What follows belongs to an exercise in optimizing a design on an open flow for a short achievable clock period and few clock cycles; a production flow would make more cautious choices.
The RTL was checked by simulation tests, not by an equivalence proof against the original design.
The series may have gaps, and a smaller design here may also do less where the tests do not look.
The flow treats the clock pin as an ideal source, which a real chip does not have.
No activity file was given, so power comes from the tool's default toggle rates.

$ cat config.mk
export PLATFORM = sky130hd
export DESIGN_NAME = MCPU
export DESIGN_NICKNAME = MCPU
export VERILOG_FILES = /design/flow/design.v
export SDC_FILE = /design/flow/constraint.sdc
export NUM_CORES = 8
export LEC_CHECK = 0
export CAP_MARGIN = 20
export CORE_MARGIN = 2
export CORE_UTILIZATION = 30
export SETUP_SLACK_MARGIN = 5
export SLEW_MARGIN = 20
$ cat constraint.sdc
create_clock -name core_clock -period 10.0 [get_ports {clk}]
set_input_delay 2.0000 -clock core_clock [delete_from_list [all_inputs] [get_ports {clk}]]
set_output_delay 2.0000 -clock core_clock [all_outputs]
set_load 0.01 [all_outputs]
$ cat design.v
module ALU(
    input [31:0] a, b, pass,
    input [4:0] shamt,
    input sub,
    input s_add, s_slt, s_and, s_or, s_xor, s_nor, s_sll, s_srl, s_pass,
    output [31:0] res,
    output [31:0] sum,
    output eq
);
    wire [31:0] bx = sub ? ~b : b;
    assign sum = a + bx + {31'd0, sub};
    wire lt = (a[31] ^ b[31]) ? a[31] : sum[31];
    assign eq = (a == b);
    wire [31:0] sl = b << shamt;
    wire [31:0] sr = b >> shamt;
    assign res = ({32{s_add}} & sum)
               | ({32{s_slt}} & {31'd0, lt})
               | ({32{s_and}} & (a & b))
               | ({32{s_or }} & (a | b))
               | ({32{s_xor}} & (a ^ b))
               | ({32{s_nor}} & ~(a | b))
               | ({32{s_sll}} & sl)
               | ({32{s_srl}} & sr)
               | ({32{s_pass}} & pass);
endmodule
module Regs(
    input clk, rst, we,
    input [4:0] ra, rb, wa,
    input [31:0] wd,
    output [31:0] qa, qb
);
    reg [31:0] r [1:31];
    integer i;
    assign qa = (ra == 5'd0) ? 32'd0 : r[ra];
    assign qb = (rb == 5'd0) ? 32'd0 : r[rb];
    always @(posedge clk or posedge rst) begin
        if (rst) begin
            for (i = 1; i < 32; i = i + 1) r[i] <= 32'd0;
        end else if (we && wa != 5'd0) begin
            r[wa] <= wd;
        end
    end
endmodule
module MCPU(
    input clk,
    input reset,
    input [31:0] Data_in,
    output mem_w,
    output [31:0] Data_out,
    output [31:0] Addr_out
);
    reg [31:0] pc;           
    reg [31:0] ras;          
    reg        fd_v;
    reg [31:0] fd_ir;
    reg [31:0] fd_pc4;
    reg        fd_redir;     
    reg [31:0] fd_tgt;
    reg        de_v;
    reg [31:0] de_a, de_b, de_imm, de_sd;
    reg        de_fa, de_fb, de_fs;
    reg        de_sub, de_add, de_slt, de_and, de_or, de_xor, de_nor, de_sll, de_srl, de_pass;
    reg        de_shv;
    reg [4:0]  de_sh;
    reg [4:0]  de_rd;
    reg        de_wr, de_load, de_store, de_br, de_bne, de_pt, de_jr;
    reg [31:0] de_pred, de_alt;
    reg        em_v;
    reg [31:0] em_res, em_sd;
    reg [4:0]  em_rd;
    reg        em_wr, em_load, em_store;
    reg        em_redir;
    reg [31:0] em_tgt;
    wire fd_go = fd_v & fd_redir;
    wire [31:0] fetch_addr = em_redir ? em_tgt : (fd_go ? fd_tgt : pc);
    wire port_busy = em_v & (em_load | em_store);
    assign Addr_out = port_busy ? em_res : fetch_addr;
    assign mem_w = em_v & em_store;
    assign Data_out = em_sd;
    wire [31:0] f_pc4 = fetch_addr + 32'd4;
    wire [5:0]  f_op = Data_in[31:26];
    wire [5:0]  f_fn = Data_in[5:0];
    wire        f_j  = (f_op == 6'h02) | (f_op == 6'h03);
    wire        f_br = (f_op == 6'h04) | (f_op == 6'h05);
    wire        f_jr = (f_op == 6'h00) & (f_fn == 6'h08);
    wire        f_same = (Data_in[25:21] == Data_in[20:16]);
    wire        f_brt = f_same ? ~f_op[0] : (Data_in[15] | f_op[0]);
    wire [31:0] f_btgt = f_pc4 + {{14{Data_in[15]}}, Data_in[15:0], 2'b00};
    wire [31:0] f_jtgt = {f_pc4[31:28], Data_in[25:0], 2'b00};
    wire [5:0] op = fd_ir[31:26];
    wire [5:0] fn = fd_ir[5:0];
    wire [4:0] rs = fd_ir[25:21];
    wire [4:0] rt = fd_ir[20:16];
    wire [4:0] rd = fd_ir[15:11];
    wire [15:0] imm = fd_ir[15:0];
    wire [31:0] sx = {{16{imm[15]}}, imm};
    wire [31:0] zx = {16'd0, imm};
    wire isR    = (op == 6'h00);
    wire r_add  = isR & ((fn == 6'h20) | (fn == 6'h21));
    wire r_sub  = isR & ((fn == 6'h22) | (fn == 6'h23));
    wire r_and  = isR & (fn == 6'h24);
    wire r_or   = isR & (fn == 6'h25);
    wire r_xor  = isR & (fn == 6'h26);
    wire r_nor  = isR & (fn == 6'h27);
    wire r_slt  = isR & (fn == 6'h2a);
    wire r_sll  = isR & (fn == 6'h00);
    wire r_srl  = isR & (fn == 6'h02);
    wire r_sllv = isR & (fn == 6'h04);
    wire r_srlv = isR & (fn == 6'h06);
    wire r_jr   = isR & (fn == 6'h08);
    wire r_jalr = isR & (fn == 6'h09);
    wire r_known = r_add | r_sub | r_and | r_or | r_xor | r_nor | r_slt |
                   r_sll | r_srl | r_sllv | r_srlv | r_jr | r_jalr;
    wire r_other = isR & ~r_known;      
    wire i_addi = (op == 6'h08);
    wire i_slti = (op == 6'h0a);
    wire i_andi = (op == 6'h0c);
    wire i_ori  = (op == 6'h0d);
    wire i_xori = (op == 6'h0e);
    wire i_lui  = (op == 6'h0f);
    wire i_lw   = (op == 6'h23);
    wire i_sw   = (op == 6'h2b);
    wire i_beq  = (op == 6'h04);
    wire i_bne  = (op == 6'h05);
    wire i_j    = (op == 6'h02);
    wire i_jal  = (op == 6'h03);
    wire link   = i_jal | r_jalr;
    wire wr_rd  = isR & ~r_jr & ~r_jalr;
    wire wr_rt  = i_addi | i_slti | i_andi | i_ori | i_xori | i_lui | i_lw;
    wire [4:0] dest = link ? 5'd31 : (wr_rd ? rd : rt);
    wire d_wr   = (link | wr_rd | wr_rt) & (dest != 5'd0);
    wire use_rs = (isR & ~r_sll & ~r_srl) | i_addi | i_slti | i_andi | i_ori | i_xori |
                  i_lw | i_sw | i_beq | i_bne;
    wire use_rt = isR | i_sw | i_beq | i_bne;
    wire use_imm = i_addi | i_slti | i_andi | i_ori | i_xori | i_lw | i_sw;
    wire imm_zx = i_andi | i_ori | i_xori;
    wire [31:0] rf_a, rf_b;
    wire m_we = em_v & em_wr;
    wire [31:0] m_wd = em_load ? Data_in : em_res;
    Regs regs (.clk(clk), .rst(reset), .we(m_we), .ra(rs), .rb(rt), .wa(em_rd),
               .wd(m_wd), .qa(rf_a), .qb(rf_b));
    wire [31:0] rs_val = (m_we && em_rd == rs) ? m_wd : rf_a;
    wire [31:0] rt_val = (m_we && em_rd == rt) ? m_wd : rf_b;
    wire e_wr_rs = de_v & de_wr & (de_rd == rs);
    wire e_wr_rt = de_v & de_wr & (de_rd == rt);
    wire d_stall = fd_v & de_v & de_load & ((use_rs & e_wr_rs) | (use_rt & e_wr_rt));
    wire [31:0] fa = de_fa ? em_res : de_a;
    wire [31:0] fb = de_fb ? em_res : de_b;
    wire [31:0] fs = de_fs ? em_res : de_sd;
    wire [31:0] e_res, e_sum;
    wire e_eq;
    ALU alu (.a(fa), .b(fb), .pass(de_imm), .shamt(de_shv ? fa[4:0] : de_sh),
             .sub(de_sub), .s_add(de_add), .s_slt(de_slt), .s_and(de_and), .s_or(de_or),
             .s_xor(de_xor), .s_nor(de_nor), .s_sll(de_sll), .s_srl(de_srl), .s_pass(de_pass),
             .res(e_res), .sum(e_sum), .eq(e_eq));
    wire e_taken = de_bne ? ~e_eq : e_eq;
    wire e_misp = de_v & ((de_br & (e_taken != de_pt)) | (de_jr & (e_sum != de_pred)));
    always @(posedge clk or posedge reset) begin
        if (reset) begin
            pc <= 32'd0;
            ras <= 32'd0;
            fd_v <= 1'b0;
            fd_ir <= 32'd0;
            fd_pc4 <= 32'd0;
            fd_redir <= 1'b0;
            fd_tgt <= 32'd0;
            de_v <= 1'b0;
            em_v <= 1'b0;
            em_redir <= 1'b0;
        end else begin
            if (~d_stall) begin
                fd_v <= ~port_busy & ~e_misp;
                fd_ir <= Data_in;
                fd_pc4 <= f_pc4;
                fd_redir <= f_j | (f_br & f_brt) | f_jr;
                fd_tgt <= f_jr ? ras : (f_j ? f_jtgt : f_btgt);
            end
            pc <= (d_stall | port_busy) ? fetch_addr : f_pc4;
            if (fd_v & ~d_stall & link) ras <= fd_pc4;
            de_v <= fd_v & ~d_stall & ~e_misp;
            em_v <= de_v;
            em_redir <= e_misp;
        end
    end
    always @(posedge clk) begin
        de_a <= rs_val;
        de_b <= use_imm ? (imm_zx ? zx : sx) : rt_val;
        de_fa <= e_wr_rs;
        de_fb <= e_wr_rt & ~use_imm;
        de_sd <= rt_val;
        de_fs <= e_wr_rt;
        de_imm <= i_lui ? {imm, 16'd0} : fd_pc4;
        de_sub <= r_sub | r_slt | i_slti;
        de_add <= r_add | r_sub | r_other | i_addi | i_lw | i_sw;
        de_slt <= r_slt | i_slti;
        de_and <= r_and | i_andi;
        de_or  <= r_or | i_ori;
        de_xor <= r_xor | i_xori;
        de_nor <= r_nor;
        de_sll <= r_sll | r_sllv;
        de_srl <= r_srl | r_srlv;
        de_pass <= i_lui | link;
        de_shv <= r_sllv | r_srlv;
        de_sh <= fd_ir[10:6];
        de_rd <= dest;
        de_wr <= d_wr;
        de_load <= i_lw;
        de_store <= i_sw;
        de_br <= i_beq | i_bne;
        de_bne <= i_bne;
        de_pt <= fd_redir;
        de_jr <= r_jr | r_jalr;
        de_pred <= fd_redir ? fd_tgt : fd_pc4;
        de_alt <= fd_redir ? fd_pc4 : fd_tgt;
        em_res <= e_res;
        em_sd <= fs;
        em_rd <= de_rd;
        em_wr <= de_wr;
        em_load <= de_load;
        em_store <= de_store;
        em_tgt <= de_br ? de_alt : e_sum;
    end
endmodule
$ cat run.sh
#!/bin/bash
# synth_recipe.tcl (not shown) runs the flow's synth.tcl, then flattens the netlist and writes it again
# the make line also repeats each setting of config.mk as NAME=value (left out here)
make -C /OpenROAD-flow-scripts/flow DESIGN_CONFIG=/design/flow/config.mk WORK_HOME=/design/flow/orfs CLKGATE_MAP_FILE= SYNTH_SCRIPT=/design/flow/synth_recipe.tcl finish
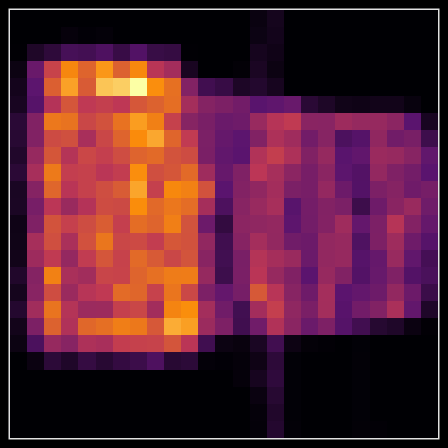
Run 1: wire density map
25 x 25 tiles, from black (low) to pale yellow (high), scaled to the fullest tile. Values are wire area over tile area, all layers added.
emptiest ninth of the die: bottom right
densest ninth of the die: left middle
nearly empty tiles: 32%

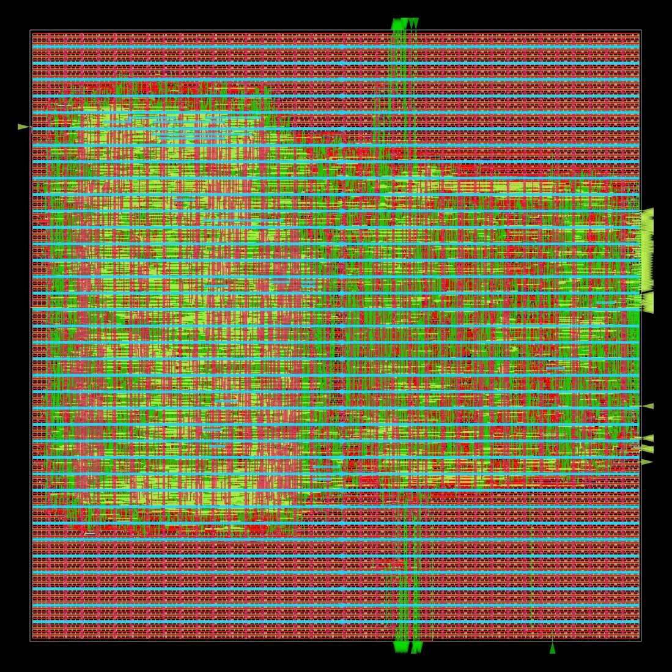
Run 1: top view of the die
Die Y-Extent: 506.2 µm
Final Cell Area: 88890 µm²
chip width: 506.2 µm

==> flow_summary.toml, run 1 <==
[status]
status = "complete, no violations"

[timing]
drv_slew = 0
finalCriticalPeriod_ps = 5106
max_slew_margin_pct = 13.05
hold_slack_ps = 343.2
setup_viol = 0
finalSetupTns_ps = 0
final.period_utilization_pct = 51.06

[worst_setup_path]
crit_family = "compound AO/OA/AOI/OAI gates"
cp.depth = 22
critPathBufInv = 5
crit_chain = "buf_6 -> buf_16 -> nand2_8 -> mux2_2 -> mux2i_4 -> buf_4 -> buf_4 -> nor2_1 -> nand2_1 -> xor2_2 -> ha_1 -> and2_1 -> a221o_1 -> a41oi_1 -> buf_4 -> o211ai_1 -> a21bo_2 -> a41o_1 -> mux2i_2 -> a21oi_1 -> or3b_1 -> a21oi_2"
cpMostUsedCell = "buf_4"
r2r_cells = 22
crit_fanout = 26

[die]
start_util_pct = 30.12

[routing]
drt-total-wl_um = 390700
antenna_left = 0
top_layer = "met5"
wl_met3_um = 56490
drc = 0

[clocking]
cts-root-buf = "clkbuf_16"
cts_tree = "yes"
hold_buffers = 0
post_cts_resized = 155
cts_setup_buffers = 21

[grt]
grt_remaining_overflow = 0
antenna_found_initial = 33
gr-usage-met3_pct = 12.36
grt_pass1_vias = 68490
grt_pass1_wl_um = 537800

[power]
power_density_nw_per_um2 = 238.1
p_leak_nw = 35.21
power_mw = 21.16
peakVddDrop_mv = 0.1830

[synthesis]
synthXorXnorAreaFrac_pct = 2.223
synth_top_area_share_pct = 38.27
yosysUniqueCellTypes = 94
synthAdderAreaFrac_pct = 2.104
synth_compound_area_share_pct = 23.66
ys.warnings.count = 3
synth_seq_cells = 1484
synth_top_area_cell = "dfrtp_1"
synthTopCellsByArea = "dfrtp_1, dfxtp_1, a21oi_1"
synthSimpleGateAreaFrac_pct = 14.47

[layout]
seqCellArea_um2 = 35530
multi_input_area_um2 = 39040
instances_no_fill = 11670
syn_to_final_growth_pct = 17.48
nets = 8326

[place]
dp_hpwl_um = 239100
pre_cts_ws_ps = 3577

[hold_path]
hold_end = "em_store$_DFF_P_"
Testbench counts for the RTL of run 1, summed over its fixed seeds: cycles 185,241.
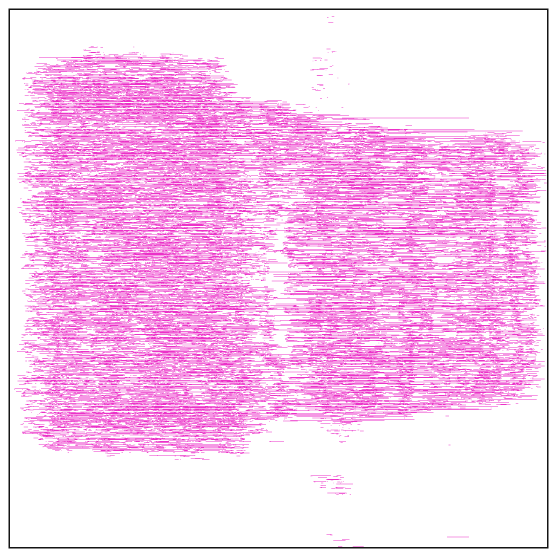
Run 1: metal 1
nets with wire on the layer: 7868
wire length on this layer: 148 mm
share of all routed wire: 38%
longest straight run: 120 µm
main direction: horizontal

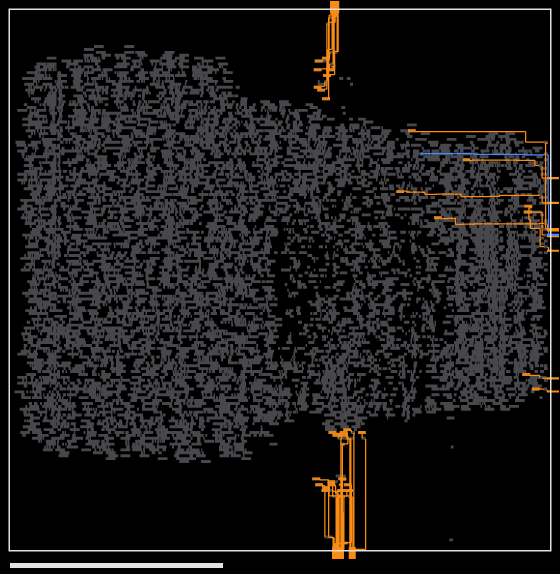
Run 1: nets reached from selected ports
Scale bar: 200 µm.
| colour | port | direction | end cells | wire |
|---|---|---|---|---|
| orange | Data_out | output | 32 | 2570 µm |
| blue | mem_w | output | 1 | 193 µm |

-- run 1: cells in the final DEF, fill, tap and decap left out, drive strengths merged, types with 44 or more instances in the layout --
cell,n
dfrtp,1157
dfxtp,327
clkbuf,231
ha,124
o21ai,549
nand4,139
a22o,168
a221oi,175
a222oi,94
nor2,938
xor2,52
nand2b,44
clkdlybuf4s50,76
buf,303
and3,49
inv,117
a21oi,911
o211ai,45
xnor2,122
mux2,243
nor3,77
nand3,179
mux2i,217
nand2,847
a22oi,510
-- run 1: power by group --
group	switching (mW)	internal, mW	leakage, nW
sequential	1.26	7.32	14.4
combinational	3.66	2.41	18.0
clock	2.84	3.68	2.79
-- run 1: layout make-up --
class | count | area share (%)
multi-input cells | 6004 | 43.92
clock buffers | 225 | 5.291
flip-flops and latches | 1484 | 39.97
well taps | 3348 | 4.713
repair buffers | 408 | 4.414
inverters | 109 | 0.4702
diodes | 21 | 0.05912
clock inverters | 74 | 1.164
-- run 1: logic make-up after synthesis --
family,Yosys count
and+or+nand+nor,2486
xor gates and xnor gates,181
AOI/OAI and AO/OA,2751
buffers and inverters,825
adders and majority gates,126
muxes,460
DFF,1484
Run 1, the metal 4 layer:
Scale bar: 200 µm.
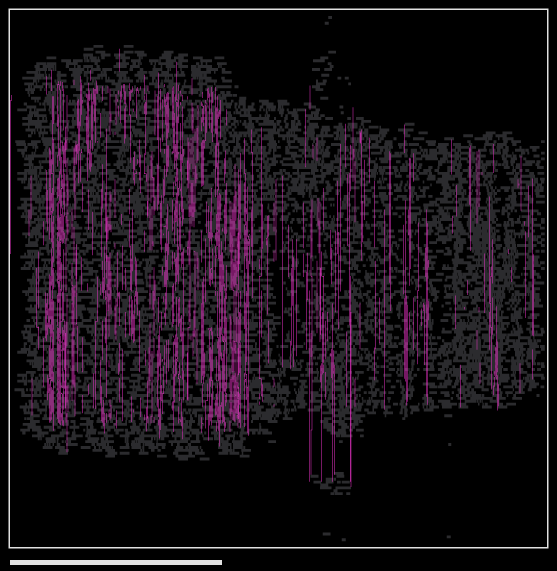

## Run 2: files that changed since run 1, shown whole
removed: run.sh
==> design.v <==
module ALU(
    input [31:0] a, b, pass,
    input [4:0] shamt,
    input sub,
    input s_add, s_slt, s_and, s_or, s_xor, s_nor, s_sll, s_srl, s_pass,
    output [31:0] res,
    output [31:0] sum,
    output eq
);
    wire [31:0] bx = sub ? ~b : b;
    assign sum = a + bx + {31'd0, sub};
    wire lt = (a[31] ^ b[31]) ? a[31] : sum[31];
    assign eq = (a == b);
    wire [31:0] sl = b << shamt;
    wire [31:0] sr = b >> shamt;
    assign res = ({32{s_add}} & sum)
               | ({32{s_slt}} & {31'd0, lt})
               | ({32{s_and}} & (a & b))
               | ({32{s_or }} & (a | b))
               | ({32{s_xor}} & (a ^ b))
               | ({32{s_nor}} & ~(a | b))
               | ({32{s_sll}} & sl)
               | ({32{s_srl}} & sr)
               | ({32{s_pass}} & pass);
endmodule
module Regs(
    input clk, rst, we,
    input [4:0] ra, rb, wa,
    input [31:0] wd,
    output [31:0] qa, qb
);
    reg [32*32-1:32] r;      
    reg [31:1] w;            
    wire [32*32-1:0] rv;     
    assign rv[31:0] = 32'd0;
    genvar i;
    generate
        for (i = 1; i < 32; i = i + 1) begin : g
            assign rv[i*32 +: 32] = w[i] ? r[i*32 +: 32] : 32'd0;
            always @(posedge clk or posedge rst) begin
                if (rst) w[i] <= 1'b0;
                else if (we && wa == i) w[i] <= 1'b1;
            end
            always @(posedge clk) begin
                if (we && wa == i) r[i*32 +: 32] <= wd;
            end
        end
    endgenerate
    assign qa = rv[ra*32 +: 32];
    assign qb = rv[rb*32 +: 32];
endmodule
module MCPU(
    input clk,
    input reset,
    input [31:0] Data_in,
    output mem_w,
    output [31:0] Data_out,
    output [31:0] Addr_out
);
    reg [31:0] nfa;          
    reg [31:0] ras;          
    reg [31:0] jlast;        
    reg        fd_v;
    reg [31:0] fd_ir;
    reg [31:0] fd_pc4;
    reg        fd_redir;     
    reg [31:0] fd_tgt;
    reg        de_v;
    reg [31:0] de_a, de_b, de_imm, de_sd;
    reg        de_fa, de_fb, de_fs;
    reg        de_sub, de_add, de_slt, de_and, de_or, de_xor, de_nor, de_sll, de_srl, de_pass;
    reg        de_shv, de_rt0;
    reg [4:0]  de_sh;
    reg [4:0]  de_rd;
    reg        de_wr, de_load, de_store, de_br, de_bne, de_pt, de_jr, de_jalr;
    reg [31:0] de_pred, de_alt;
    reg        em_v;
    reg [31:0] em_res, em_sd;
    reg [4:0]  em_rd;
    reg        em_wr, em_load, em_store, em_jalr;
    reg        em_redir;     
    reg [31:0] em_tgt;
    wire [31:0] fetch_addr = em_redir ? em_tgt : nfa;
    wire [31:0] f_pc4 = fetch_addr + 32'd4;
    wire port_busy = em_v & (em_load | em_store);
    assign Addr_out = port_busy ? em_res : fetch_addr;
    assign mem_w = em_v & em_store;
    assign Data_out = em_sd;
    localparam IC_B = 6;
    localparam IC_N = 1 << IC_B;
    reg [31:0]        ic_data [0:IC_N-1];
    reg [16:0]        ic_blo  [0:IC_N-1];
    reg [15-IC_B:0]   ic_tag  [0:IC_N-1];
    reg [IC_N-1:0]    ic_val;
    wire [IC_B-1:0]   ic_idx = fetch_addr[IC_B+1:2];
    wire              ic_hit = ic_val[ic_idx] & (ic_tag[ic_idx] == fetch_addr[17:IC_B+2]);
    wire              f_ok = ~port_busy | ic_hit;
    wire [31:0]       f_ir = port_busy ? ic_data[ic_idx] : Data_in;
    wire [5:0]  f_op = f_ir[31:26];
    wire [5:0]  f_fn = f_ir[5:0];
    wire        f_j  = (f_op == 6'h02) | (f_op == 6'h03);
    wire        f_br = (f_op == 6'h04) | (f_op == 6'h05);
    wire        f_jr = (f_op == 6'h00) & (f_fn == 6'h08);
    wire        f_jalr = (f_op == 6'h00) & (f_fn == 6'h09);
    wire        f_same = (f_ir[25:21] == f_ir[20:16]);
    wire        f_brt = f_same ? ~f_op[0] : (f_ir[15] | f_op[0]);
    wire [16:0] f_blo_m = {1'b0, f_pc4[17:2]} + {1'b0, Data_in[15:0]};
    wire [16:0] f_blo = port_busy ? ic_blo[ic_idx] : f_blo_m;
    wire [13:0] f_hi  = f_pc4[31:18];
    wire [13:0] f_hip = f_hi + 14'd1;
    wire [13:0] f_him = f_hi - 14'd1;
    wire [13:0] f_bhi = (f_blo[16] == f_ir[15]) ? f_hi : (f_blo[16] ? f_hip : f_him);
    wire [31:0] f_btgt = {f_bhi, f_blo[15:0], f_pc4[1:0]};
    wire [31:0] f_jtgt = {f_pc4[31:28], f_ir[25:0], 2'b00};
    wire        f_redir = f_j | (f_br & f_brt) | f_jr | f_jalr;
    wire [31:0] f_tgt = f_jr ? ras : (f_jalr ? jlast : (f_j ? f_jtgt : f_btgt));
    wire              st_mem = mem_w & (em_res[31:14] == 18'd0);
    wire [IC_B-1:0]   st_idx = em_res[IC_B+1:2];
    always @(posedge clk or posedge reset) begin
        if (reset) ic_val <= {IC_N{1'b0}};
        else if (~port_busy) ic_val[ic_idx] <= 1'b1;
        else if (st_mem && ic_tag[st_idx][11-IC_B:0] == em_res[13:IC_B+2]) ic_val[st_idx] <= 1'b0;
    end
    always @(posedge clk) begin
        if (~port_busy) begin
            ic_data[ic_idx] <= Data_in;
            ic_blo[ic_idx] <= f_blo_m;
            ic_tag[ic_idx] <= fetch_addr[17:IC_B+2];
        end
    end
    wire [5:0] op = fd_ir[31:26];
    wire [5:0] fn = fd_ir[5:0];
    wire [4:0] rs = fd_ir[25:21];
    wire [4:0] rt = fd_ir[20:16];
    wire [4:0] rd = fd_ir[15:11];
    wire [15:0] imm = fd_ir[15:0];
    wire [31:0] sx = {{16{imm[15]}}, imm};
    wire [31:0] zx = {16'd0, imm};
    wire isR    = (op == 6'h00);
    wire r_add  = isR & ((fn == 6'h20) | (fn == 6'h21));
    wire r_sub  = isR & ((fn == 6'h22) | (fn == 6'h23));
    wire r_and  = isR & (fn == 6'h24);
    wire r_or   = isR & (fn == 6'h25);
    wire r_xor  = isR & (fn == 6'h26);
    wire r_nor  = isR & (fn == 6'h27);
    wire r_slt  = isR & (fn == 6'h2a);
    wire r_sll  = isR & (fn == 6'h00);
    wire r_srl  = isR & (fn == 6'h02);
    wire r_sllv = isR & (fn == 6'h04);
    wire r_srlv = isR & (fn == 6'h06);
    wire r_jr   = isR & (fn == 6'h08);
    wire r_jalr = isR & (fn == 6'h09);
    wire r_known = r_add | r_sub | r_and | r_or | r_xor | r_nor | r_slt |
                   r_sll | r_srl | r_sllv | r_srlv | r_jr | r_jalr;
    wire r_other = isR & ~r_known;      
    wire i_addi = (op == 6'h08);
    wire i_slti = (op == 6'h0a);
    wire i_andi = (op == 6'h0c);
    wire i_ori  = (op == 6'h0d);
    wire i_xori = (op == 6'h0e);
    wire i_lui  = (op == 6'h0f);
    wire i_lw   = (op == 6'h23);
    wire i_sw   = (op == 6'h2b);
    wire i_beq  = (op == 6'h04);
    wire i_bne  = (op == 6'h05);
    wire i_jal  = (op == 6'h03);
    wire link   = i_jal | r_jalr;
    wire wr_rd  = isR & ~r_jr & ~r_jalr;
    wire wr_rt  = i_addi | i_slti | i_andi | i_ori | i_xori | i_lui | i_lw;
    wire [4:0] dest = link ? 5'd31 : (wr_rd ? rd : rt);
    wire d_wr   = (link | wr_rd | wr_rt) & (dest != 5'd0);
    wire use_rs = (isR & ~r_sll & ~r_srl) | i_addi | i_slti | i_andi | i_ori | i_xori |
                  i_lw | i_sw | i_beq | i_bne;
    wire use_rt = isR | i_sw | i_beq | i_bne;
    wire use_imm = i_addi | i_slti | i_andi | i_ori | i_xori | i_lw | i_sw;
    wire imm_zx = i_andi | i_ori | i_xori;
    wire [31:0] rf_a, rf_b;
    wire m_we = em_v & em_wr;
    wire [31:0] m_wd = em_load ? Data_in : em_res;
    Regs regs (.clk(clk), .rst(reset), .we(m_we), .ra(rs), .rb(rt), .wa(em_rd),
               .wd(m_wd), .qa(rf_a), .qb(rf_b));
    wire [31:0] rs_val = (m_we && em_rd == rs) ? m_wd : rf_a;
    wire [31:0] rt_val = (m_we && em_rd == rt) ? m_wd : rf_b;
    wire e_wr_rs = de_v & de_wr & (de_rd == rs);
    wire e_wr_rt = de_v & de_wr & (de_rd == rt);
    wire d_stall = fd_v & de_v & de_load & ((use_rs & e_wr_rs) | (use_rt & e_wr_rt));
    wire [31:0] fa = de_fa ? em_res : de_a;
    wire [31:0] fb = de_fb ? em_res : de_b;
    wire [31:0] fs = de_fs ? em_res : de_sd;
    wire [31:0] e_res, e_sum;
    wire e_eq;
    ALU alu (.a(fa), .b(fb), .pass(de_imm), .shamt(de_shv ? fa[4:0] : de_sh),
             .sub(de_sub), .s_add(de_add), .s_slt(de_slt), .s_and(de_and), .s_or(de_or),
             .s_xor(de_xor), .s_nor(de_nor), .s_sll(de_sll), .s_srl(de_srl), .s_pass(de_pass),
             .res(e_res), .sum(e_sum), .eq(e_eq));
    wire e_taken = de_bne ? ~e_eq : e_eq;
    wire e_misp = de_v & ((de_br & (e_taken != de_pt)) | (de_jr & ~(de_rt0 & (fa == de_pred))));
    wire f_take = f_ok & ~d_stall;
    always @(posedge clk or posedge reset) begin
        if (reset) begin
            nfa <= 32'd0;
            ras <= 32'd0;
            jlast <= 32'd0;
            fd_v <= 1'b0;
            de_v <= 1'b0;
            em_v <= 1'b0;
            em_redir <= 1'b0;
        end else begin
            if (~d_stall) fd_v <= f_ok & ~e_misp;
            nfa <= f_take ? (f_redir ? f_tgt : f_pc4) : fetch_addr;
            de_v <= fd_v & ~d_stall & ~e_misp;
            em_v <= de_v;
            em_redir <= e_misp;
            if (fd_v & ~d_stall & link) ras <= fd_pc4;
            if (em_v & em_jalr) jlast <= em_tgt;
        end
    end
    always @(posedge clk) begin
        if (~d_stall) begin
            fd_ir <= f_ir;
            fd_pc4 <= f_pc4;
            fd_redir <= f_redir;
            fd_tgt <= f_tgt;
        end
        de_a <= rs_val;
        de_b <= use_imm ? (imm_zx ? zx : sx) : rt_val;
        de_fa <= e_wr_rs;
        de_fb <= e_wr_rt & ~use_imm;
        de_sd <= rt_val;
        de_fs <= e_wr_rt;
        de_imm <= i_lui ? {imm, 16'd0} : fd_pc4;
        de_sub <= r_sub | r_slt | i_slti;
        de_add <= r_add | r_sub | r_other | i_addi | i_lw | i_sw;
        de_slt <= r_slt | i_slti;
        de_and <= r_and | i_andi;
        de_or  <= r_or | i_ori;
        de_xor <= r_xor | i_xori;
        de_nor <= r_nor;
        de_sll <= r_sll | r_sllv;
        de_srl <= r_srl | r_srlv;
        de_pass <= i_lui | link;
        de_shv <= r_sllv | r_srlv;
        de_sh <= fd_ir[10:6];
        de_rd <= dest;
        de_wr <= d_wr;
        de_load <= i_lw;
        de_store <= i_sw;
        de_br <= i_beq | i_bne;
        de_bne <= i_bne;
        de_pt <= fd_redir;
        de_jr <= r_jr | r_jalr;
        de_jalr <= r_jalr;
        de_rt0 <= (rt == 5'd0);
        de_pred <= fd_redir ? fd_tgt : fd_pc4;
        de_alt <= fd_redir ? fd_pc4 : fd_tgt;
        em_res <= e_res;
        em_sd <= fs;
        em_rd <= de_rd;
        em_wr <= de_wr;
        em_load <= de_load;
        em_store <= de_store;
        em_jalr <= de_jalr;
        em_tgt <= de_br ? de_alt : (de_rt0 ? fa : e_sum);
    end
endmodule
==> flow/run.sh <==
#!/bin/bash
# The standard layout, except that synthesis leaves adders to ABC instead
# of mapping them to full/half adder cells, and that timing repair aims for a
# 6 ns setup margin on the worst 5% of endpoints. make's output goes to
# flow.log; ORFS keeps each step's log under orfs/logs.
set -uo pipefail
bash standard.sh ADDER_MAP_FILE= SETUP_SLACK_MARGIN=6 TNS_END_PERCENT=5 finish > flow.log 2>&1
==> standard.sh <==
#!/bin/bash
# synth_recipe.tcl (not shown) runs the flow's synth.tcl, then flattens the netlist and writes it again
# the make line also repeats each setting of config.mk as NAME=value (left out here)
make -C /OpenROAD-flow-scripts/flow DESIGN_CONFIG=/design/flow/config.mk WORK_HOME=/design/flow/orfs CLKGATE_MAP_FILE= SYNTH_SCRIPT=/design/flow/synth_recipe.tcl "${@:-finish}"
==> config.mk <==
export PLATFORM = sky130hd
export DESIGN_NAME = MCPU
export DESIGN_NICKNAME = MCPU
export VERILOG_FILES = /design/flow/design.v
export SDC_FILE = /design/flow/constraint.sdc
export NUM_CORES = 8
export LEC_CHECK = 0
export CAP_MARGIN = 20
export CORE_MARGIN = 2
export CORE_UTILIZATION = 30
export SLEW_MARGIN = 20
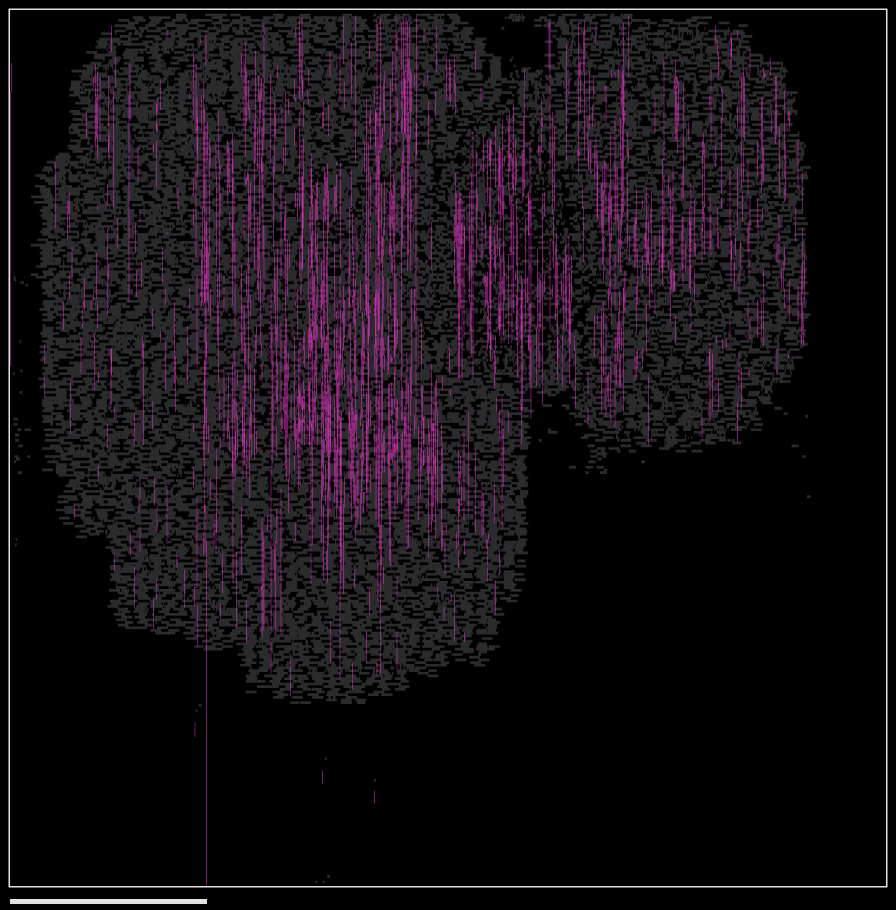
Run 2: the metal 4 layer
Scale bar: 200 µm.
share of all routed wire: 6.3%
main direction: vertical

==> run 2 against run 1 <==
Still clean on timing, DRC and antenna. Global-route usage down 7.8 points. Hold slack worse by 15 ps. First-iteration DRC count up 83%. Fmax down 4.3%. Wire length up 130%. Clock power rose to 3.2 times the previous value. Clock skew up 45 ps. Sequential share of layout area up 16 points. Critical endpoint is now nfa[14]$_DFF_PP0_. Largest power group unchanged. Highest routed layer unchanged.
==> flow_summary.toml, run 2 <==
[power]
power_density_nw_per_um2 = 295.0
p_sw_mw = 30.33
p_clk_share_pct = 25.5
p_leak_nw = 90.77
power_mw = 82.45
internal_power_mw = 52.12
seqPwrFrac_pct = 37.4
power_frac_comb_pct = 37.2
sw_frac_of_total_pct = 36.79
peakVddDrop_mv = 0.3469

[layout]
final_cell_mix = "edfxtp_1, nand2_1, mux4_2"
multi_input_gates = 9319
multi_input_area_um2 = 76260
antennaDiodeCount = 44
nets = 16510
drive_gt1_share_pct = 23.28
num-nonclk-buffers = 1124
buffer_area_share_pct = 4.913
instances_no_fill = 27450
top_area_cell_class = "registers"
multi_input_area_share_pct = 27.28
inverters = 79
clkCellAreaFrac_pct = 6.508
seq_cell_count = 5390
final_common_cell = "edfxtp_1"
nClkBuffers = 753
fin_util_pct = 35.69
syn_to_final_growth_pct = 18.57
seq_area_share_pct = 56.42
seqCellArea_um2 = 157700
top_register = "ic_data"
largest_reg_flops = 2048
design_area_um2 = 279500

[die]
start_util_pct = 30.10
die_w_um = 890.4
dieArea_um2 = 792800
nWellTaps = 10460
die-height_um = 890.4

[place]
dpl-instance-area_um2 = 249700
pre_cts_ws_ps = 2673
dp_hpwl_um = 482400

[synthesis]
synth_top_family_by_area = "multiplexers"
synthSimpleGateAreaFrac_pct = 8.786
synthTopCellsByArea = "edfxtp_1, mux4_2, nand2_1"
synthXorXnorAreaFrac_pct = 0.9862
synth_compound_area_share_pct = 6.522
yosysUniqueCellTypes = 108
yosysMostFrequentCell = "edfxtp_1"
synth_top_area_share_pct = 61.98
synth_seq_cells = 5390
synthAdderAreaFrac_pct = 0.08068
synth_top_area_cell = "edfxtp_1"
ys.warnings.count = 2

[timing]
final.period_utilization_pct = 53.37
finalSetupTns_ps = 0
max_slew_margin_pct = 14.49
finalCriticalPeriod_ps = 5337
worstMarginPinSlew_ps = 1247
setup_viol = 0
hold_slack_ps = 328.5
drv_slew = 0
fmax_ghz = 0.1874

[worst_setup_path]
cpMostUsedCell = "buf_12"
rr_endpoint = "nfa[14]$_DFF_PP0_"
crit_chain = "buf_12 -> buf_6 -> mux2_8 -> buf_12 -> buf_16 -> nand3_1 -> a311oi_4 -> a31oi_1 -> a222oi_1 -> o21ai_1 -> buf_4 -> or3b_4 -> nand4b_4 -> buf_12 -> buf_8 -> buf_12 -> buf_8 -> a211oi_4 -> o21ai_1 -> o21ai_1 -> a21oi_1"
crit_path_end_kind = "flip-flop"
r2r_cells = 21
worstPathArrival_ps = 6330
crit_fanout = 39

[routing]
drc = 0
top_layer = "met5"
drt-total-wl_um = 891800
wl_met3_um = 115500
antenna_left = 0

[clocking]
hold_buffers = 0
cts-root-buf = "clkbuf_16"
cts_tree = "yes"
cts.clk_slew.worst_paths_ps = 60
clock_latency_ps = 1130

[grt]
grt_util_met2_pct = 32.50
gr-usage-met3_pct = 5.583
grt_remaining_overflow = 0
antenna_found_initial = 63
grt_pass1_vias = 148900
grt_pass1_wl_um = 1208000

[status]
status = "complete, no violations"

[hold_path]
hold_end = "em_store$_DFF_P_"
Testbench counts for the RTL of run 2, summed over its fixed seeds: cycles 164,903.
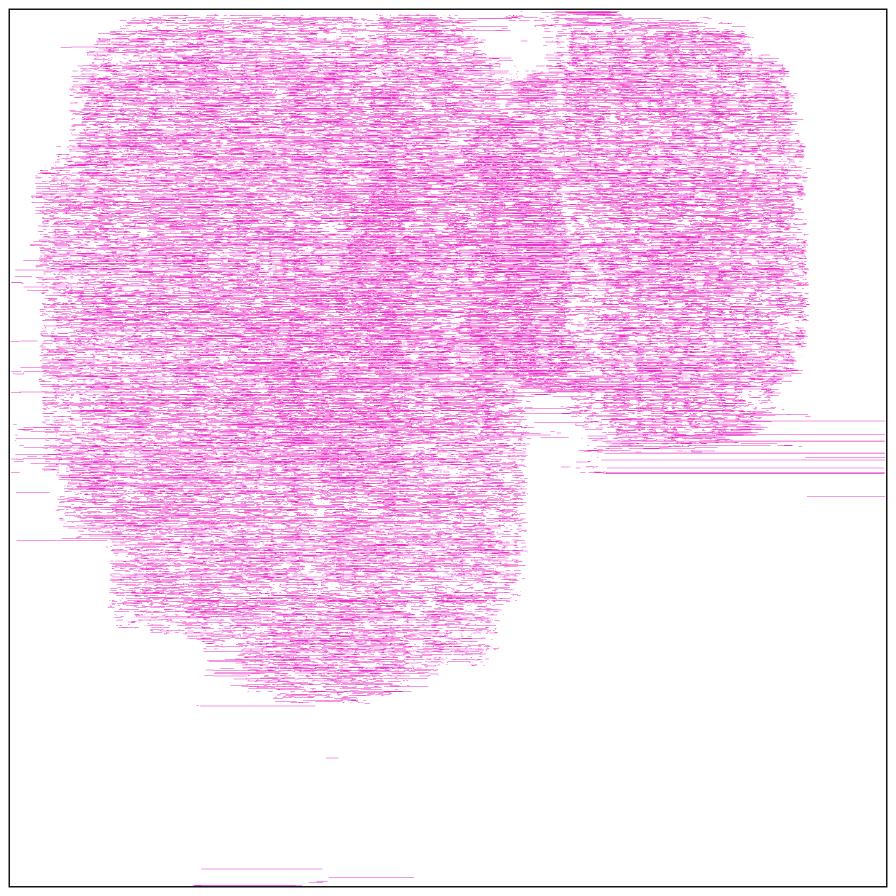
Run 2: metal 1
wire length on this layer: 328 mm
main direction: horizontal
longest straight run: 288 µm

[run 2: how the worst max path moves through the flow]
stage                        endpoint  slack [ps]
detailed placement   nfa[2]$_DFF_PP0_        2670
floorplan           nfa[16]$_DFF_PP0_        4170
CTS                       Addr_out[5]        4840
global placement     nfa[2]$_DFF_PP0_        2650
global route        nfa[14]$_DFF_PP0_        4640
finish              nfa[14]$_DFF_PP0_        4660
[run 2: timing repair]
item,4_1_cts,5_1_grt
pin swaps,114,138
buffers inserted,196,205
gates cloned,90,33
endpoints found under the setup margin,5107,3165
gates resized for setup,721,362
[run 2: worst max-delay path, delay by kind of cell, from the launching register on]
| family | cells | cell delay (ps) |
|---|---|---|
| and+or+nand+nor | 3 | 820 |
| muxes | 1 | 280 |
| AOI/OAI and AO/OA | 8 | 2090 |
| DFF | 1 | 500 |
| buffers and inverters | 9 | 1460 |
[run 2: power by group through the flow]
stage / Combinational (mW) / Sequential [mW] / Clock [mW]
3_3_place_gp: 25.1 / 31.1 / 0
5_1_grt: 31.6 / 30.9 / 21.9
6_report: 30.7 / 30.8 / 21.0
2_1_floorplan: 16.2 / 30.3 / 0
4_1_cts: 28.6 / 30.7 / 21.1
3_5_place_dp: 25.3 / 31.1 / 0
Run 2, top view of the die:
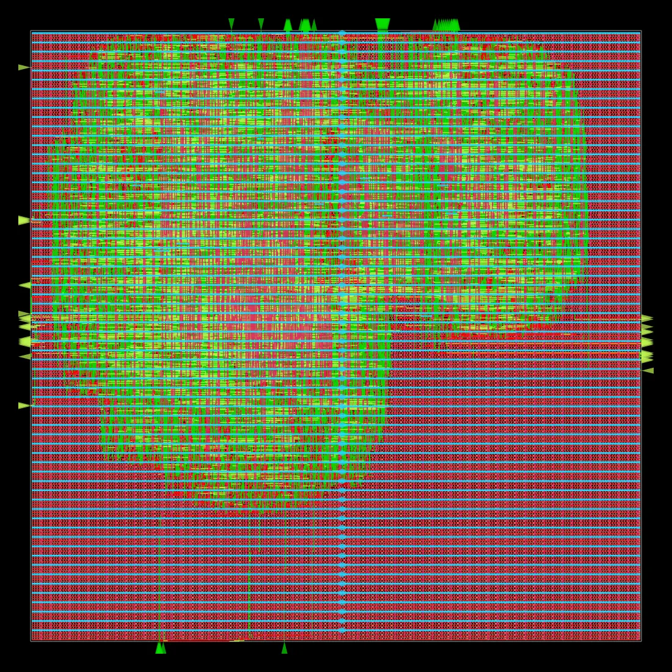

==> inputs of run 3 (changes only) <==
==> flow/run.sh (replaced) <==
#!/bin/bash
# The standard layout, except that synthesis leaves adders to ABC instead
# of mapping them to full/half adder cells, and that timing repair aims for a
# 7 ns setup margin on the worst 5% of endpoints. make's output goes to
# flow.log; ORFS keeps each step's log under orfs/logs.
set -uo pipefail
bash standard.sh ADDER_MAP_FILE= SETUP_SLACK_MARGIN=7 TNS_END_PERCENT=5 finish > flow.log 2>&1
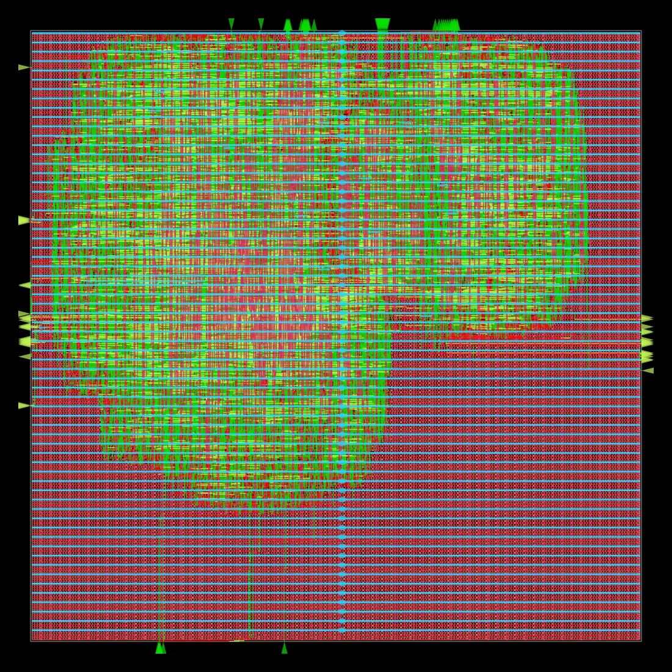
Run 3: top view of the die
row cnt: 325
fin util: 35.86%
Ports: 99
chip width: 890.4 µm
Die Y-Extent: 890.4 µm

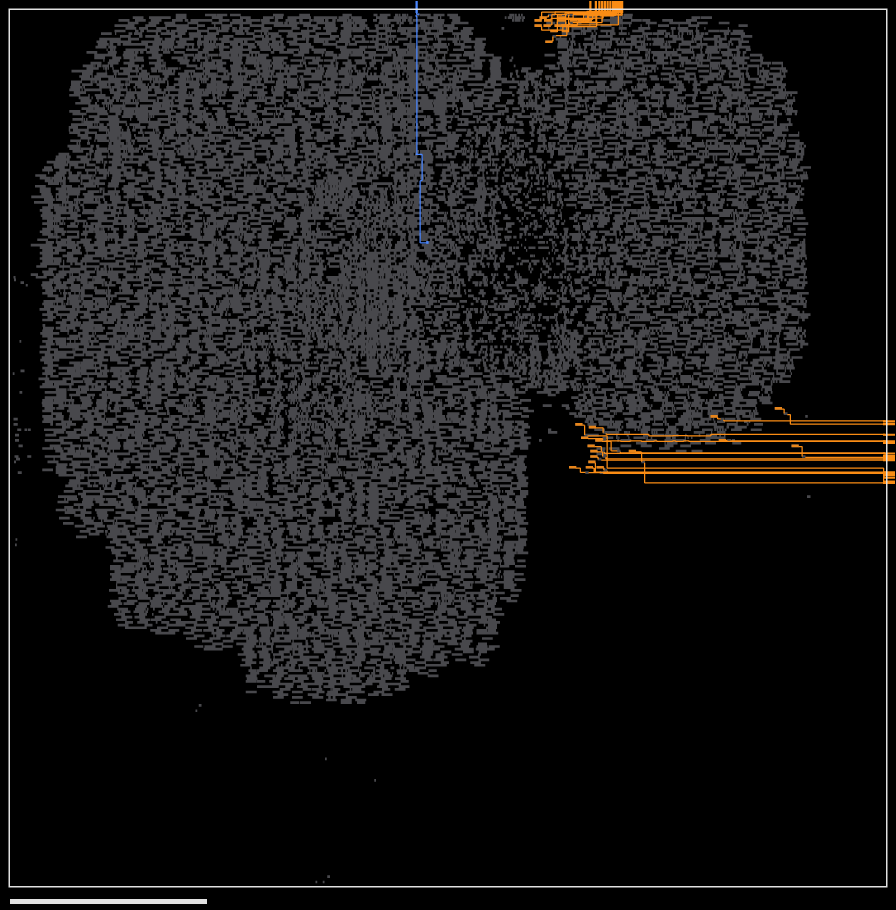
Run 3: nets reached from selected ports
Scale bar: 200 µm.
| colour | port | direction | end cells | wire |
|---|---|---|---|---|
| orange | Data_out | output | 32 | 5150 µm |
| blue | mem_w | output | 1 | 255 µm |

==> run 3 against run 2 <==
Setup slack better by 66 ps. Design area up 0.48%. Global-route usage up 0.19 points. Via count grew 0.17%. Synthesized area is the same. Wire length up 0.82%. Die area stayed put. Critical endpoint is now nfa[17]$_DFF_PP0_. Largest cell class unchanged.
==> flow_summary.toml, run 3 <==
[layout]
inverters = 79
multi_input_area_share_pct = 27.21
num-nonclk-buffers = 1164
drive_gt1_share_pct = 23.54
final_cell_mix = "edfxtp_1, nand2_1, mux4_2"
top_area_cell_class = "registers"
nets = 16550
syn_to_final_growth_pct = 19.14
largest_reg_flops = 2048
instances_no_fill = 27480
antennaDiodeCount = 33
seq_area_share_pct = 56.14
buffer_area_share_pct = 5.330
clkCellAreaFrac_pct = 6.476
multi_input_area_um2 = 76410
seq_cell_count = 5390
final_common_cell = "edfxtp_1"
seqCellArea_um2 = 157700
top_register = "ic_data"
design_area_um2 = 280900
multi_input_gates = 9319
nClkBuffers = 753

[grt]
grt_pass1_wl_um = 1217000
antenna_found_initial = 53
grt_remaining_overflow = 0
grt_pass1_vias = 149600

[hold_path]
worstHoldStart = "de_store$_DFF_P_"
hold_end = "em_store$_DFF_P_"

[timing]
max_slew_margin_pct = 15.85
drv_slew = 0
hold_slack_ps = 329.8
fmax_ghz = 0.1897
setup_slack_ps = 4729
worstMarginPinSlew_ps = 1256
finalSetupTns_ps = 0
setup_viol = 0
finalCriticalPeriod_ps = 5271
final-hold-violation-count = 0
final.period_utilization_pct = 52.71

[synthesis]
synth_top_area_share_pct = 61.98
synthAdderAreaFrac_pct = 0.08068
synth_seq_cells = 5390
synth_top_family_by_area = "multiplexers"
synth_top_area_cell = "edfxtp_1"
yosysSeqAreaShare_pct = 66.85
yosysUniqueCellTypes = 108
synth-async-reset-ratio_pct = 3.618
ys.warnings.count = 2
syn_inst = 16000
synthTopCellsByArea = "edfxtp_1, mux4_2, nand2_1"
synth_mux_area_share_pct = 14.17
synthSimpleGateAreaFrac_pct = 8.786
yosysMostFrequentCell = "edfxtp_1"
ys_top_cells_by_count = "edfxtp_1, nand2_1, nand3_1, mux4_2, o21ai_0"
synth_edf_count = 4865
synthXorXnorAreaFrac_pct = 0.9862
synth_compound_area_share_pct = 6.522
ys.flop_type = "edfxtp_1"

[worst_setup_path]
r2r_setup_slack_ps = 4730
crit_chain = "buf_12 -> mux2_8 -> buf_12 -> buf_4 -> buf_16 -> buf_16 -> nand2_1 -> and3_1 -> a311oi_1 -> o311ai_2 -> o31ai_2 -> a222oi_1 -> o21ai_2 -> buf_6 -> buf_12 -> buf_4 -> nand2_1 -> o21a_1 -> and3_4 -> buf_12 -> buf_16 -> inv_16 -> or4_1 -> o221ai_1"
crit_family = "compound AO/OA/AOI/OAI gates"
critPathBufInv = 11
path_class = "reg -> reg"
cpMostUsedCell = "buf_12"
critPathLaunch = "em_redir$_DFF_PP0_"
cp_slowest_stage_delay_ps = 900
r2r_cells = 24
cp.depth = 24
critPathCapture = "nfa[17]$_DFF_PP0_"
crit_path_end_kind = "flip-flop"
crit_fanout = 18
rr_endpoint = "nfa[17]$_DFF_PP0_"
cp-start-kind = "flip-flop"
worstPathArrival_ps = 6280

[clocking]
clock_latency_ps = 1120
clk_path_buf_depth = 4
hold_buffers = 0
cts_tree = "yes"
cts.clk_slew.worst_paths_ps = 60
cts-root-buf = "clkbuf_16"
htreeDepth = 6

[die]
nWellTaps = 10460
core_um2 = 783200
dieArea_um2 = 792800
start_util_pct = 30.10

[routing]
viasPerCell = 5.814
wl_per_cell_um = 32.72
wl_met3_um = 116700
drc = 0
top_layer = "met5"
first_iter_violations = 27330
num_vias = 159800
drt-total-wl_um = 899100
antenna_left = 0

[power]
peakVddDrop_mv = 0.3523
power_mw = 83.02
power_density_nw_per_um2 = 295.6
p_leak_nw = 91.36

[place]
portBuffers = 98
pre_cts_ws_ps = 2673
dpl-instance-area_um2 = 249700
gp_congestion = 0.9483
dp_hpwl_um = 482400

[status]
status = "complete, no violations"

[flow_run]
cap_violations = 0
[run 3: changes by cell type in the layout (fill, tap and decap cells not counted), sizes merged]
| cell | previous run | this run |
|---|---|---|
| buf | 997 | 1040 |
| bufbuf | 48 | 59 |
| diode | 44 | 33 |
| clkdlybuf4s50 | 39 | 34 |
| dlygate4sd2 | 8 | 3 |
| clkbuf | 784 | 781 |
| clkdlybuf4s15 | 1 | 0 |
| clkinv | 218 | 217 |
| inv | 96 | 97 |
| nand2 | 2405 | 2404 |
| nor2 | 569 | 570 |
[run 3: metal layers]
| metal | up-vias | GRT usage (%) |
|---|---|---|
| met5 | - | 0.1491 |
| met4 | 28 | 11.24 |
| met3 | 2561 | 5.799 |
| met2 | 11880 | 32.68 |
| met1 | 81890 | 28.10 |
| li1 | 63410 | - |
[run 3: power by group]
part / internal [mW] / switching [mW] / total, mW
sequential: 29.2 / 1.59 / 30.8
combinational: 11.6 / 19.7 / 31.2
clock: 11.7 / 9.30 / 21.0
total: 52.5 / 30.5 / 83.0
[run 3: what timing repair did]
item,in CTS,in global routing
pin swaps,117,148
endpoints found under the setup margin,6503,6466
gates cloned,113,36
gates resized for setup,788,456
buffers inserted,229,187
Run 3, wire density map:
22 x 22 tiles, from black (low) to pale yellow (high), scaled to the fullest tile. Values are wire area over tile area, all layers added.
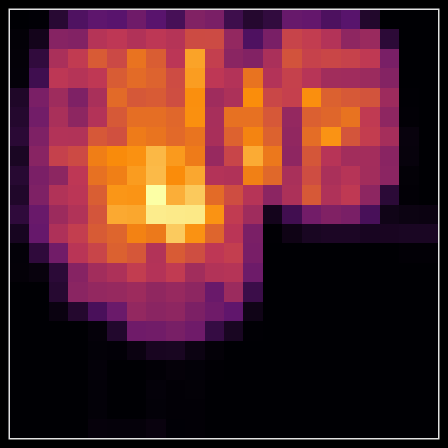

==> run 4: a larger rewrite; changed files in full <==
==> design.v <==
module Mux32(input s, input [31:0] a, input [31:0] b, output [31:0] y);
    assign y = s ? a : b;
endmodule
module AddrMux(input sel_m, sel_r, input [31:0] m, r, n, output [31:0] y);
    assign y = sel_m ? m : (sel_r ? r : n);
endmodule
module NfaSel(input sel_b, c, s, input [13:0] h, hp, hm, input [15:0] lo,
              input [1:0] l2, input [31:0] nb, output [31:0] y);
    wire [13:0] b1 = s ? h : hp;
    wire [13:0] b0 = s ? hm : h;
    assign y = sel_b ? {c ? b1 : b0, lo, l2} : nb;
endmodule
module ALU(
    input [31:0] ra, rb,         
    input [31:0] fwd,            
    input fa, fb,                
    input [31:0] pass,
    input shv,                   
    input [4:0] sh,
    input inv,
    input [3:0] lut,             
    input s_sum, s_slt, s_lu, s_sll, s_srl, s_pass,
    output [31:0] res,
    output [31:0] sum,
    output eq
);
    wire [31:0] fwdb = fwd ^ {32{inv}};
    Add32F add (.ra(ra), .rb(rb), .fwda(fwd), .fwdb(fwdb), .fa(fa), .fb(fb), .cin(inv), .s(sum));
    wire a31 = fa ? fwd[31] : ra[31];
    wire b31 = fb ? fwdb[31] : rb[31];
    wire lt = (a31 ^ ~b31) ? a31 : sum[31];
    Eq32F cmp (.ra(ra), .rb(rb), .fwd(fwd), .fa(fa), .fb(fb), .eq(eq));
    wire [31:0] lu, sl, sr;
    Logic32F lg (.ra(ra), .rb(rb), .fwd(fwd), .fa(fa), .fb(fb), .lut(lut), .y(lu));
    Shift32F shf (.ra(ra[4:0]), .rb(rb), .fwd(fwd), .fa(fa), .fb(fb), .shv(shv), .sh(sh),
                  .sl(sl), .sr(sr));
    assign res = ({32{s_sum}} & sum)
               | ({32{s_slt}} & {31'd0, lt})
               | ({32{s_lu}}  & lu)
               | ({32{s_sll}} & sl)
               | ({32{s_srl}} & sr)
               | ({32{s_pass}} & pass);
endmodule
module Add32F(input [31:0] ra, rb, fwda, fwdb, input fa, fb, cin, output [31:0] s);
    wire [31:0] a = fa ? fwda : ra;
    wire [31:0] b = fb ? fwdb : rb;
    assign s = a + b + {31'd0, cin};
endmodule
module Eq32F(input [31:0] ra, rb, fwd, input fa, fb, output eq);
    wire [31:0] a = fa ? fwd : ra;
    wire [31:0] b = fb ? fwd : rb;
    assign eq = (a == b);
endmodule
module Logic32F(input [31:0] ra, rb, fwd, input fa, fb, input [3:0] lut, output [31:0] y);
    wire [31:0] a = fa ? fwd : ra;
    wire [31:0] b = fb ? fwd : rb;
    assign y = ({32{lut[3]}} & a & b) | ({32{lut[2]}} & a & ~b) |
               ({32{lut[1]}} & ~a & b) | ({32{lut[0]}} & ~a & ~b);
endmodule
module Shift32F(input [4:0] ra, input [31:0] rb, fwd, input fa, fb, shv, input [4:0] sh,
                output [31:0] sl, sr);
    wire [4:0] amt = shv ? (fa ? fwd[4:0] : ra) : sh;
    wire [31:0] b = fb ? fwd : rb;
    assign sl = b << amt;
    assign sr = b >> amt;
endmodule
module Regs(
    input clk, rst, we,
    input [31:0] ra, rb,
    input [4:0] wa,
    input [31:0] wd,
    output [31:0] qa, qb
);
    reg [32*32-1:32] r;      
    reg [31:1] w;            
    wire [32*32-1:0] pa, pb;     
    assign pa[31:0] = 32'd0;
    assign pb[31:0] = 32'd0;
    genvar i;
    generate
        for (i = 1; i < 32; i = i + 1) begin : g
            assign pa[i*32 +: 32] = {32{ra[i] & w[i]}} & r[i*32 +: 32];
            assign pb[i*32 +: 32] = {32{rb[i] & w[i]}} & r[i*32 +: 32];
            always @(posedge clk or posedge rst) begin
                if (rst) w[i] <= 1'b0;
                else if (we && wa == i) w[i] <= 1'b1;
            end
            always @(posedge clk) begin
                if (we && wa == i) r[i*32 +: 32] <= wd;
            end
        end
    endgenerate
    OrTree32 ta (.x(pa), .y(qa));
    OrTree32 tb (.x(pb), .y(qb));
endmodule
module OrTree32(input [32*32-1:0] x, output [31:0] y);
    integer j;
    reg [31:0] acc;
    always @* begin
        acc = 32'd0;
        for (j = 0; j < 32; j = j + 1) acc = acc | x[j*32 +: 32];
    end
    assign y = acc;
endmodule
module BrLo(input [15:0] a, input [15:0] b, output [16:0] s);
    assign s = {1'b0, a} + {1'b0, b} + 17'd1;
endmodule
module BrHi(input [13:0] h, output [13:0] hp, output [13:0] hm);
    assign hp = h + 14'd1;
    assign hm = h - 14'd1;
endmodule
module Inc4(input [31:0] a, output [31:0] y);
    assign y = a + 32'd4;
endmodule
module MCPU(
    input clk,
    input reset,
    input [31:0] Data_in,
    output mem_w,
    output [31:0] Data_out,
    output [31:0] Addr_out
);
    reg [31:0] nfa;          
    reg [31:0] ras;          
    reg [31:0] jlast;        
    reg        fd_v;
    reg [31:0] fd_ir;
    reg [31:0] fd_rs_oh, fd_rt_oh;   
    reg [31:0] fd_pc4;
    reg        fd_redir;     
    reg [31:0] fd_tgt;
    reg        de_v;
    reg [31:0] de_a, de_b, de_imm, de_sd;
    reg        de_fa, de_fb, de_fs;
    reg        de_inv;       
    reg [3:0]  de_lut;       
    reg        de_s_sum, de_s_slt, de_s_lu, de_s_sll, de_s_srl, de_s_pass;
    reg        de_shv, de_rt0;
    reg [4:0]  de_sh;
    reg [4:0]  de_rd;
    reg        de_wr, de_load, de_store, de_br, de_bne, de_pt, de_jr, de_jalr;
    reg [31:0] de_pred, de_alt;
    reg        em_v;
    reg        em_mem;       
    reg        em_st;        
    reg [31:0] em_res, em_sd;
    reg [4:0]  em_rd;
    reg        em_wr, em_load, em_jalr;
    reg        em_redir;     
    reg [31:0] em_tgt;
    reg        mw_we;
    reg [4:0]  mw_rd;
    reg [31:0] mw_res;
    reg em_redir_c, em_redir_p, em_mem_p;
    wire [31:0] fetch_addr, fetch_addr_c;
    Mux32 fam (.s(em_redir), .a(em_tgt), .b(nfa), .y(fetch_addr));
    Mux32 fac (.s(em_redir_c), .a(em_tgt), .b(nfa), .y(fetch_addr_c));
    wire [31:0] f_pc4;
    Inc4 finc (.a(fetch_addr), .y(f_pc4));
    wire port_busy = em_mem;
    AddrMux amx (.sel_m(em_mem_p), .sel_r(em_redir_p), .m(em_res), .r(em_tgt), .n(nfa), .y(Addr_out));
    assign mem_w = em_st;
    assign Data_out = em_sd;
    localparam IC_B = 6;
    localparam IC_N = 1 << IC_B;
    reg [31:0]        ic_data [0:IC_N-1];
    reg [16:0]        ic_blo  [0:IC_N-1];
    reg [15-IC_B:0]   ic_tag  [0:IC_N-1];
    reg [IC_N-1:0]    ic_val;
    wire [IC_B-1:0]   ic_idx = fetch_addr_c[IC_B+1:2];
    wire              ic_hit = ic_val[ic_idx] & (ic_tag[ic_idx] == fetch_addr_c[17:IC_B+2]);
    wire              f_ok = ~port_busy | ic_hit;
    wire [31:0]       f_ir = port_busy ? ic_data[ic_idx] : Data_in;
    wire [5:0]  f_op = f_ir[31:26];
    wire [5:0]  f_fn = f_ir[5:0];
    wire        f_j  = (f_op == 6'h02) | (f_op == 6'h03);
    wire        f_br = (f_op == 6'h04) | (f_op == 6'h05);
    wire        f_jr = (f_op == 6'h00) & (f_fn == 6'h08);
    wire        f_jalr = (f_op == 6'h00) & (f_fn == 6'h09);
    wire        f_same = (f_ir[25:21] == f_ir[20:16]);
    wire        f_brt = f_same ? ~f_op[0] : (f_ir[15] | f_op[0]);
    wire [16:0] f_blo_m;
    BrLo fblo (.a(fetch_addr[17:2]), .b(Data_in[15:0]), .s(f_blo_m));
    wire [16:0] f_blo = port_busy ? ic_blo[ic_idx] : f_blo_m;
    wire [13:0] f_hi  = fetch_addr[31:18];
    wire [13:0] f_hip, f_him;
    BrHi fbhi (.h(f_hi), .hp(f_hip), .hm(f_him));
    wire [13:0] f_bhi1 = f_ir[15] ? f_hi : f_hip;      
    wire [13:0] f_bhi0 = f_ir[15] ? f_him : f_hi;      
    wire [31:0] f_btgt = {f_blo[16] ? f_bhi1 : f_bhi0, f_blo[15:0], fetch_addr[1:0]};
    wire [31:0] f_jtgt = {f_pc4[31:28], f_ir[25:0], 2'b00};
    wire        f_redir = f_j | (f_br & f_brt) | f_jr | f_jalr;
    wire [31:0] f_tgt_nb = f_jr ? ras : (f_jalr ? jlast : f_jtgt);
    wire [31:0] f_tgt = f_br ? f_btgt : f_tgt_nb;
    reg               fl_v;
    reg [15:0]        fl_a;            
    reg [31:0]        fl_data;
    reg [16:0]        fl_blo;
    wire              st_mem = em_st & (em_res[31:14] == 18'd0);
    wire [IC_B-1:0]   st_idx = em_res[IC_B+1:2];
    wire [IC_B-1:0]   fl_idx = fl_a[IC_B-1:0];
    wire              fl_ok = fl_v & ~(st_mem & (em_res[13:2] == fl_a[11:0]));
    genvar k;
    generate
        for (k = 0; k < IC_N; k = k + 1) begin : icv
            always @(posedge clk or posedge reset) begin
                if (reset) ic_val[k] <= 1'b0;
                else if (fl_v && fl_idx == k) ic_val[k] <= fl_ok;
                else if (st_mem && st_idx == k && ic_tag[k][11-IC_B:0] == em_res[13:IC_B+2])
                    ic_val[k] <= 1'b0;
            end
        end
    endgenerate
    always @(posedge clk) begin
        if (fl_v) begin
            ic_data[fl_idx] <= fl_data;
            ic_blo[fl_idx] <= fl_blo;
            ic_tag[fl_idx] <= fl_a[15:IC_B];
        end
    end
    wire [5:0] op = fd_ir[31:26];
    wire [5:0] fn = fd_ir[5:0];
    wire [4:0] rs = fd_ir[25:21];
    wire [4:0] rt = fd_ir[20:16];
    wire [4:0] rd = fd_ir[15:11];
    wire [15:0] imm = fd_ir[15:0];
    wire [31:0] sx = {{16{imm[15]}}, imm};
    wire [31:0] zx = {16'd0, imm};
    wire isR    = (op == 6'h00);
    wire r_add  = isR & ((fn == 6'h20) | (fn == 6'h21));
    wire r_sub  = isR & ((fn == 6'h22) | (fn == 6'h23));
    wire r_and  = isR & (fn == 6'h24);
    wire r_or   = isR & (fn == 6'h25);
    wire r_xor  = isR & (fn == 6'h26);
    wire r_nor  = isR & (fn == 6'h27);
    wire r_slt  = isR & (fn == 6'h2a);
    wire r_sll  = isR & (fn == 6'h00);
    wire r_srl  = isR & (fn == 6'h02);
    wire r_sllv = isR & (fn == 6'h04);
    wire r_srlv = isR & (fn == 6'h06);
    wire r_jr   = isR & (fn == 6'h08);
    wire r_jalr = isR & (fn == 6'h09);
    wire r_known = r_add | r_sub | r_and | r_or | r_xor | r_nor | r_slt |
                   r_sll | r_srl | r_sllv | r_srlv | r_jr | r_jalr;
    wire r_other = isR & ~r_known;      
    wire i_addi = (op == 6'h08);
    wire i_slti = (op == 6'h0a);
    wire i_andi = (op == 6'h0c);
    wire i_ori  = (op == 6'h0d);
    wire i_xori = (op == 6'h0e);
    wire i_lui  = (op == 6'h0f);
    wire i_lw   = (op == 6'h23);
    wire i_sw   = (op == 6'h2b);
    wire i_beq  = (op == 6'h04);
    wire i_bne  = (op == 6'h05);
    wire i_jal  = (op == 6'h03);
    wire link   = i_jal | r_jalr;
    wire wr_rd  = isR & ~r_jr & ~r_jalr;
    wire wr_rt  = i_addi | i_slti | i_andi | i_ori | i_xori | i_lui | i_lw;
    wire [4:0] dest = link ? 5'd31 : (wr_rd ? rd : rt);
    wire d_wr   = (link | wr_rd | wr_rt) & (dest != 5'd0);
    wire use_rs = (isR & ~r_sll & ~r_srl) | i_addi | i_slti | i_andi | i_ori | i_xori |
                  i_lw | i_sw | i_beq | i_bne;
    wire use_rt = isR | i_sw | i_beq | i_bne;
    wire use_imm = i_addi | i_slti | i_andi | i_ori | i_xori | i_lw | i_sw;
    wire imm_zx = i_andi | i_ori | i_xori;
    wire d_inv  = r_sub | r_slt | i_slti;
    wire [31:0] rf_a, rf_b;
    wire m_we = em_v & em_wr;
    wire [31:0] m_wd = em_load ? Data_in : em_res;
    Regs regs (.clk(clk), .rst(reset), .we(mw_we), .ra(fd_rs_oh), .rb(fd_rt_oh), .wa(mw_rd),
               .wd(mw_res), .qa(rf_a), .qb(rf_b));
    wire [31:0] rs_w = (mw_we && mw_rd == rs) ? mw_res : rf_a;
    wire [31:0] rt_w = (mw_we && mw_rd == rt) ? mw_res : rf_b;
    wire [31:0] rs_val = (m_we && em_rd == rs) ? m_wd : rs_w;
    wire [31:0] rt_val = (m_we && em_rd == rt) ? m_wd : rt_w;
    wire [31:0] d_b = use_imm ? (imm_zx ? zx : sx) : rt_val;
    wire e_wr_rs = de_v & de_wr & (de_rd == rs);
    wire e_wr_rt = de_v & de_wr & (de_rd == rt);
    wire d_stall = fd_v & de_v & de_load & ((use_rs & e_wr_rs) | (use_rt & e_wr_rt));
    wire [31:0] fa = de_fa ? em_res : de_a;
    wire [31:0] fs = de_fs ? em_res : de_sd;
    wire [31:0] e_res, e_sum;
    wire e_eq;
    ALU alu (.ra(de_a), .rb(de_b), .fwd(em_res), .fa(de_fa), .fb(de_fb), .pass(de_imm),
             .shv(de_shv), .sh(de_sh), .inv(de_inv), .lut(de_lut),
             .s_sum(de_s_sum), .s_slt(de_s_slt), .s_lu(de_s_lu), .s_sll(de_s_sll),
             .s_srl(de_s_srl), .s_pass(de_s_pass),
             .res(e_res), .sum(e_sum), .eq(e_eq));
    wire e_taken = de_bne ? ~e_eq : e_eq;
    wire e_misp = de_v & ((de_br & (e_taken != de_pt)) | (de_jr & ~(de_rt0 & (fa == de_pred))));
    wire f_take = f_ok & ~d_stall;
    wire f_sel_b = f_take & f_br & f_brt;
    wire [31:0] nfa_nb = ~f_take ? fetch_addr : (f_redir ? f_tgt_nb : f_pc4);
    wire [31:0] nfa_next;
    NfaSel nsel (.sel_b(f_sel_b), .c(f_blo[16]), .s(f_ir[15]), .h(f_hi), .hp(f_hip), .hm(f_him),
                 .lo(f_blo[15:0]), .l2(fetch_addr[1:0]), .nb(nfa_nb), .y(nfa_next));
    always @(posedge clk or posedge reset) begin
        if (reset) begin
            nfa <= 32'd0;
            ras <= 32'd0;
            jlast <= 32'd0;
            fd_v <= 1'b0;
            de_v <= 1'b0;
            em_v <= 1'b0;
            em_mem <= 1'b0;
            em_st <= 1'b0;
            em_redir <= 1'b0;
            mw_we <= 1'b0;
            fl_v <= 1'b0;
        end else begin
            if (~d_stall) fd_v <= f_ok & ~e_misp;
            nfa <= nfa_next;
            de_v <= fd_v & ~d_stall & ~e_misp;
            em_v <= de_v;
            em_mem <= de_v & (de_load | de_store);
            em_st <= de_v & de_store;
            em_redir <= e_misp;
            mw_we <= m_we;
            fl_v <= ~port_busy;
            if (fd_v & ~d_stall & link) ras <= fd_pc4;
            if (em_v & em_jalr) jlast <= em_tgt;
        end
    end
    always @(posedge clk) begin
        if (~d_stall) begin
            fd_ir <= f_ir;
            fd_rs_oh <= 32'd1 << f_ir[25:21];
            fd_rt_oh <= 32'd1 << f_ir[20:16];
            fd_pc4 <= f_pc4;
            fd_redir <= f_redir;
            fd_tgt <= f_tgt;
        end
        fl_a <= fetch_addr[17:2];
        em_redir_c <= e_misp;
        em_redir_p <= e_misp;
        em_mem_p <= de_v & (de_load | de_store);
        fl_data <= Data_in;
        fl_blo <= f_blo_m;
        de_a <= rs_val;
        de_b <= d_inv ? ~d_b : d_b;
        de_fa <= e_wr_rs;
        de_fb <= e_wr_rt & ~use_imm;
        de_sd <= rt_val;
        de_fs <= e_wr_rt;
        de_imm <= i_lui ? {imm, 16'd0} : fd_pc4;
        de_inv <= d_inv;
        de_lut <= (r_and | i_andi) ? 4'b1000 :
                  (r_or  | i_ori ) ? 4'b1110 :
                  (r_xor | i_xori) ? 4'b0110 : 4'b0001;
        de_s_sum <= r_add | r_sub | r_other | i_addi | i_lw | i_sw;
        de_s_slt <= r_slt | i_slti;
        de_s_lu <= r_and | i_andi | r_or | i_ori | r_xor | i_xori | r_nor;
        de_s_sll <= r_sll | r_sllv;
        de_s_srl <= r_srl | r_srlv;
        de_s_pass <= i_lui | link;
        de_shv <= r_sllv | r_srlv;
        de_sh <= fd_ir[10:6];
        de_rd <= dest;
        de_wr <= d_wr;
        de_load <= i_lw;
        de_store <= i_sw;
        de_br <= i_beq | i_bne;
        de_bne <= i_bne;
        de_pt <= fd_redir;
        de_jr <= r_jr | r_jalr;
        de_jalr <= r_jalr;
        de_rt0 <= (rt == 5'd0);
        de_pred <= fd_redir ? fd_tgt : fd_pc4;
        de_alt <= fd_redir ? fd_pc4 : fd_tgt;
        em_res <= e_res;
        em_sd <= fs;
        em_rd <= de_rd;
        em_wr <= de_wr;
        em_load <= de_load;
        em_jalr <= de_jalr;
        em_tgt <= de_br ? de_alt : (de_rt0 ? fa : e_sum);
        mw_rd <= em_rd;
        mw_res <= m_wd;
    end
endmodule
==> flow/run.sh <==
#!/bin/bash
# The standard layout, except that: the port buffers are buf_4 cells
# (not delay cells); timing repair aims for a 6 ns setup margin on the worst
# 5% of endpoints and runs twice more after CTS (flow/post_cts.tcl).
# make's output goes to flow.log; ORFS keeps each step's log under orfs/logs.
set -uo pipefail
bash standard.sh SETUP_SLACK_MARGIN=6 TNS_END_PERCENT=5 \
  "BUFFER_PORTS_ARGS=-buffer_cell sky130_fd_sc_hd__buf_4" \
  POST_CTS_TCL=$PWD/flow/post_cts.tcl finish > flow.log 2>&1
==> flow/post_cts.tcl <==
# Extra setup repair after CTS: two more passes, without cell footprint
# matching, then legalize the placement again.
estimate_parasitics -placement
repair_timing -setup -setup_margin 6 -repair_tns 5
repair_timing -setup -setup_margin 6 -repair_tns 5
detailed_placement
check_placement -verbose
estimate_parasitics -placement
puts "post_cts worst slack [worst_slack -max]"
==> config.mk <==
export PLATFORM = sky130hd
export DESIGN_NAME = MCPU
export DESIGN_NICKNAME = MCPU
export VERILOG_FILES = /design/flow/design.v
export SDC_FILE = /design/flow/constraint.sdc
export NUM_CORES = 8
export LEC_CHECK = 0
export CAP_MARGIN = 20
export CORE_MARGIN = 2
export CORE_UTILIZATION = 30
export SLEW_MARGIN = 20
export SYNTH_HIERARCHICAL = 1
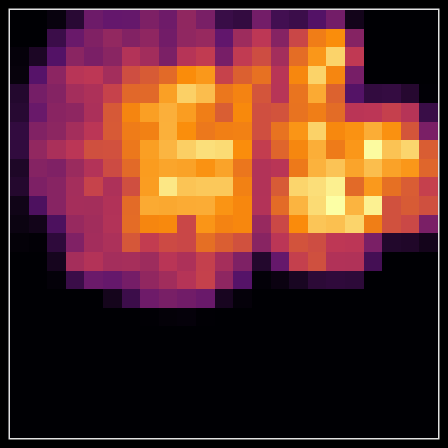
Run 4: wire density map
23 x 23 tiles, from black (low) to pale yellow (high), scaled to the fullest tile. Values are wire area over tile area, all layers added.
fullest tile: 0.66
mean over tiles: 0.20
nearly empty tiles: 41%
tiles over half the peak: 30%
emptiest ninth of the die: bottom right

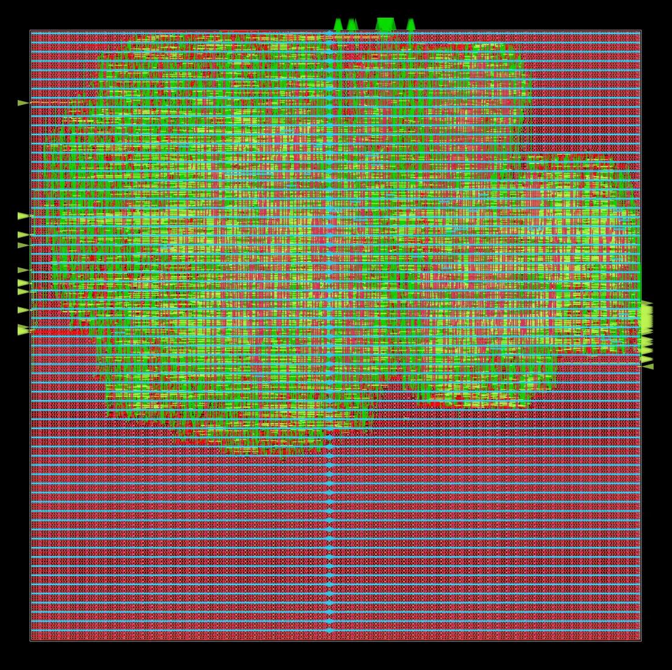
Run 4: top view of the die
chip width: 905.4 µm
total wire length: 936300 µm
row cnt: 331
Die Y-Extent: 905.4 µm
Final Cell Area: 282300 µm²

==> run 4 against run 3 <==
Still clean on timing, DRC and antenna. Via count shrank 0.57%. Flip-flop and latch count up 169. Clock power barely moved. Combinational power shrank 19%. Wire length rose by 4.1%. Setup slack better by 140 ps. Clock skew is 31 ps lower. Non-clock buffer count decreased by 314. Die area up 3.4%. Synthesized cell count decreased by 5.1%. Sequential power barely moved. Critical endpoint is now nfa[27]$_DFF_PP0_.
==> flow_summary.toml, run 4 <==
[status]
status = "complete, no violations"

[timing]
finalSetupTns_ps = 0
setup_viol = 0
final.period_utilization_pct = 51.29
drv_slew = 0
final-hold-violation-count = 0
worstMarginPinSlew_ps = 1299
finClkSkew_ps = 82.47
max_slew_margin_pct = 12.77
setup_slack_ps = 4871
rsz0062_at_grt = "yes"
fmax_ghz = 0.1950
finalCriticalPeriod_ps = 5129

[flow_run]
cap_violations = 0

[layout]
largest_reg_flops = 2048
final_cell_mix = "edfxtp_1, and3_1, mux4_2"
top_register = "ic_data"
final_common_cell = "edfxtp_1"
fillers = 76390
nets = 15650
reg_top3 = "ic_data: 2048 flops, ic_blo: 1088 flops, regs.r: 992 flops"
syn_to_final_growth_pct = 15.84
drive_gt1_share_pct = 23.11
instances_no_fill = 26910

[place]
pre_cts_ws_ps = 2290
portBuffers = 98
placed_cells = 25600
gp_congestion = 0.9500
dpl-instance-area_um2 = 258300
dp_hpwl_um = 537400

[worst_setup_path]
cpMostUsedCell = "buf_12"
cp.depth = 22
worstPathArrival_ps = 6140
crit_path_end_kind = "flip-flop"
rr_endpoint = "nfa[27]$_DFF_PP0_"
r2r_cells = 22
critPathLaunch = "em_redir_c$_DFF_P_"
r2r_setup_slack_ps = 4870
path_class = "reg -> reg"
critPathCapture = "nfa[27]$_DFF_PP0_"
cp_slowest_cell = "mux2i_1"
critPathBufInv = 8
cp-start-kind = "flip-flop"
cp_slowest_stage_delay_ps = 520
crit_chain = "buf_12 -> buf_12 -> mux2_4 -> buf_6 -> buf_16 -> buf_12 -> mux2i_1 -> o22ai_1 -> nor3_1 -> o311a_1 -> nor3_1 -> a221o_1 -> nor4_4 -> nand3_4 -> a21boi_4 -> nor3b_4 -> buf_12 -> buf_12 -> buf_16 -> and2b_4 -> nand2_1 -> o221ai_2"
crit_family = "simple AND/OR/NAND/NOR gates"
crit_fanout = 12
crit_required_ps = 11010
r2r-start = "em_redir_c$_DFF_P_"

[synthesis]
syn_avg_cell_area_um2 = 16.05
ys.warnings.count = 9
syn_inst = 15190
synth_area_um2 = 243700

[die]
start_util_pct = 30.06
core_um2 = 810900
ioPinCount = 99
dieArea_um2 = 819700

[power]
p_comb_mw = 25.3
pg_seq_mw = 30.9
power_density_nw_per_um2 = 273.3
p_clk_share_pct = 27.1
power_frac_comb_pct = 32.8
p_clk_mw = 20.9
seqPwrFrac_pct = 40.1
internal_power_mw = 49.80
sw_frac_of_total_pct = 35.46
power_leader = "registers"
peakVddDrop_mv = 0.2104
p_leak_nw = 99.80
p_sw_mw = 27.36

[routing]
num_vias = 158900
first_iter_violations = 27930
antenna_left = 0
drt_pass1_iterations = 12
wl_per_cell_um = 34.79
viasPerCell = 5.903
drc = 0

[hold_path]
hold_path_depth = 0
hold_path.class = "reg -> reg"
hold_end = "em_jalr$_DFF_P_"
worstHoldStart = "de_jalr$_DFF_P_"

[grt]
grt_max_degree = 66
grt_remaining_overflow = 0
grt_pass1_wl_um = 1262000
grt_pass1_vias = 149600
antenna_found_initial = 105
grt_usage_pct = 21.79

[clocking]
clock-sinks = 5559
clock_latency_ps = 1160
cts_tree = "yes"
cts.clk_slew.worst_paths_ps = 70
Testbench counts for the RTL of run 4, summed over its fixed seeds: cycles 164,984.
-- run 4: area by class of cell --
class / instances / area, µm² / area share [%]
Timing Repair inverter: 1 / 8.758 / 0.003102
Sequential cell: 5559 / 161800 / 57.31
Inverter: 109 / 441.7 / 0.1564
Tap cell: 10820 / 13540 / 4.796
Clock buffer: 742 / 14960 / 5.300
Clock inverter: 263 / 2814 / 0.9966
Antenna cell: 73 / 182.7 / 0.06470
Multi-Input combinational cell: 8494 / 79110 / 28.02
Timing Repair Buffer: 850 / 9474 / 3.356
-- run 4: per-stage QoR --
step | hold slack [ps] | power [mW] | utilization [%]
floorplan | 309.6 | 43.83 | -
global placement | 319.0 | 53.02 | 31.83
detailed placement | 312.8 | 53.15 | 31.85
global route | 335.5 | 78.85 | 34.80
finish | 329.0 | 77.15 | 34.82
-- run 4: per-layer routing --
| layer | vias up | GRT usage [%] | share of wire (%) |
|---|---|---|---|
| li1 | 61700 | - | - |
| met1 | 82430 | 28.49 | 37 |
| met3 | 2512 | 6.715 | 13 |
| met2 | 12160 | 32.83 | 44 |
| met5 | - | 0 | 0.052 |
| met4 | 64 | 10.89 | 6.2 |
Run 4, the metal 4 layer:
Scale bar: 200 µm.
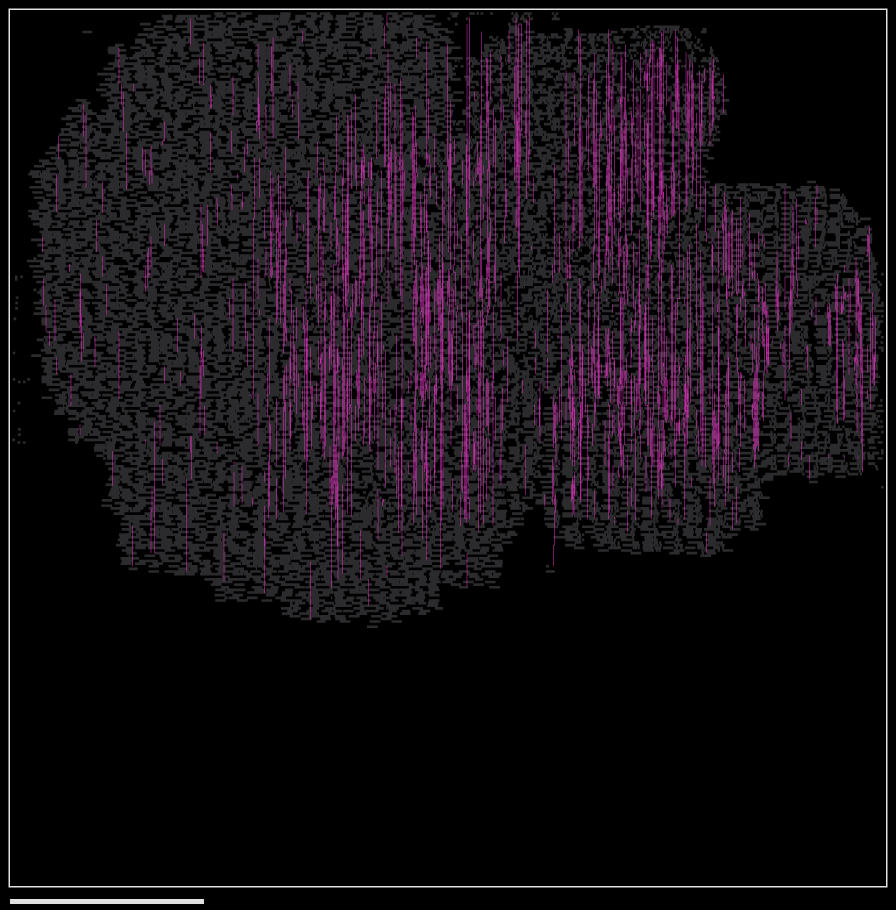

==> run 5: a larger rewrite; changed files in full <==
==> design.v <==
module Mux32(input s, input [31:0] a, input [31:0] b, output [31:0] y);
    assign y = s ? a : b;
endmodule
module AddrMux(input sel_m, sel_r, input [31:0] m, r, n, output [31:0] y);
    assign y = sel_m ? m : (sel_r ? r : n);
endmodule
module NfaSel(input hold, sq, b, j, jr, jalr, input c, s, input [13:0] h, hp, hm,
              input [15:0] lo, input [31:0] fa, pc4, jt, ra, jl, output [31:0] y);
    wire [31:0] bt = {c ? (s ? h : hp) : (s ? hm : h), lo, fa[1:0]};
    assign y = ({32{hold}} & fa) | ({32{sq}} & pc4) | ({32{j}} & jt) |
               ({32{jr}} & ra) | ({32{jalr}} & jl) | ({32{b}} & bt);
endmodule
module ALU(
    input clk,
    input d_fa, d_fb, d_inv,     
    input [31:0] ra, rb,         
    input [31:0] fwd,            
    input [31:0] pass,
    input shv,                   
    input [4:0] sh,
    input [3:0] lut,             
    input s_sum, s_slt, s_lu, s_sll, s_srl, s_pass,
    output [31:0] res,
    output [31:0] sum
);
    wire a31, b31;
    Add32F add (.clk(clk), .d_fa(d_fa), .d_fb(d_fb), .d_inv(d_inv), .ra(ra), .rb(rb), .fwd(fwd),
                .s(sum), .a31(a31), .b31(b31));
    wire lt = (a31 ^ b31) ? a31 : sum[31];
    wire [31:0] lu, sl, sr;
    Logic32F lg (.clk(clk), .d_fa(d_fa), .d_fb(d_fb), .ra(ra), .rb(rb), .fwd(fwd), .lut(lut), .y(lu));
    Shift32F shf (.clk(clk), .d_fa(d_fa), .d_fb(d_fb), .ra(ra[4:0]), .rb(rb), .fwd(fwd), .shv(shv),
                  .sh(sh), .sl(sl), .sr(sr));
    wire [31:0] oth = ({32{s_slt}} & {31'd0, lt})
                    | ({32{s_lu}}  & lu)
                    | ({32{s_sll}} & sl)
                    | ({32{s_srl}} & sr)
                    | ({32{s_pass}} & pass);
    AndOr32 rmx (.s(s_sum), .x(sum), .o(oth), .y(res));
endmodule
module AndOr32(input s, input [31:0] x, o, output [31:0] y);
    assign y = ({32{s}} & x) | o;
endmodule
module Add32F(input clk, d_fa, d_fb, d_inv, input [31:0] ra, rb, fwd,
              output [31:0] s, output a31, b31);
    reg fa, fb, inv;
    always @(posedge clk) begin
        fa <= d_fa;
        fb <= d_fb;
        inv <= d_inv;
    end
    wire [31:0] a = fa ? fwd : ra;
    wire [31:0] b = fb ? (fwd ^ {32{inv}}) : rb;
    assign s = a + b + {31'd0, inv};
    assign a31 = a[31];
    assign b31 = b[31] ^ inv;
endmodule
module BrCmp(input [31:0] ra, rb, fwd, pred, input fa, fb, output eq, eqp);
    wire eq_rr = (ra == rb);
    wire eq_fr = (fwd == rb);
    wire eq_rf = (ra == fwd);
    assign eq = fa ? (fb | eq_fr) : (fb ? eq_rf : eq_rr);
    wire ep_r = (ra == pred);
    wire ep_f = (fwd == pred);
    assign eqp = fa ? ep_f : ep_r;
endmodule
module Logic32F(input clk, d_fa, d_fb, input [31:0] ra, rb, fwd, input [3:0] lut, output [31:0] y);
    reg fa, fb;
    always @(posedge clk) begin
        fa <= d_fa;
        fb <= d_fb;
    end
    wire [31:0] a = fa ? fwd : ra;
    wire [31:0] b = fb ? fwd : rb;
    assign y = ({32{lut[3]}} & a & b) | ({32{lut[2]}} & a & ~b) |
               ({32{lut[1]}} & ~a & b) | ({32{lut[0]}} & ~a & ~b);
endmodule
module Shift32F(input clk, d_fa, d_fb, input [4:0] ra, input [31:0] rb, fwd, input shv,
                input [4:0] sh, output [31:0] sl, sr);
    reg fa, fb;
    always @(posedge clk) begin
        fa <= d_fa;
        fb <= d_fb;
    end
    wire [4:0] amt = shv ? (fa ? fwd[4:0] : ra) : sh;
    wire [31:0] b = fb ? fwd : rb;
    assign sl = b << amt;
    assign sr = b >> amt;
endmodule
module Regs(
    input clk, rst, we,
    input [31:0] ra, rb,
    input [4:0] wa,
    input [31:0] wd,
    output [31:0] qa, qb
);
    reg [32*32-1:32] r;      
    reg [31:1] w;            
    wire [32*32-1:0] pa, pb;     
    assign pa[31:0] = 32'd0;
    assign pb[31:0] = 32'd0;
    genvar i;
    generate
        for (i = 1; i < 32; i = i + 1) begin : g
            assign pa[i*32 +: 32] = {32{ra[i] & w[i]}} & r[i*32 +: 32];
            assign pb[i*32 +: 32] = {32{rb[i] & w[i]}} & r[i*32 +: 32];
            always @(posedge clk or posedge rst) begin
                if (rst) w[i] <= 1'b0;
                else if (we && wa == i) w[i] <= 1'b1;
            end
            always @(posedge clk) begin
                if (we && wa == i) r[i*32 +: 32] <= wd;
            end
        end
    endgenerate
    OrTree32 ta (.x(pa), .y(qa));
    OrTree32 tb (.x(pb), .y(qb));
endmodule
module OrTree32(input [32*32-1:0] x, output [31:0] y);
    integer j;
    reg [31:0] acc;
    always @* begin
        acc = 32'd0;
        for (j = 0; j < 32; j = j + 1) acc = acc | x[j*32 +: 32];
    end
    assign y = acc;
endmodule
module BrLo(input [15:0] a, input [15:0] b, output [16:0] s);
    assign s = {1'b0, a} + {1'b0, b} + 17'd1;
endmodule
module BrHi(input [13:0] h, output [13:0] hp, output [13:0] hm);
    assign hp = h + 14'd1;
    assign hm = h - 14'd1;
endmodule
module Inc4(input [31:0] a, output [31:0] y);
    assign y = a + 32'd4;
endmodule
module Predecode(input [31:0] ir, output [3:0] pd);
    wire [5:0] op = ir[31:26];
    wire [5:0] fn = ir[5:0];
    wire br = (op == 6'h04) | (op == 6'h05);
    wire same = (ir[25:21] == ir[20:16]);
    wire brt = same ? ~op[0] : (ir[15] | op[0]);
    assign pd = {br & brt, (op == 6'h02) | (op == 6'h03),
                 (op == 6'h00) & (fn == 6'h08), (op == 6'h00) & (fn == 6'h09)};
endmodule
module Add32(input [31:0] a, input [31:0] b, input cin, output [31:0] s);
    assign s = a + b + {31'd0, cin};
endmodule
module BrCarry(input [15:0] a, input [15:0] b, output c);
    wire [16:0] s = {1'b0, a} + {1'b0, b} + 17'd1;
    assign c = s[16];
endmodule
module MCPU(
    input clk,
    input reset,
    input [31:0] Data_in,
    output mem_w,
    output [31:0] Data_out,
    output [31:0] Addr_out
);
    reg [31:0] nfa;          
    reg [31:0] ras;          
    reg [31:0] jlast;        
    reg        fd_v;
    reg [31:0] fd_ir;
    reg [31:0] fd_rs_oh, fd_rt_oh;   
    reg [31:0] fd_pc4;
    reg        fd_redir;     
    reg [31:0] fd_tgt;
    reg        de_v;
    reg [31:0] de_a, de_b, de_imm, de_sd;
    reg        de_fa, de_fb, de_fs;
    reg        de_inv;       
    reg [3:0]  de_lut;       
    reg        de_s_sum, de_s_slt, de_s_lu, de_s_sll, de_s_srl, de_s_pass;
    reg        de_shv, de_rt0;
    reg [4:0]  de_sh;
    reg [4:0]  de_rd;
    reg        de_wr, de_load, de_store, de_br, de_bne, de_pt, de_jr, de_jalr;
    reg [31:0] de_pred, de_alt;
    reg        em_v;
    reg        em_mem;       
    reg        em_st;        
    reg [31:0] em_res, em_sd;
    reg [4:0]  em_rd;
    reg        em_wr, em_load, em_jalr;
    reg        em_redir;     
    reg [31:0] em_tgt;
    reg        mw_we;
    reg [4:0]  mw_rd;
    reg [31:0] mw_res;
    reg em_redir_p, em_mem_p;
    wire [31:0] fetch_addr;
    Mux32 fam (.s(em_redir), .a(em_tgt), .b(nfa), .y(fetch_addr));
    wire [31:0] f_pc4;
    Inc4 finc (.a(fetch_addr), .y(f_pc4));
    wire port_busy = em_mem;
    AddrMux amx (.sel_m(em_mem_p), .sel_r(em_redir_p), .m(em_res), .r(em_tgt), .n(nfa), .y(Addr_out));
    assign mem_w = em_st;
    assign Data_out = em_sd;
    localparam IC_B = 6;
    localparam IC_N = 1 << IC_B;
    reg [31:0]        ic_data [0:IC_N-1];
    reg [16:0]        ic_blo  [0:IC_N-1];
    reg [3:0]         ic_pd   [0:IC_N-1];
    reg [15-IC_B:0]   ic_tag  [0:IC_N-1];
    reg [IC_N-1:0]    ic_val;
    wire [IC_B-1:0]   ic_idx = nfa[IC_B+1:2];
    wire              ic_hit = ic_val[ic_idx] & (ic_tag[ic_idx] == nfa[17:IC_B+2]);
    wire              f_ok = ~port_busy | ic_hit;
    wire [31:0]       f_ir = port_busy ? ic_data[ic_idx] : Data_in;
    wire [3:0]  f_pd_m;
    Predecode fpdm (.ir(Data_in), .pd(f_pd_m));
    wire [3:0]  f_pd = port_busy ? ic_pd[ic_idx] : f_pd_m;
    wire        f_ptb = f_pd[3];
    wire        f_j = f_pd[2];
    wire        f_jr = f_pd[1];
    wire        f_jalr = f_pd[0];
    wire [16:0] f_blo_m;
    BrLo fblo (.a(fetch_addr[17:2]), .b(Data_in[15:0]), .s(f_blo_m));
    wire [16:0] f_blo = port_busy ? ic_blo[ic_idx] : f_blo_m;
    wire        f_bc_m;
    BrCarry fbc (.a(fetch_addr[17:2]), .b(Data_in[15:0]), .c(f_bc_m));
    wire        f_bc = port_busy ? ic_blo[ic_idx][16] : f_bc_m;
    wire [13:0] f_hi  = fetch_addr[31:18];
    wire [13:0] f_hip, f_him;
    BrHi fbhi (.h(f_hi), .hp(f_hip), .hm(f_him));
    wire [31:0] f_jtgt = {f_pc4[31:28], f_ir[25:0], 2'b00};
    wire        f_redir = f_j | f_ptb | f_jr | f_jalr;
    wire [31:0] f_tgt_nb = f_jr ? ras : (f_jalr ? jlast : f_jtgt);
    reg               fl_v;
    reg [15:0]        fl_a;            
    reg [IC_N-1:0]    fl_oh;           
    reg [31:0]        fl_data;
    reg [16:0]        fl_blo;
    wire              st_mem = em_st & (em_res[31:14] == 18'd0);
    wire [IC_B-1:0]   st_idx = em_res[IC_B+1:2];
    wire [3:0]        fl_pd;
    Predecode flpd (.ir(fl_data), .pd(fl_pd));
    wire              fl_ok = fl_v & ~(st_mem & (em_res[13:2] == fl_a[11:0]));
    genvar k;
    generate
        for (k = 0; k < IC_N; k = k + 1) begin : icv
            always @(posedge clk or posedge reset) begin
                if (reset) ic_val[k] <= 1'b0;
                else if (fl_v && fl_oh[k]) ic_val[k] <= fl_ok;
                else if (st_mem && st_idx == k && ic_tag[k][11-IC_B:0] == em_res[13:IC_B+2])
                    ic_val[k] <= 1'b0;
            end
            always @(posedge clk) begin
                if (fl_v && fl_oh[k]) begin
                    ic_data[k] <= fl_data;
                    ic_blo[k] <= fl_blo;
                    ic_pd[k] <= fl_pd;
                    ic_tag[k] <= fl_a[15:IC_B];
                end
            end
        end
    endgenerate
    wire [5:0] op = fd_ir[31:26];
    wire [5:0] fn = fd_ir[5:0];
    wire [4:0] rs = fd_ir[25:21];
    wire [4:0] rt = fd_ir[20:16];
    wire [4:0] rd = fd_ir[15:11];
    wire [15:0] imm = fd_ir[15:0];
    wire [31:0] sx = {{16{imm[15]}}, imm};
    wire [31:0] zx = {16'd0, imm};
    wire isR    = (op == 6'h00);
    wire r_add  = isR & ((fn == 6'h20) | (fn == 6'h21));
    wire r_sub  = isR & ((fn == 6'h22) | (fn == 6'h23));
    wire r_and  = isR & (fn == 6'h24);
    wire r_or   = isR & (fn == 6'h25);
    wire r_xor  = isR & (fn == 6'h26);
    wire r_nor  = isR & (fn == 6'h27);
    wire r_slt  = isR & (fn == 6'h2a);
    wire r_sll  = isR & (fn == 6'h00);
    wire r_srl  = isR & (fn == 6'h02);
    wire r_sllv = isR & (fn == 6'h04);
    wire r_srlv = isR & (fn == 6'h06);
    wire r_jr   = isR & (fn == 6'h08);
    wire r_jalr = isR & (fn == 6'h09);
    wire r_known = r_add | r_sub | r_and | r_or | r_xor | r_nor | r_slt |
                   r_sll | r_srl | r_sllv | r_srlv | r_jr | r_jalr;
    wire r_other = isR & ~r_known;      
    wire i_addi = (op == 6'h08);
    wire i_slti = (op == 6'h0a);
    wire i_andi = (op == 6'h0c);
    wire i_ori  = (op == 6'h0d);
    wire i_xori = (op == 6'h0e);
    wire i_lui  = (op == 6'h0f);
    wire i_lw   = (op == 6'h23);
    wire i_sw   = (op == 6'h2b);
    wire i_beq  = (op == 6'h04);
    wire i_bne  = (op == 6'h05);
    wire i_jal  = (op == 6'h03);
    wire link   = i_jal | r_jalr;
    wire wr_rd  = isR & ~r_jr & ~r_jalr;
    wire wr_rt  = i_addi | i_slti | i_andi | i_ori | i_xori | i_lui | i_lw;
    wire [4:0] dest = link ? 5'd31 : (wr_rd ? rd : rt);
    wire d_wr   = (link | wr_rd | wr_rt) & (dest != 5'd0);
    wire use_rs = (isR & ~r_sll & ~r_srl) | i_addi | i_slti | i_andi | i_ori | i_xori |
                  i_lw | i_sw | i_beq | i_bne;
    wire use_rt = isR | i_sw | i_beq | i_bne;
    wire use_imm = i_addi | i_slti | i_andi | i_ori | i_xori | i_lw | i_sw;
    wire imm_zx = i_andi | i_ori | i_xori;
    wire d_inv  = r_sub | r_slt | i_slti;
    wire d_br   = i_beq | i_bne;
    wire [31:0] d_btgt;                  
    Add32 dbt (.a(fd_pc4), .b({sx[29:0], 2'b00}), .cin(1'b0), .s(d_btgt));
    wire [31:0] rf_a, rf_b;
    wire m_we = em_v & em_wr;
    wire [31:0] m_wd = em_load ? Data_in : em_res;
    Regs regs (.clk(clk), .rst(reset), .we(mw_we), .ra(fd_rs_oh), .rb(fd_rt_oh), .wa(mw_rd),
               .wd(mw_res), .qa(rf_a), .qb(rf_b));
    wire [31:0] rs_w = (mw_we && mw_rd == rs) ? mw_res : rf_a;
    wire [31:0] rt_w = (mw_we && mw_rd == rt) ? mw_res : rf_b;
    wire [31:0] rs_val = (m_we && em_rd == rs) ? m_wd : rs_w;
    wire [31:0] rt_val = (m_we && em_rd == rt) ? m_wd : rt_w;
    wire [31:0] d_b = use_imm ? (imm_zx ? zx : sx) : rt_val;
    wire e_wr_rs = de_v & de_wr & (de_rd == rs);
    wire e_wr_rt = de_v & de_wr & (de_rd == rt);
    wire d_stall = fd_v & de_v & de_load & ((use_rs & e_wr_rs) | (use_rt & e_wr_rt));
    wire [31:0] fa = de_fa ? em_res : de_a;
    wire [31:0] fs = de_fs ? em_res : de_sd;
    wire [31:0] e_res, e_sum;
    wire e_eq;
    ALU alu (.clk(clk), .d_fa(e_wr_rs), .d_fb(e_wr_rt & ~use_imm), .d_inv(d_inv),
             .ra(de_a), .rb(de_b), .fwd(em_res), .pass(de_imm),
             .shv(de_shv), .sh(de_sh), .lut(de_lut),
             .s_sum(de_s_sum), .s_slt(de_s_slt), .s_lu(de_s_lu), .s_sll(de_s_sll),
             .s_srl(de_s_srl), .s_pass(de_s_pass),
             .res(e_res), .sum(e_sum));
    wire e_eqp;
    BrCmp bcmp (.ra(de_a), .rb(de_b), .fwd(em_res), .pred(de_pred), .fa(de_fa), .fb(de_fb),
                .eq(e_eq), .eqp(e_eqp));
    wire e_taken = de_bne ? ~e_eq : e_eq;
    wire e_misp = de_v & ((de_br & (e_taken != de_pt)) | (de_jr & ~(de_rt0 & e_eqp)));
    wire f_take = f_ok & ~d_stall;
    wire [31:0] nfa_next;
    NfaSel nsel (.hold(~f_take), .sq(f_take & ~f_redir), .b(f_take & f_ptb), .j(f_take & f_j),
                 .jr(f_take & f_jr), .jalr(f_take & f_jalr),
                 .c(f_bc), .s(f_ir[15]), .h(f_hi), .hp(f_hip), .hm(f_him), .lo(f_blo[15:0]),
                 .fa(fetch_addr), .pc4(f_pc4), .jt(f_jtgt), .ra(ras), .jl(jlast), .y(nfa_next));
    always @(posedge clk or posedge reset) begin
        if (reset) begin
            nfa <= 32'd0;
            ras <= 32'd0;
            jlast <= 32'd0;
            fd_v <= 1'b0;
            de_v <= 1'b0;
            em_v <= 1'b0;
            em_mem <= 1'b0;
            em_st <= 1'b0;
            em_redir <= 1'b0;
            mw_we <= 1'b0;
            fl_v <= 1'b0;
        end else begin
            if (~d_stall) fd_v <= f_ok & ~e_misp;
            nfa <= nfa_next;
            de_v <= fd_v & ~d_stall & ~e_misp;
            em_v <= de_v;
            em_mem <= de_v & (de_load | de_store);
            em_st <= de_v & de_store;
            em_redir <= e_misp;
            mw_we <= m_we;
            fl_v <= ~port_busy;
            if (fd_v & ~d_stall & link) ras <= fd_pc4;
            if (em_v & em_jalr) jlast <= em_tgt;
        end
    end
    always @(posedge clk) begin
        if (~d_stall) begin
            fd_ir <= f_ir;
            fd_rs_oh <= 32'd1 << f_ir[25:21];
            fd_rt_oh <= 32'd1 << f_ir[20:16];
            fd_pc4 <= f_pc4;
            fd_redir <= f_redir;
            fd_tgt <= f_tgt_nb;
        end
        fl_a <= fetch_addr[17:2];
        fl_oh <= {{IC_N-1{1'b0}}, 1'b1} << fetch_addr[IC_B+1:2];
        em_redir_p <= e_misp;
        em_mem_p <= de_v & (de_load | de_store);
        fl_data <= Data_in;
        fl_blo <= f_blo_m;
        de_a <= rs_val;
        de_b <= d_inv ? ~d_b : d_b;
        de_fa <= e_wr_rs;
        de_fb <= e_wr_rt & ~use_imm;
        de_sd <= rt_val;
        de_fs <= e_wr_rt;
        de_imm <= i_lui ? {imm, 16'd0} : fd_pc4;
        de_inv <= d_inv;
        de_lut <= (r_and | i_andi) ? 4'b1000 :
                  (r_or  | i_ori ) ? 4'b1110 :
                  (r_xor | i_xori) ? 4'b0110 : 4'b0001;
        de_s_sum <= r_add | r_sub | r_other | i_addi | i_lw | i_sw;
        de_s_slt <= r_slt | i_slti;
        de_s_lu <= r_and | i_andi | r_or | i_ori | r_xor | i_xori | r_nor;
        de_s_sll <= r_sll | r_sllv;
        de_s_srl <= r_srl | r_srlv;
        de_s_pass <= i_lui | link;
        de_shv <= r_sllv | r_srlv;
        de_sh <= fd_ir[10:6];
        de_rd <= dest;
        de_wr <= d_wr;
        de_load <= i_lw;
        de_store <= i_sw;
        de_br <= i_beq | i_bne;
        de_bne <= i_bne;
        de_pt <= fd_redir;
        de_jr <= r_jr | r_jalr;
        de_jalr <= r_jalr;
        de_rt0 <= (rt == 5'd0);
        de_pred <= fd_redir ? (d_br ? d_btgt : fd_tgt) : fd_pc4;
        de_alt <= fd_redir ? fd_pc4 : d_btgt;
        em_res <= e_res;
        em_sd <= fs;
        em_rd <= de_rd;
        em_wr <= de_wr;
        em_load <= de_load;
        em_jalr <= de_jalr;
        em_tgt <= de_br ? de_alt : (de_rt0 ? fa : e_sum);
        mw_rd <= em_rd;
        mw_res <= m_wd;
    end
endmodule
==> flow/run.sh <==
#!/bin/bash
# The standard layout, except that: the port buffers are buf_8 cells
# (not delay cells); timing repair aims for a 6 ns setup margin on the worst
# 5% of endpoints, and runs once more after CTS (flow/post_cts.tcl) and
# after global routing (flow/post_grt.tcl). make's output goes to flow.log;
# ORFS keeps each step's log under orfs/logs.
set -uo pipefail
bash standard.sh SETUP_SLACK_MARGIN=6 TNS_END_PERCENT=5 \
  "BUFFER_PORTS_ARGS=-buffer_cell sky130_fd_sc_hd__buf_8" \
  POST_CTS_TCL=$PWD/flow/post_cts.tcl POST_GLOBAL_ROUTE_TCL=$PWD/flow/post_grt.tcl \
  finish > flow.log 2>&1
==> flow/post_grt.tcl <==
# Extra setup repair after global routing, without cell footprint matching,
# with the incremental global routing and legalization ORFS uses around its
# own repair.
estimate_parasitics -global_routing
global_route -start_incremental
repair_timing -setup -setup_margin 6 -repair_tns 5
detailed_placement
global_route -end_incremental
check_placement -verbose
estimate_parasitics -global_routing
puts "post_grt worst slack [worst_slack -max]"
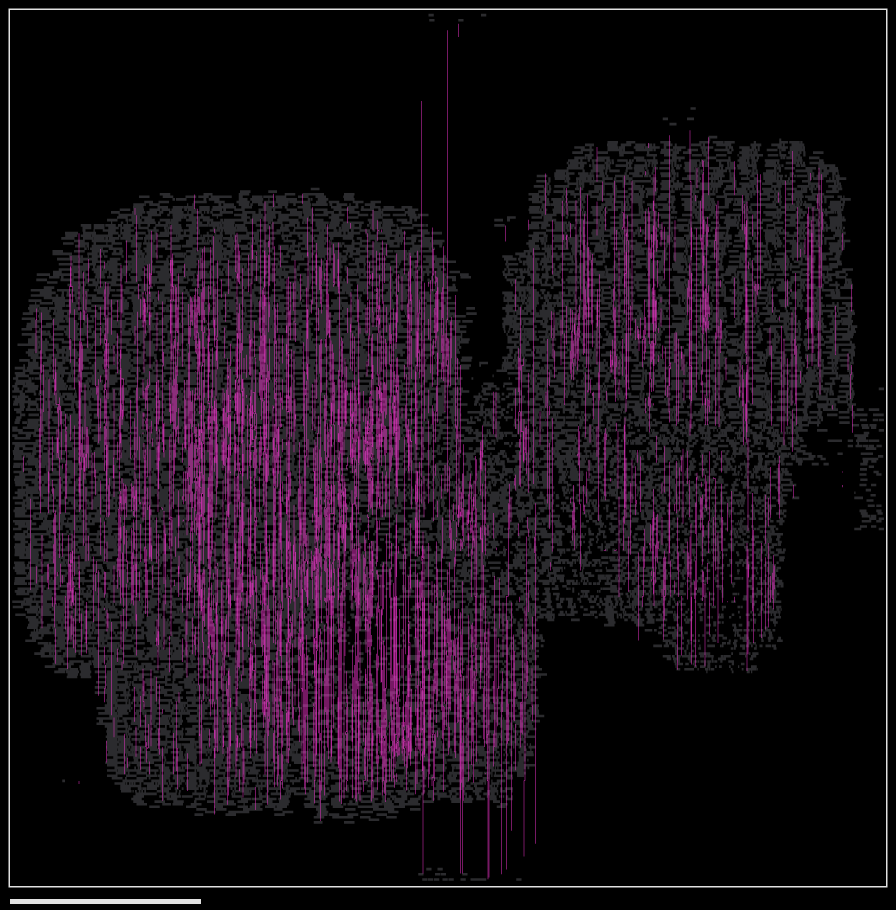
Run 5: the metal 4 layer
Scale bar: 200 µm.
wire length on this layer: 104 mm
nets with wire on the layer: 1123
share of all routed wire: 8.3%
longest straight run: 394 µm
main direction: vertical

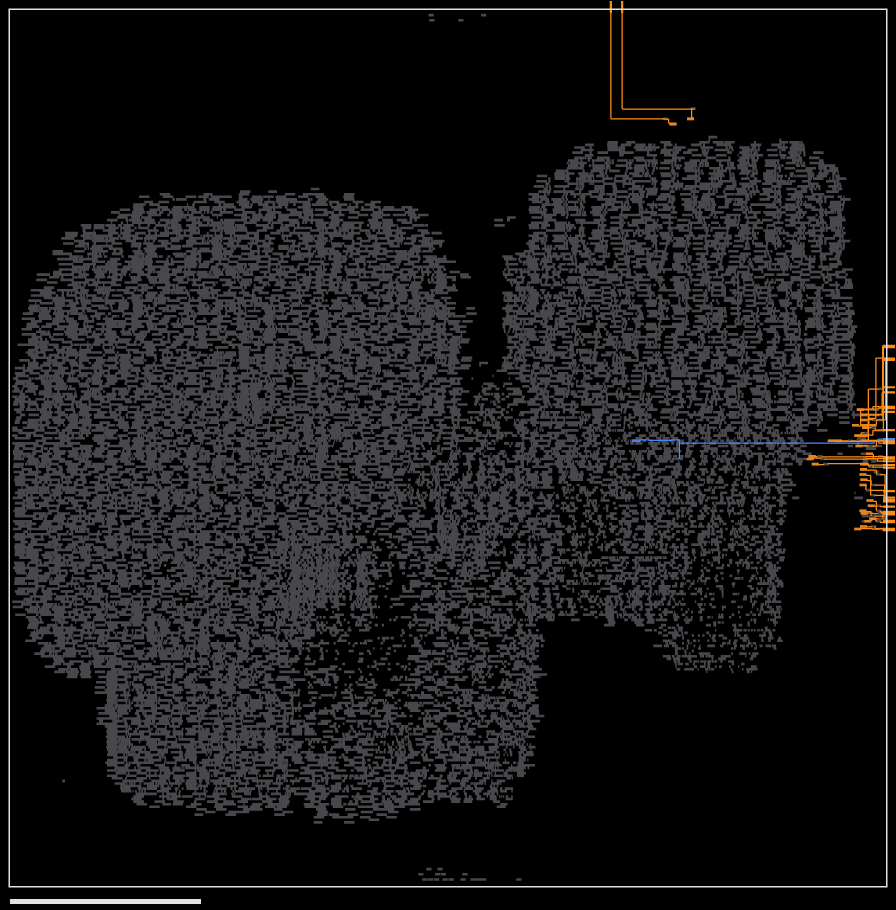
Run 5: nets reached from selected ports
Scale bar: 200 µm.
| colour | port | direction | end cells | wire |
|---|---|---|---|---|
| orange | Data_out | output | 32 | 1630 µm |
| blue | mem_w | output | 1 | 280 µm |

==> run 5 against run 4 <==
Combinational power fell by 16%. Design area grew 4.8%. Non-clock buffer count increased by 325. Setup slack improved by 52 ps. Flip-flop and latch count up 326. Largest cell class unchanged. Wire length is 34% higher. Critical endpoint is now nfa[13]$_DFF_PP0_. First-iteration DRC count is 53% higher. Sequential power grew 5%.
==> flow_summary.toml, run 5 <==
[layout]
seq_area_share_pct = 57.76
antennaDiodeCount = 215
fillers = 79130
num-nonclk-buffers = 1175
buffer_area_share_pct = 4.584
inverters = 149
drive_gt1_share_pct = 16.68
reg_top3 = "ic_data: 2048 flops, ic_blo: 1088 flops, regs.r: 992 flops"
nClkBuffers = 784
top_area_cell_class = "registers"
final_cell_mix = "edfxtp_1, and3_1, a22oi_1"
final_common_cell = "edfxtp_1"
seq_cell_count = 5885
multi_input_area_share_pct = 25.91
seqCellArea_um2 = 170900
multi_input_gates = 10730
largest_reg_flops = 2048
syn_to_final_growth_pct = 18.12
clkCellAreaFrac_pct = 6.559
design_area_um2 = 296000

[power]
power_mw = 76.41
p_leak_nw = 105.9
power_density_nw_per_um2 = 258.2
peakVddDrop_mv = 0.1996

[routing]
viasPerCell = 6.469
wl_per_cell_um = 41.39
first_iter_violations = 42720
antenna_left = 0
dr_wl_met2_um = 510000
wl_met3_um = 211500
drt-total-wl_um = 1257000
drt-met1-wl_um = 431100
num_vias = 196500

[die]
core_um2 = 832400
dieArea_um2 = 842500
die-height_um = 917.9
die_w_um = 917.9
rows = 335
nWellTaps = 11120
start_util_pct = 30.10

[worst_setup_path]
cpMostUsedCell = "buf_4"
crit_fanout = 26
crit_family = "simple AND/OR/NAND/NOR gates"
cp_slowest_cell = "nor4_1"
critPathBufInv = 6
path_class = "reg -> reg"
crit_required_ps = 10940
cp-start-kind = "flip-flop"
crit_chain = "buf_12 -> buf_12 -> or4bb_4 -> buf_4 -> nor2_4 -> buf_4 -> buf_4 -> bufbuf_16 -> a22oi_1 -> nand4_1 -> nor4_1 -> nand3_1 -> o211ai_1 -> o21ai_0 -> a22oi_1 -> nand3_1"
cp_slowest_stage_delay_ps = 820
crit_path_end_kind = "flip-flop"
worstPathArrival_ps = 6020

[timing]
finalCriticalPeriod_ps = 5077
finClkSkew_ps = 168.5
max_slew_margin_pct = 11.28
setup_viol = 0
finalSetupTns_ps = 0
final.period_utilization_pct = 50.77
drv_slew = 0
worstMarginPinSlew_ps = 1321
final-hold-violation-count = 0
fmax_ghz = 0.1970

[grt]
grt_max_degree = 86
grt_usage_pct = 28.05
grt_pass1_wl_um = 1627000
grtUsageMet1_pct = 35.58
gr-usage-met3_pct = 11.11
grt_util_met2_pct = 39.96
grt_pass1_vias = 175100
grt_remaining_overflow = 0
antenna_found_initial = 152
top_usage_layer = "met2"

[place]
dpl-instance-area_um2 = 267200
dp_hpwl_um = 716100
portBuffers = 98
gp_congestion = 1.009

[clocking]
clock_latency_ps = 1230
clock-sinks = 5885
cts_tree = "yes"

[flow_run]
cap_violations = 0

[synthesis]
syn_inst = 18070
synth_area_um2 = 250600
ys.warnings.count = 16

[hold_path]
hold_path.class = "reg -> reg"

[status]
status = "complete, no violations"
Testbench counts for the RTL of run 5, summed over its fixed seeds: cycles 164,984.
## run 5: power by group
part | switching, mW | total (mW) | leakage, nW | internal, mW
Clock | 10.2 | 22.8 | 9.48 | 12.6
Combinational | 15.3 | 21.2 | 42.2 | 5.91
Sequential | 2.25 | 32.4 | 54.3 | 30.1
## run 5: final timing paths
path / start / endpoint / slack, ps / cells past startpoint
setup / recovery: nfa[4]$_DFF_PP0_ / nfa[13]$_DFF_PP0_ / 4920 / 16
hold / removal: de_jalr$_DFF_P_ / em_jalr$_DFF_P_ / 340 / 0
setup reg to reg: nfa[4]$_DFF_PP0_ / nfa[13]$_DFF_PP0_ / 4920 / 16
hold reg to reg: de_jalr$_DFF_P_ / em_jalr$_DFF_P_ / 340 / 0
max in group asynchronous: reset / ic_val[55]$_DFFE_PP0P_ / 6930 / 4
min in group asynchronous: reset / em_v$_DFF_PP0_ / 1050 / 2
## run 5: metrics by stage
| step | setup WS, ps | instances | hold WS (ps) | util (%) |
|---|---|---|---|---|
| floorplan | 5729 | 18140 | 309.6 | - |
| global placement | 2435 | 28640 | 335.4 | 32.10 |
| detailed placement | 2467 | 28640 | 339.3 | 32.10 |
| finish | 4923 | 30380 | 335.2 | 35.55 |
Run 5, metal 1:
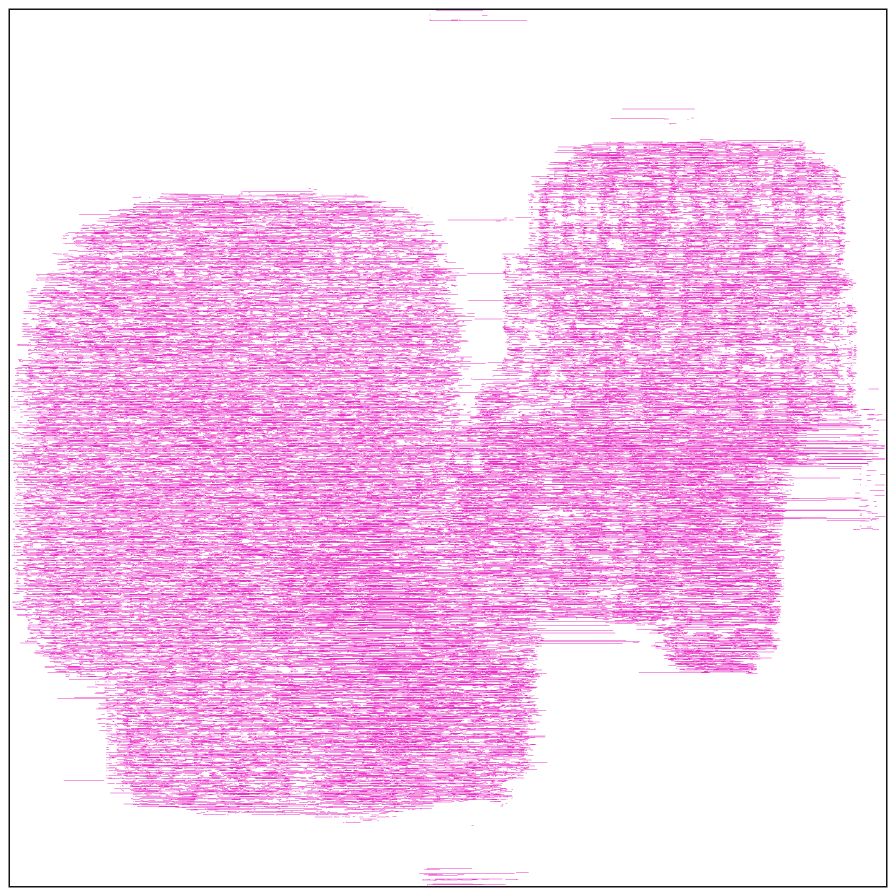

==> inputs of run 6 (changes only) <==
--- a/design.v
+++ b/design.v
@@ -4,6 +4,9 @@
 module AddrMux(input sel_m, sel_r, input [31:0] m, r, n, output [31:0] y);
     assign y = sel_m ? m : (sel_r ? r : n);
 endmodule
+module AddrMux4(input sel_m, sel_r, sel_f, input [31:0] m, r, f, n, output [31:0] y);
+    assign y = sel_m ? m : (sel_r ? r : (sel_f ? f : n));
+endmodule
 module NfaSel(input hold, sq, b, j, jr, jalr, input c, s, input [13:0] h, hp, hm,
               input [15:0] lo, input [31:0] fa, pc4, jt, ra, jl, output [31:0] y);
     wire [31:0] bt = {c ? (s ? h : hp) : (s ? hm : h), lo, fa[1:0]};
@@ -151,6 +154,15 @@
     wire [16:0] s = {1'b0, a} + {1'b0, b} + 17'd1;
     assign c = s[16];
 endmodule
+module UseDecode(input [31:0] ir, output urs, urt);
+    wire [5:0] op = ir[31:26];
+    wire [5:0] fn = ir[5:0];
+    wire isR = (op == 6'h00);
+    assign urs = (isR & (fn != 6'h00) & (fn != 6'h02)) | (op == 6'h08) | (op == 6'h0a) |
+                 (op == 6'h0c) | (op == 6'h0d) | (op == 6'h0e) | (op == 6'h23) |
+                 (op == 6'h2b) | (op == 6'h04) | (op == 6'h05);
+    assign urt = isR | (op == 6'h2b) | (op == 6'h04) | (op == 6'h05);
+endmodule
 module MCPU(
     input clk,
     input reset,
@@ -187,16 +199,21 @@
     reg        em_wr, em_load, em_jalr;
     reg        em_redir;     
     reg [31:0] em_tgt;
+    reg        em_slow;      
+    reg [31:0] em_sum;
+    reg        rfe_v;
+    reg [31:0] rfe_a;
     reg        mw_we;
     reg [4:0]  mw_rd;
     reg [31:0] mw_res;
-    reg em_redir_p, em_mem_p;
+    reg em_redir_p, em_mem_p, rfe_v_p;
     wire [31:0] fetch_addr;
-    Mux32 fam (.s(em_redir), .a(em_tgt), .b(nfa), .y(fetch_addr));
+    AddrMux fam (.sel_m(em_redir), .sel_r(rfe_v), .m(em_tgt), .r(rfe_a), .n(nfa), .y(fetch_addr));
     wire [31:0] f_pc4;
     Inc4 finc (.a(fetch_addr), .y(f_pc4));
     wire port_busy = em_mem;
-    AddrMux amx (.sel_m(em_mem_p), .sel_r(em_redir_p), .m(em_res), .r(em_tgt), .n(nfa), .y(Addr_out));
+    AddrMux4 amx (.sel_m(em_mem_p), .sel_r(em_redir_p), .sel_f(rfe_v_p), .m(em_res), .r(em_tgt),
+                  .f(rfe_a), .n(nfa), .y(Addr_out));
     assign mem_w = em_st;
     assign Data_out = em_sd;
     localparam IC_B = 6;
@@ -208,7 +225,7 @@
     reg [IC_N-1:0]    ic_val;
     wire [IC_B-1:0]   ic_idx = nfa[IC_B+1:2];
     wire              ic_hit = ic_val[ic_idx] & (ic_tag[ic_idx] == nfa[17:IC_B+2]);
-    wire              f_ok = ~port_busy | ic_hit;
+    wire              f_ok = (~port_busy | (ic_hit & ~rfe_v)) & ~em_slow;
     wire [31:0]       f_ir = port_busy ? ic_data[ic_idx] : Data_in;
     wire [3:0]  f_pd_m;
     Predecode fpdm (.ir(Data_in), .pd(f_pd_m));
@@ -320,7 +337,11 @@
     wire [31:0] d_b = use_imm ? (imm_zx ? zx : sx) : rt_val;
     wire e_wr_rs = de_v & de_wr & (de_rd == rs);
     wire e_wr_rt = de_v & de_wr & (de_rd == rt);
-    wire d_stall = fd_v & de_v & de_load & ((use_rs & e_wr_rs) | (use_rt & e_wr_rt));
+    reg d_stall;
+    wire f_urs, f_urt;
+    UseDecode fud (.ir(f_ir), .urs(f_urs), .urt(f_urt));
+    wire ds_next = ~d_stall & fd_v & ~e_misp & i_lw & (rt != 5'd0) & f_ok &
+                   ((f_urs & (f_ir[25:21] == rt)) | (f_urt & (f_ir[20:16] == rt)));
     wire [31:0] fa = de_fa ? em_res : de_a;
     wire [31:0] fs = de_fs ? em_res : de_sd;
     wire [31:0] e_res, e_sum;
@@ -336,10 +357,10 @@
                 .eq(e_eq), .eqp(e_eqp));
     wire e_taken = de_bne ? ~e_eq : e_eq;
     wire e_misp = de_v & ((de_br & (e_taken != de_pt)) | (de_jr & ~(de_rt0 & e_eqp)));
-    wire f_take = f_ok & ~d_stall;
     wire [31:0] nfa_next;
-    NfaSel nsel (.hold(~f_take), .sq(f_take & ~f_redir), .b(f_take & f_ptb), .j(f_take & f_j),
-                 .jr(f_take & f_jr), .jalr(f_take & f_jalr),
+    wire f_go = ~d_stall;
+    NfaSel nsel (.hold(d_stall), .sq(f_go & ~f_redir), .b(f_go & f_ptb), .j(f_go & f_j),
+                 .jr(f_go & f_jr), .jalr(f_go & f_jalr),
                  .c(f_bc), .s(f_ir[15]), .h(f_hi), .hp(f_hip), .hm(f_him), .lo(f_blo[15:0]),
                  .fa(fetch_addr), .pc4(f_pc4), .jt(f_jtgt), .ra(ras), .jl(jlast), .y(nfa_next));
     always @(posedge clk or posedge reset) begin
@@ -353,6 +374,9 @@
             em_mem <= 1'b0;
             em_st <= 1'b0;
             em_redir <= 1'b0;
+            em_slow <= 1'b0;
+            rfe_v <= 1'b0;
+            d_stall <= 1'b0;
             mw_we <= 1'b0;
             fl_v <= 1'b0;
         end else begin
@@ -363,10 +387,13 @@
             em_mem <= de_v & (de_load | de_store);
             em_st <= de_v & de_store;
             em_redir <= e_misp;
+            em_slow <= e_misp & de_jr & ~de_rt0;
+            rfe_v <= ~d_stall & ~f_ok;
+            d_stall <= ds_next;
             mw_we <= m_we;
             fl_v <= ~port_busy;
             if (fd_v & ~d_stall & link) ras <= fd_pc4;
-            if (em_v & em_jalr) jlast <= em_tgt;
+            if (em_v & em_jalr) jlast <= em_slow ? em_sum : em_tgt;
         end
     end
     always @(posedge clk) begin
@@ -421,7 +448,10 @@
         em_wr <= de_wr;
         em_load <= de_load;
         em_jalr <= de_jalr;
-        em_tgt <= de_br ? de_alt : (de_rt0 ? fa : e_sum);
+        em_tgt <= de_br ? de_alt : fa;
+        em_sum <= e_sum;
+        rfe_a <= em_slow ? em_sum : fetch_addr;
+        rfe_v_p <= ~d_stall & ~f_ok;
         mw_rd <= em_rd;
         mw_res <= m_wd;
     end
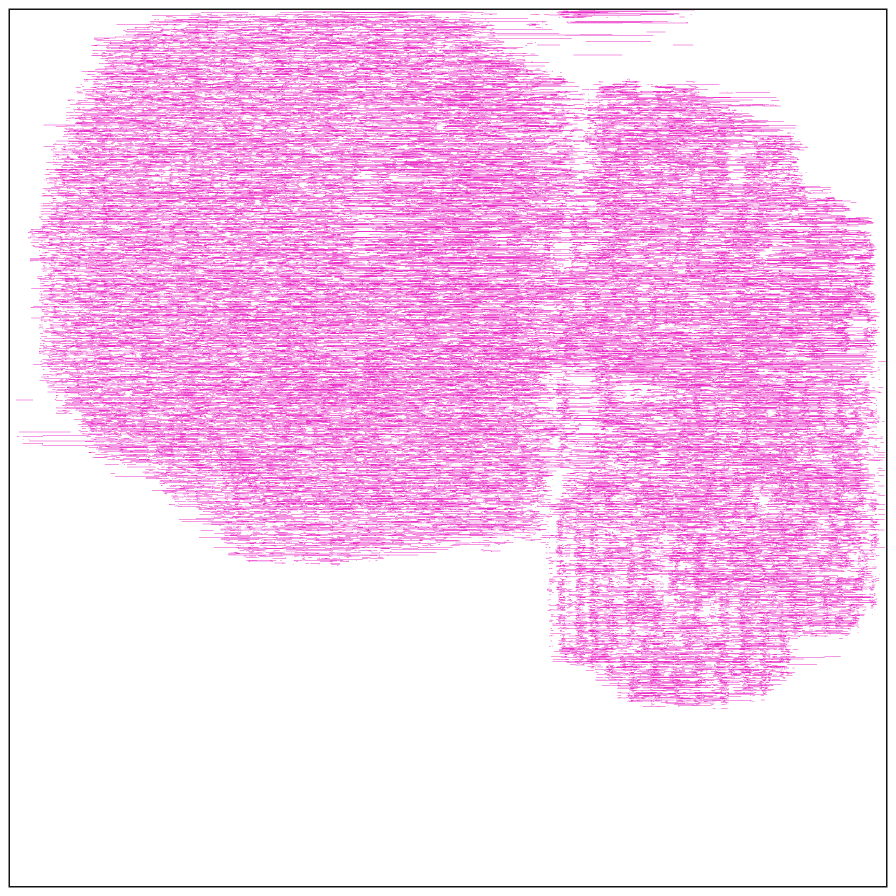
Run 6: metal 1
nets with wire on the layer: 17938
wire length on this layer: 432 mm
longest straight run: 171 µm

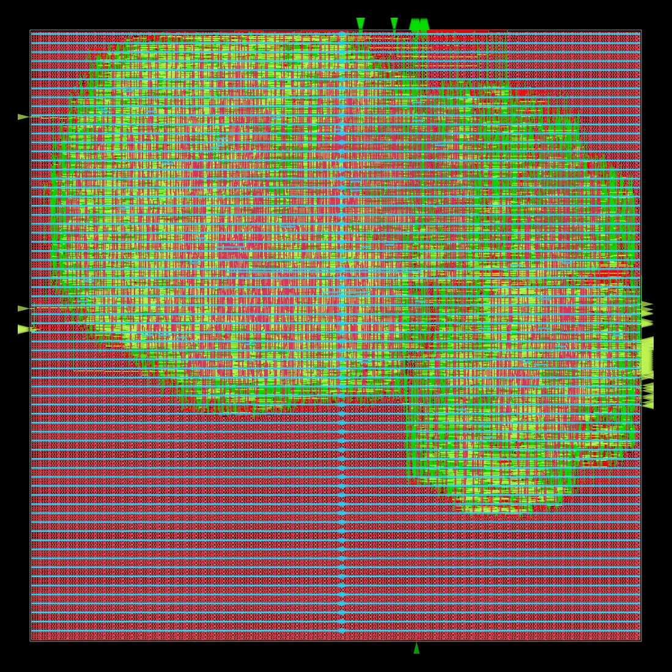
Run 6: top view of the die
Die Y-Extent: 920.0 µm
total wire length: 1284000 µm
chip width: 920.0 µm
fin util: 35.60%
Die ar.: 846300 µm²

==> run 6 against run 5 <==
Still clean. Clock power barely moved. Wire length rose by 2.1%. Synthesized cell count fell by 0.34%. Design area rose by 0.64%. Critical path type unchanged. Largest cell class unchanged.
==> flow_summary.toml, run 6 <==
[status]
status = "complete, no violations"

[grt]
grt_usage_pct = 28.48
grt_remaining_overflow = 0
grt_max_degree = 98
gr-usage-met3_pct = 11.77
grt_util_met2_pct = 40.41
top_usage_layer = "met2"
antenna_found_initial = 164

[synthesis]
syn_inst = 18010
ys.warnings.count = 16
syn_avg_cell_area_um2 = 13.98
synth_area_um2 = 251700

[routing]
wl_met3_um = 221600
antenna_left = 0
first_iter_violations = 45010
dr_wl_met2_um = 518000
top_layer = "met5"
viasPerCell = 6.564
drt-met1-wl_um = 432000

[die]
rows = 336
core_um2 = 836600
ioPinCount = 99

[layout]
final_cell_mix = "edfxtp_1, and3_1, a22oi_1"
fillers = 79210
reg_top3 = "ic_data: 2048 flops, ic_blo: 1088 flops, regs.r: 992 flops"
design_area_um2 = 297900
final_common_cell = "edfxtp_1"
instances_no_fill = 30390
nets = 18710

[place]
dp_hpwl_um = 728700
pre_cts_ws_ps = 3179
portBuffers = 98
placed_cells = 28700

[timing]
worstMarginPinSlew_ps = 1392
hold_slack_ps = 330.9
finClkSkew_ps = 161.6
setup_viol = 0
finalSetupTns_ps = 0
final-hold-violation-count = 0
drv_slew = 0
fmax_ghz = 0.1951

[worst_setup_path]
crit_chain = "buf_12 -> nand4b_1 -> buf_4 -> nor2_4 -> buf_8 -> buf_6 -> a22oi_1 -> nand4_1 -> nor3_1 -> nand4_1 -> o211ai_1 -> o21ai_2 -> nand2b_1 -> a21o_1 -> a31oi_4 -> o2111a_1 -> nand3_1 -> a221oi_2 -> nand4_1 -> a21oi_2"
critPathBufInv = 4
crit_required_ps = 10980
crit_family = "compound AO/OA/AOI/OAI gates"
cp_slowest_cell = "dfrtp_4"
crit_path_end_kind = "flip-flop"
cp_slowest_stage_delay_ps = 530
cp-start-kind = "flip-flop"
crit_fanout = 16

[power]
peakVddDrop_mv = 0.2336
power_mw = 76.87
Testbench counts for the RTL of run 6, summed over its fixed seeds: cycles 164,984.
==> run 6: area by class of cell <==
cell class | count | area, µm² | area share, %
multi-input combinational | 10610 | 76840 | 25.80
timing repair buffer | 1226 | 13820 | 4.638
antenna | 159 | 397.9 | 0.1336
sequential | 5953 | 172300 | 57.84
clock buffer | 820 | 16430 | 5.515
tap | 11150 | 13960 | 4.686
clock inverter | 289 | 3085 | 1.036
inverter | 182 | 1042 | 0.3499
==> run 6: final timing paths <==
check / from / end / slack (ps) / cells past startpoint
max: nfa[7]$_DFF_PP0_ / d_stall$_DFF_PP0_ / 4870 / 20
min: de_jalr$_DFF_P_ / em_jalr$_DFF_P_ / 330 / 0
max reg2reg: nfa[7]$_DFF_PP0_ / d_stall$_DFF_PP0_ / 4870 / 20
min reg2reg: de_jalr$_DFF_P_ / em_jalr$_DFF_P_ / 330 / 0
max in group asynchronous: reset / ic_val[22]$_DFFE_PP0P_ / 7330 / 4
min in group asynchronous: reset / regs.w[2]$_DFFE_PP0P_ / 1000 / 3
==> run 6: power by group <==
| group | internal, mW | switching, mW |
|---|---|---|
| Sequential | 30.4 | 1.81 |
| Combinational | 5.84 | 15.7 |
| Clock | 12.6 | 10.5 |

==> screenshots <==
Wire density map.
shot_01.png
23 x 23 tiles, from black (low) to pale yellow (high), scaled to the fullest tile. Values are wire area over tile area, all layers added.
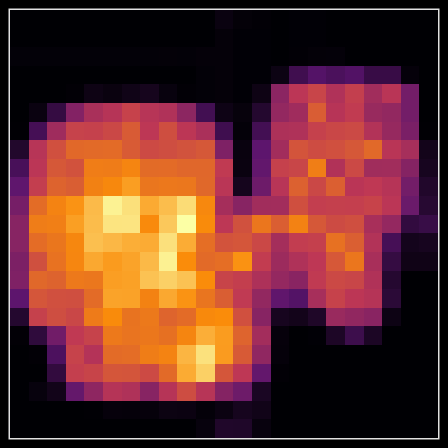
shot_02.png
22 x 22 tiles, from black (low) to pale yellow (high), scaled to the fullest tile. Values are wire area over tile area, all layers added.
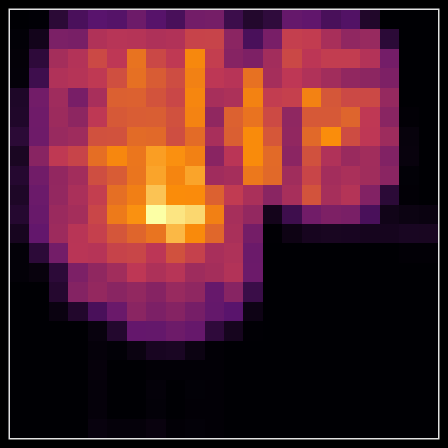
shot_03.png
23 x 23 tiles, from black (low) to pale yellow (high), scaled to the fullest tile. Values are wire area over tile area, all layers added.
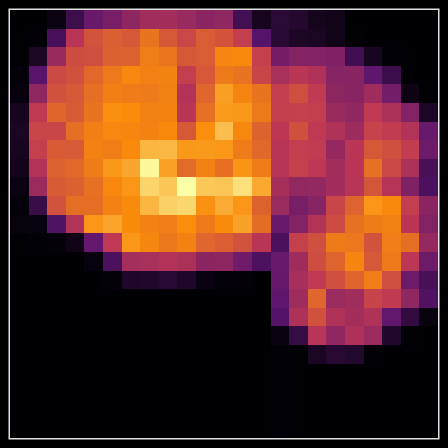
shot_02.png: run 2
shot_03.png: run 6
shot_01.png: run 5

==> re-timing with driven ports <==
How much do the figures lean on ideal ports? The routed layouts below were timed once more, with nothing changed but the port constraints.
Step 1 (the two cells are an assumption about what drives the block):
set clk [get_ports {clk}]
set_driving_cell -lib_cell sky130_fd_sc_hd__clkbuf_16 $clk
set_driving_cell -lib_cell sky130_fd_sc_hd__buf_2 [delete_from_list [all_inputs] $clk]
Step 2, shift: input delay + t, output delay - t, t = (earliest + latest rising clock arrival at the registers) / 2. This alone moves slack from input paths to output paths.
Slacks: ideal ports / drivers / drivers and shift; pairs: ideal ports / drivers.
run | t, ns | setup slack, ns | worst register clock-pin slew, ns
run 1 | 0.917 | 4.894 / 4.864 / 4.132 | 0.07 / 0.07
run 2 | 1.194 | 4.663 / 4.633 / 4.054 | 0.07 / 0.07
run 3 | 1.194 | 4.729 / 4.645 / 4.124 | 0.07 / 0.07
run 4 | 1.248 | 4.871 / 4.860 / 4.018 | 0.07 / 0.07
run 5 | 1.280 | 4.923 / 4.923 / 4.333 | 0.08 / 0.08
run 6 | 1.268 | 4.874 / 4.874 / 4.532 | 0.07 / 0.07
After both steps every run listed still meets setup and hold. The setup slack of run 4, which loses most, moves by -0.011 ns with the drivers and by -0.853 ns with both steps.
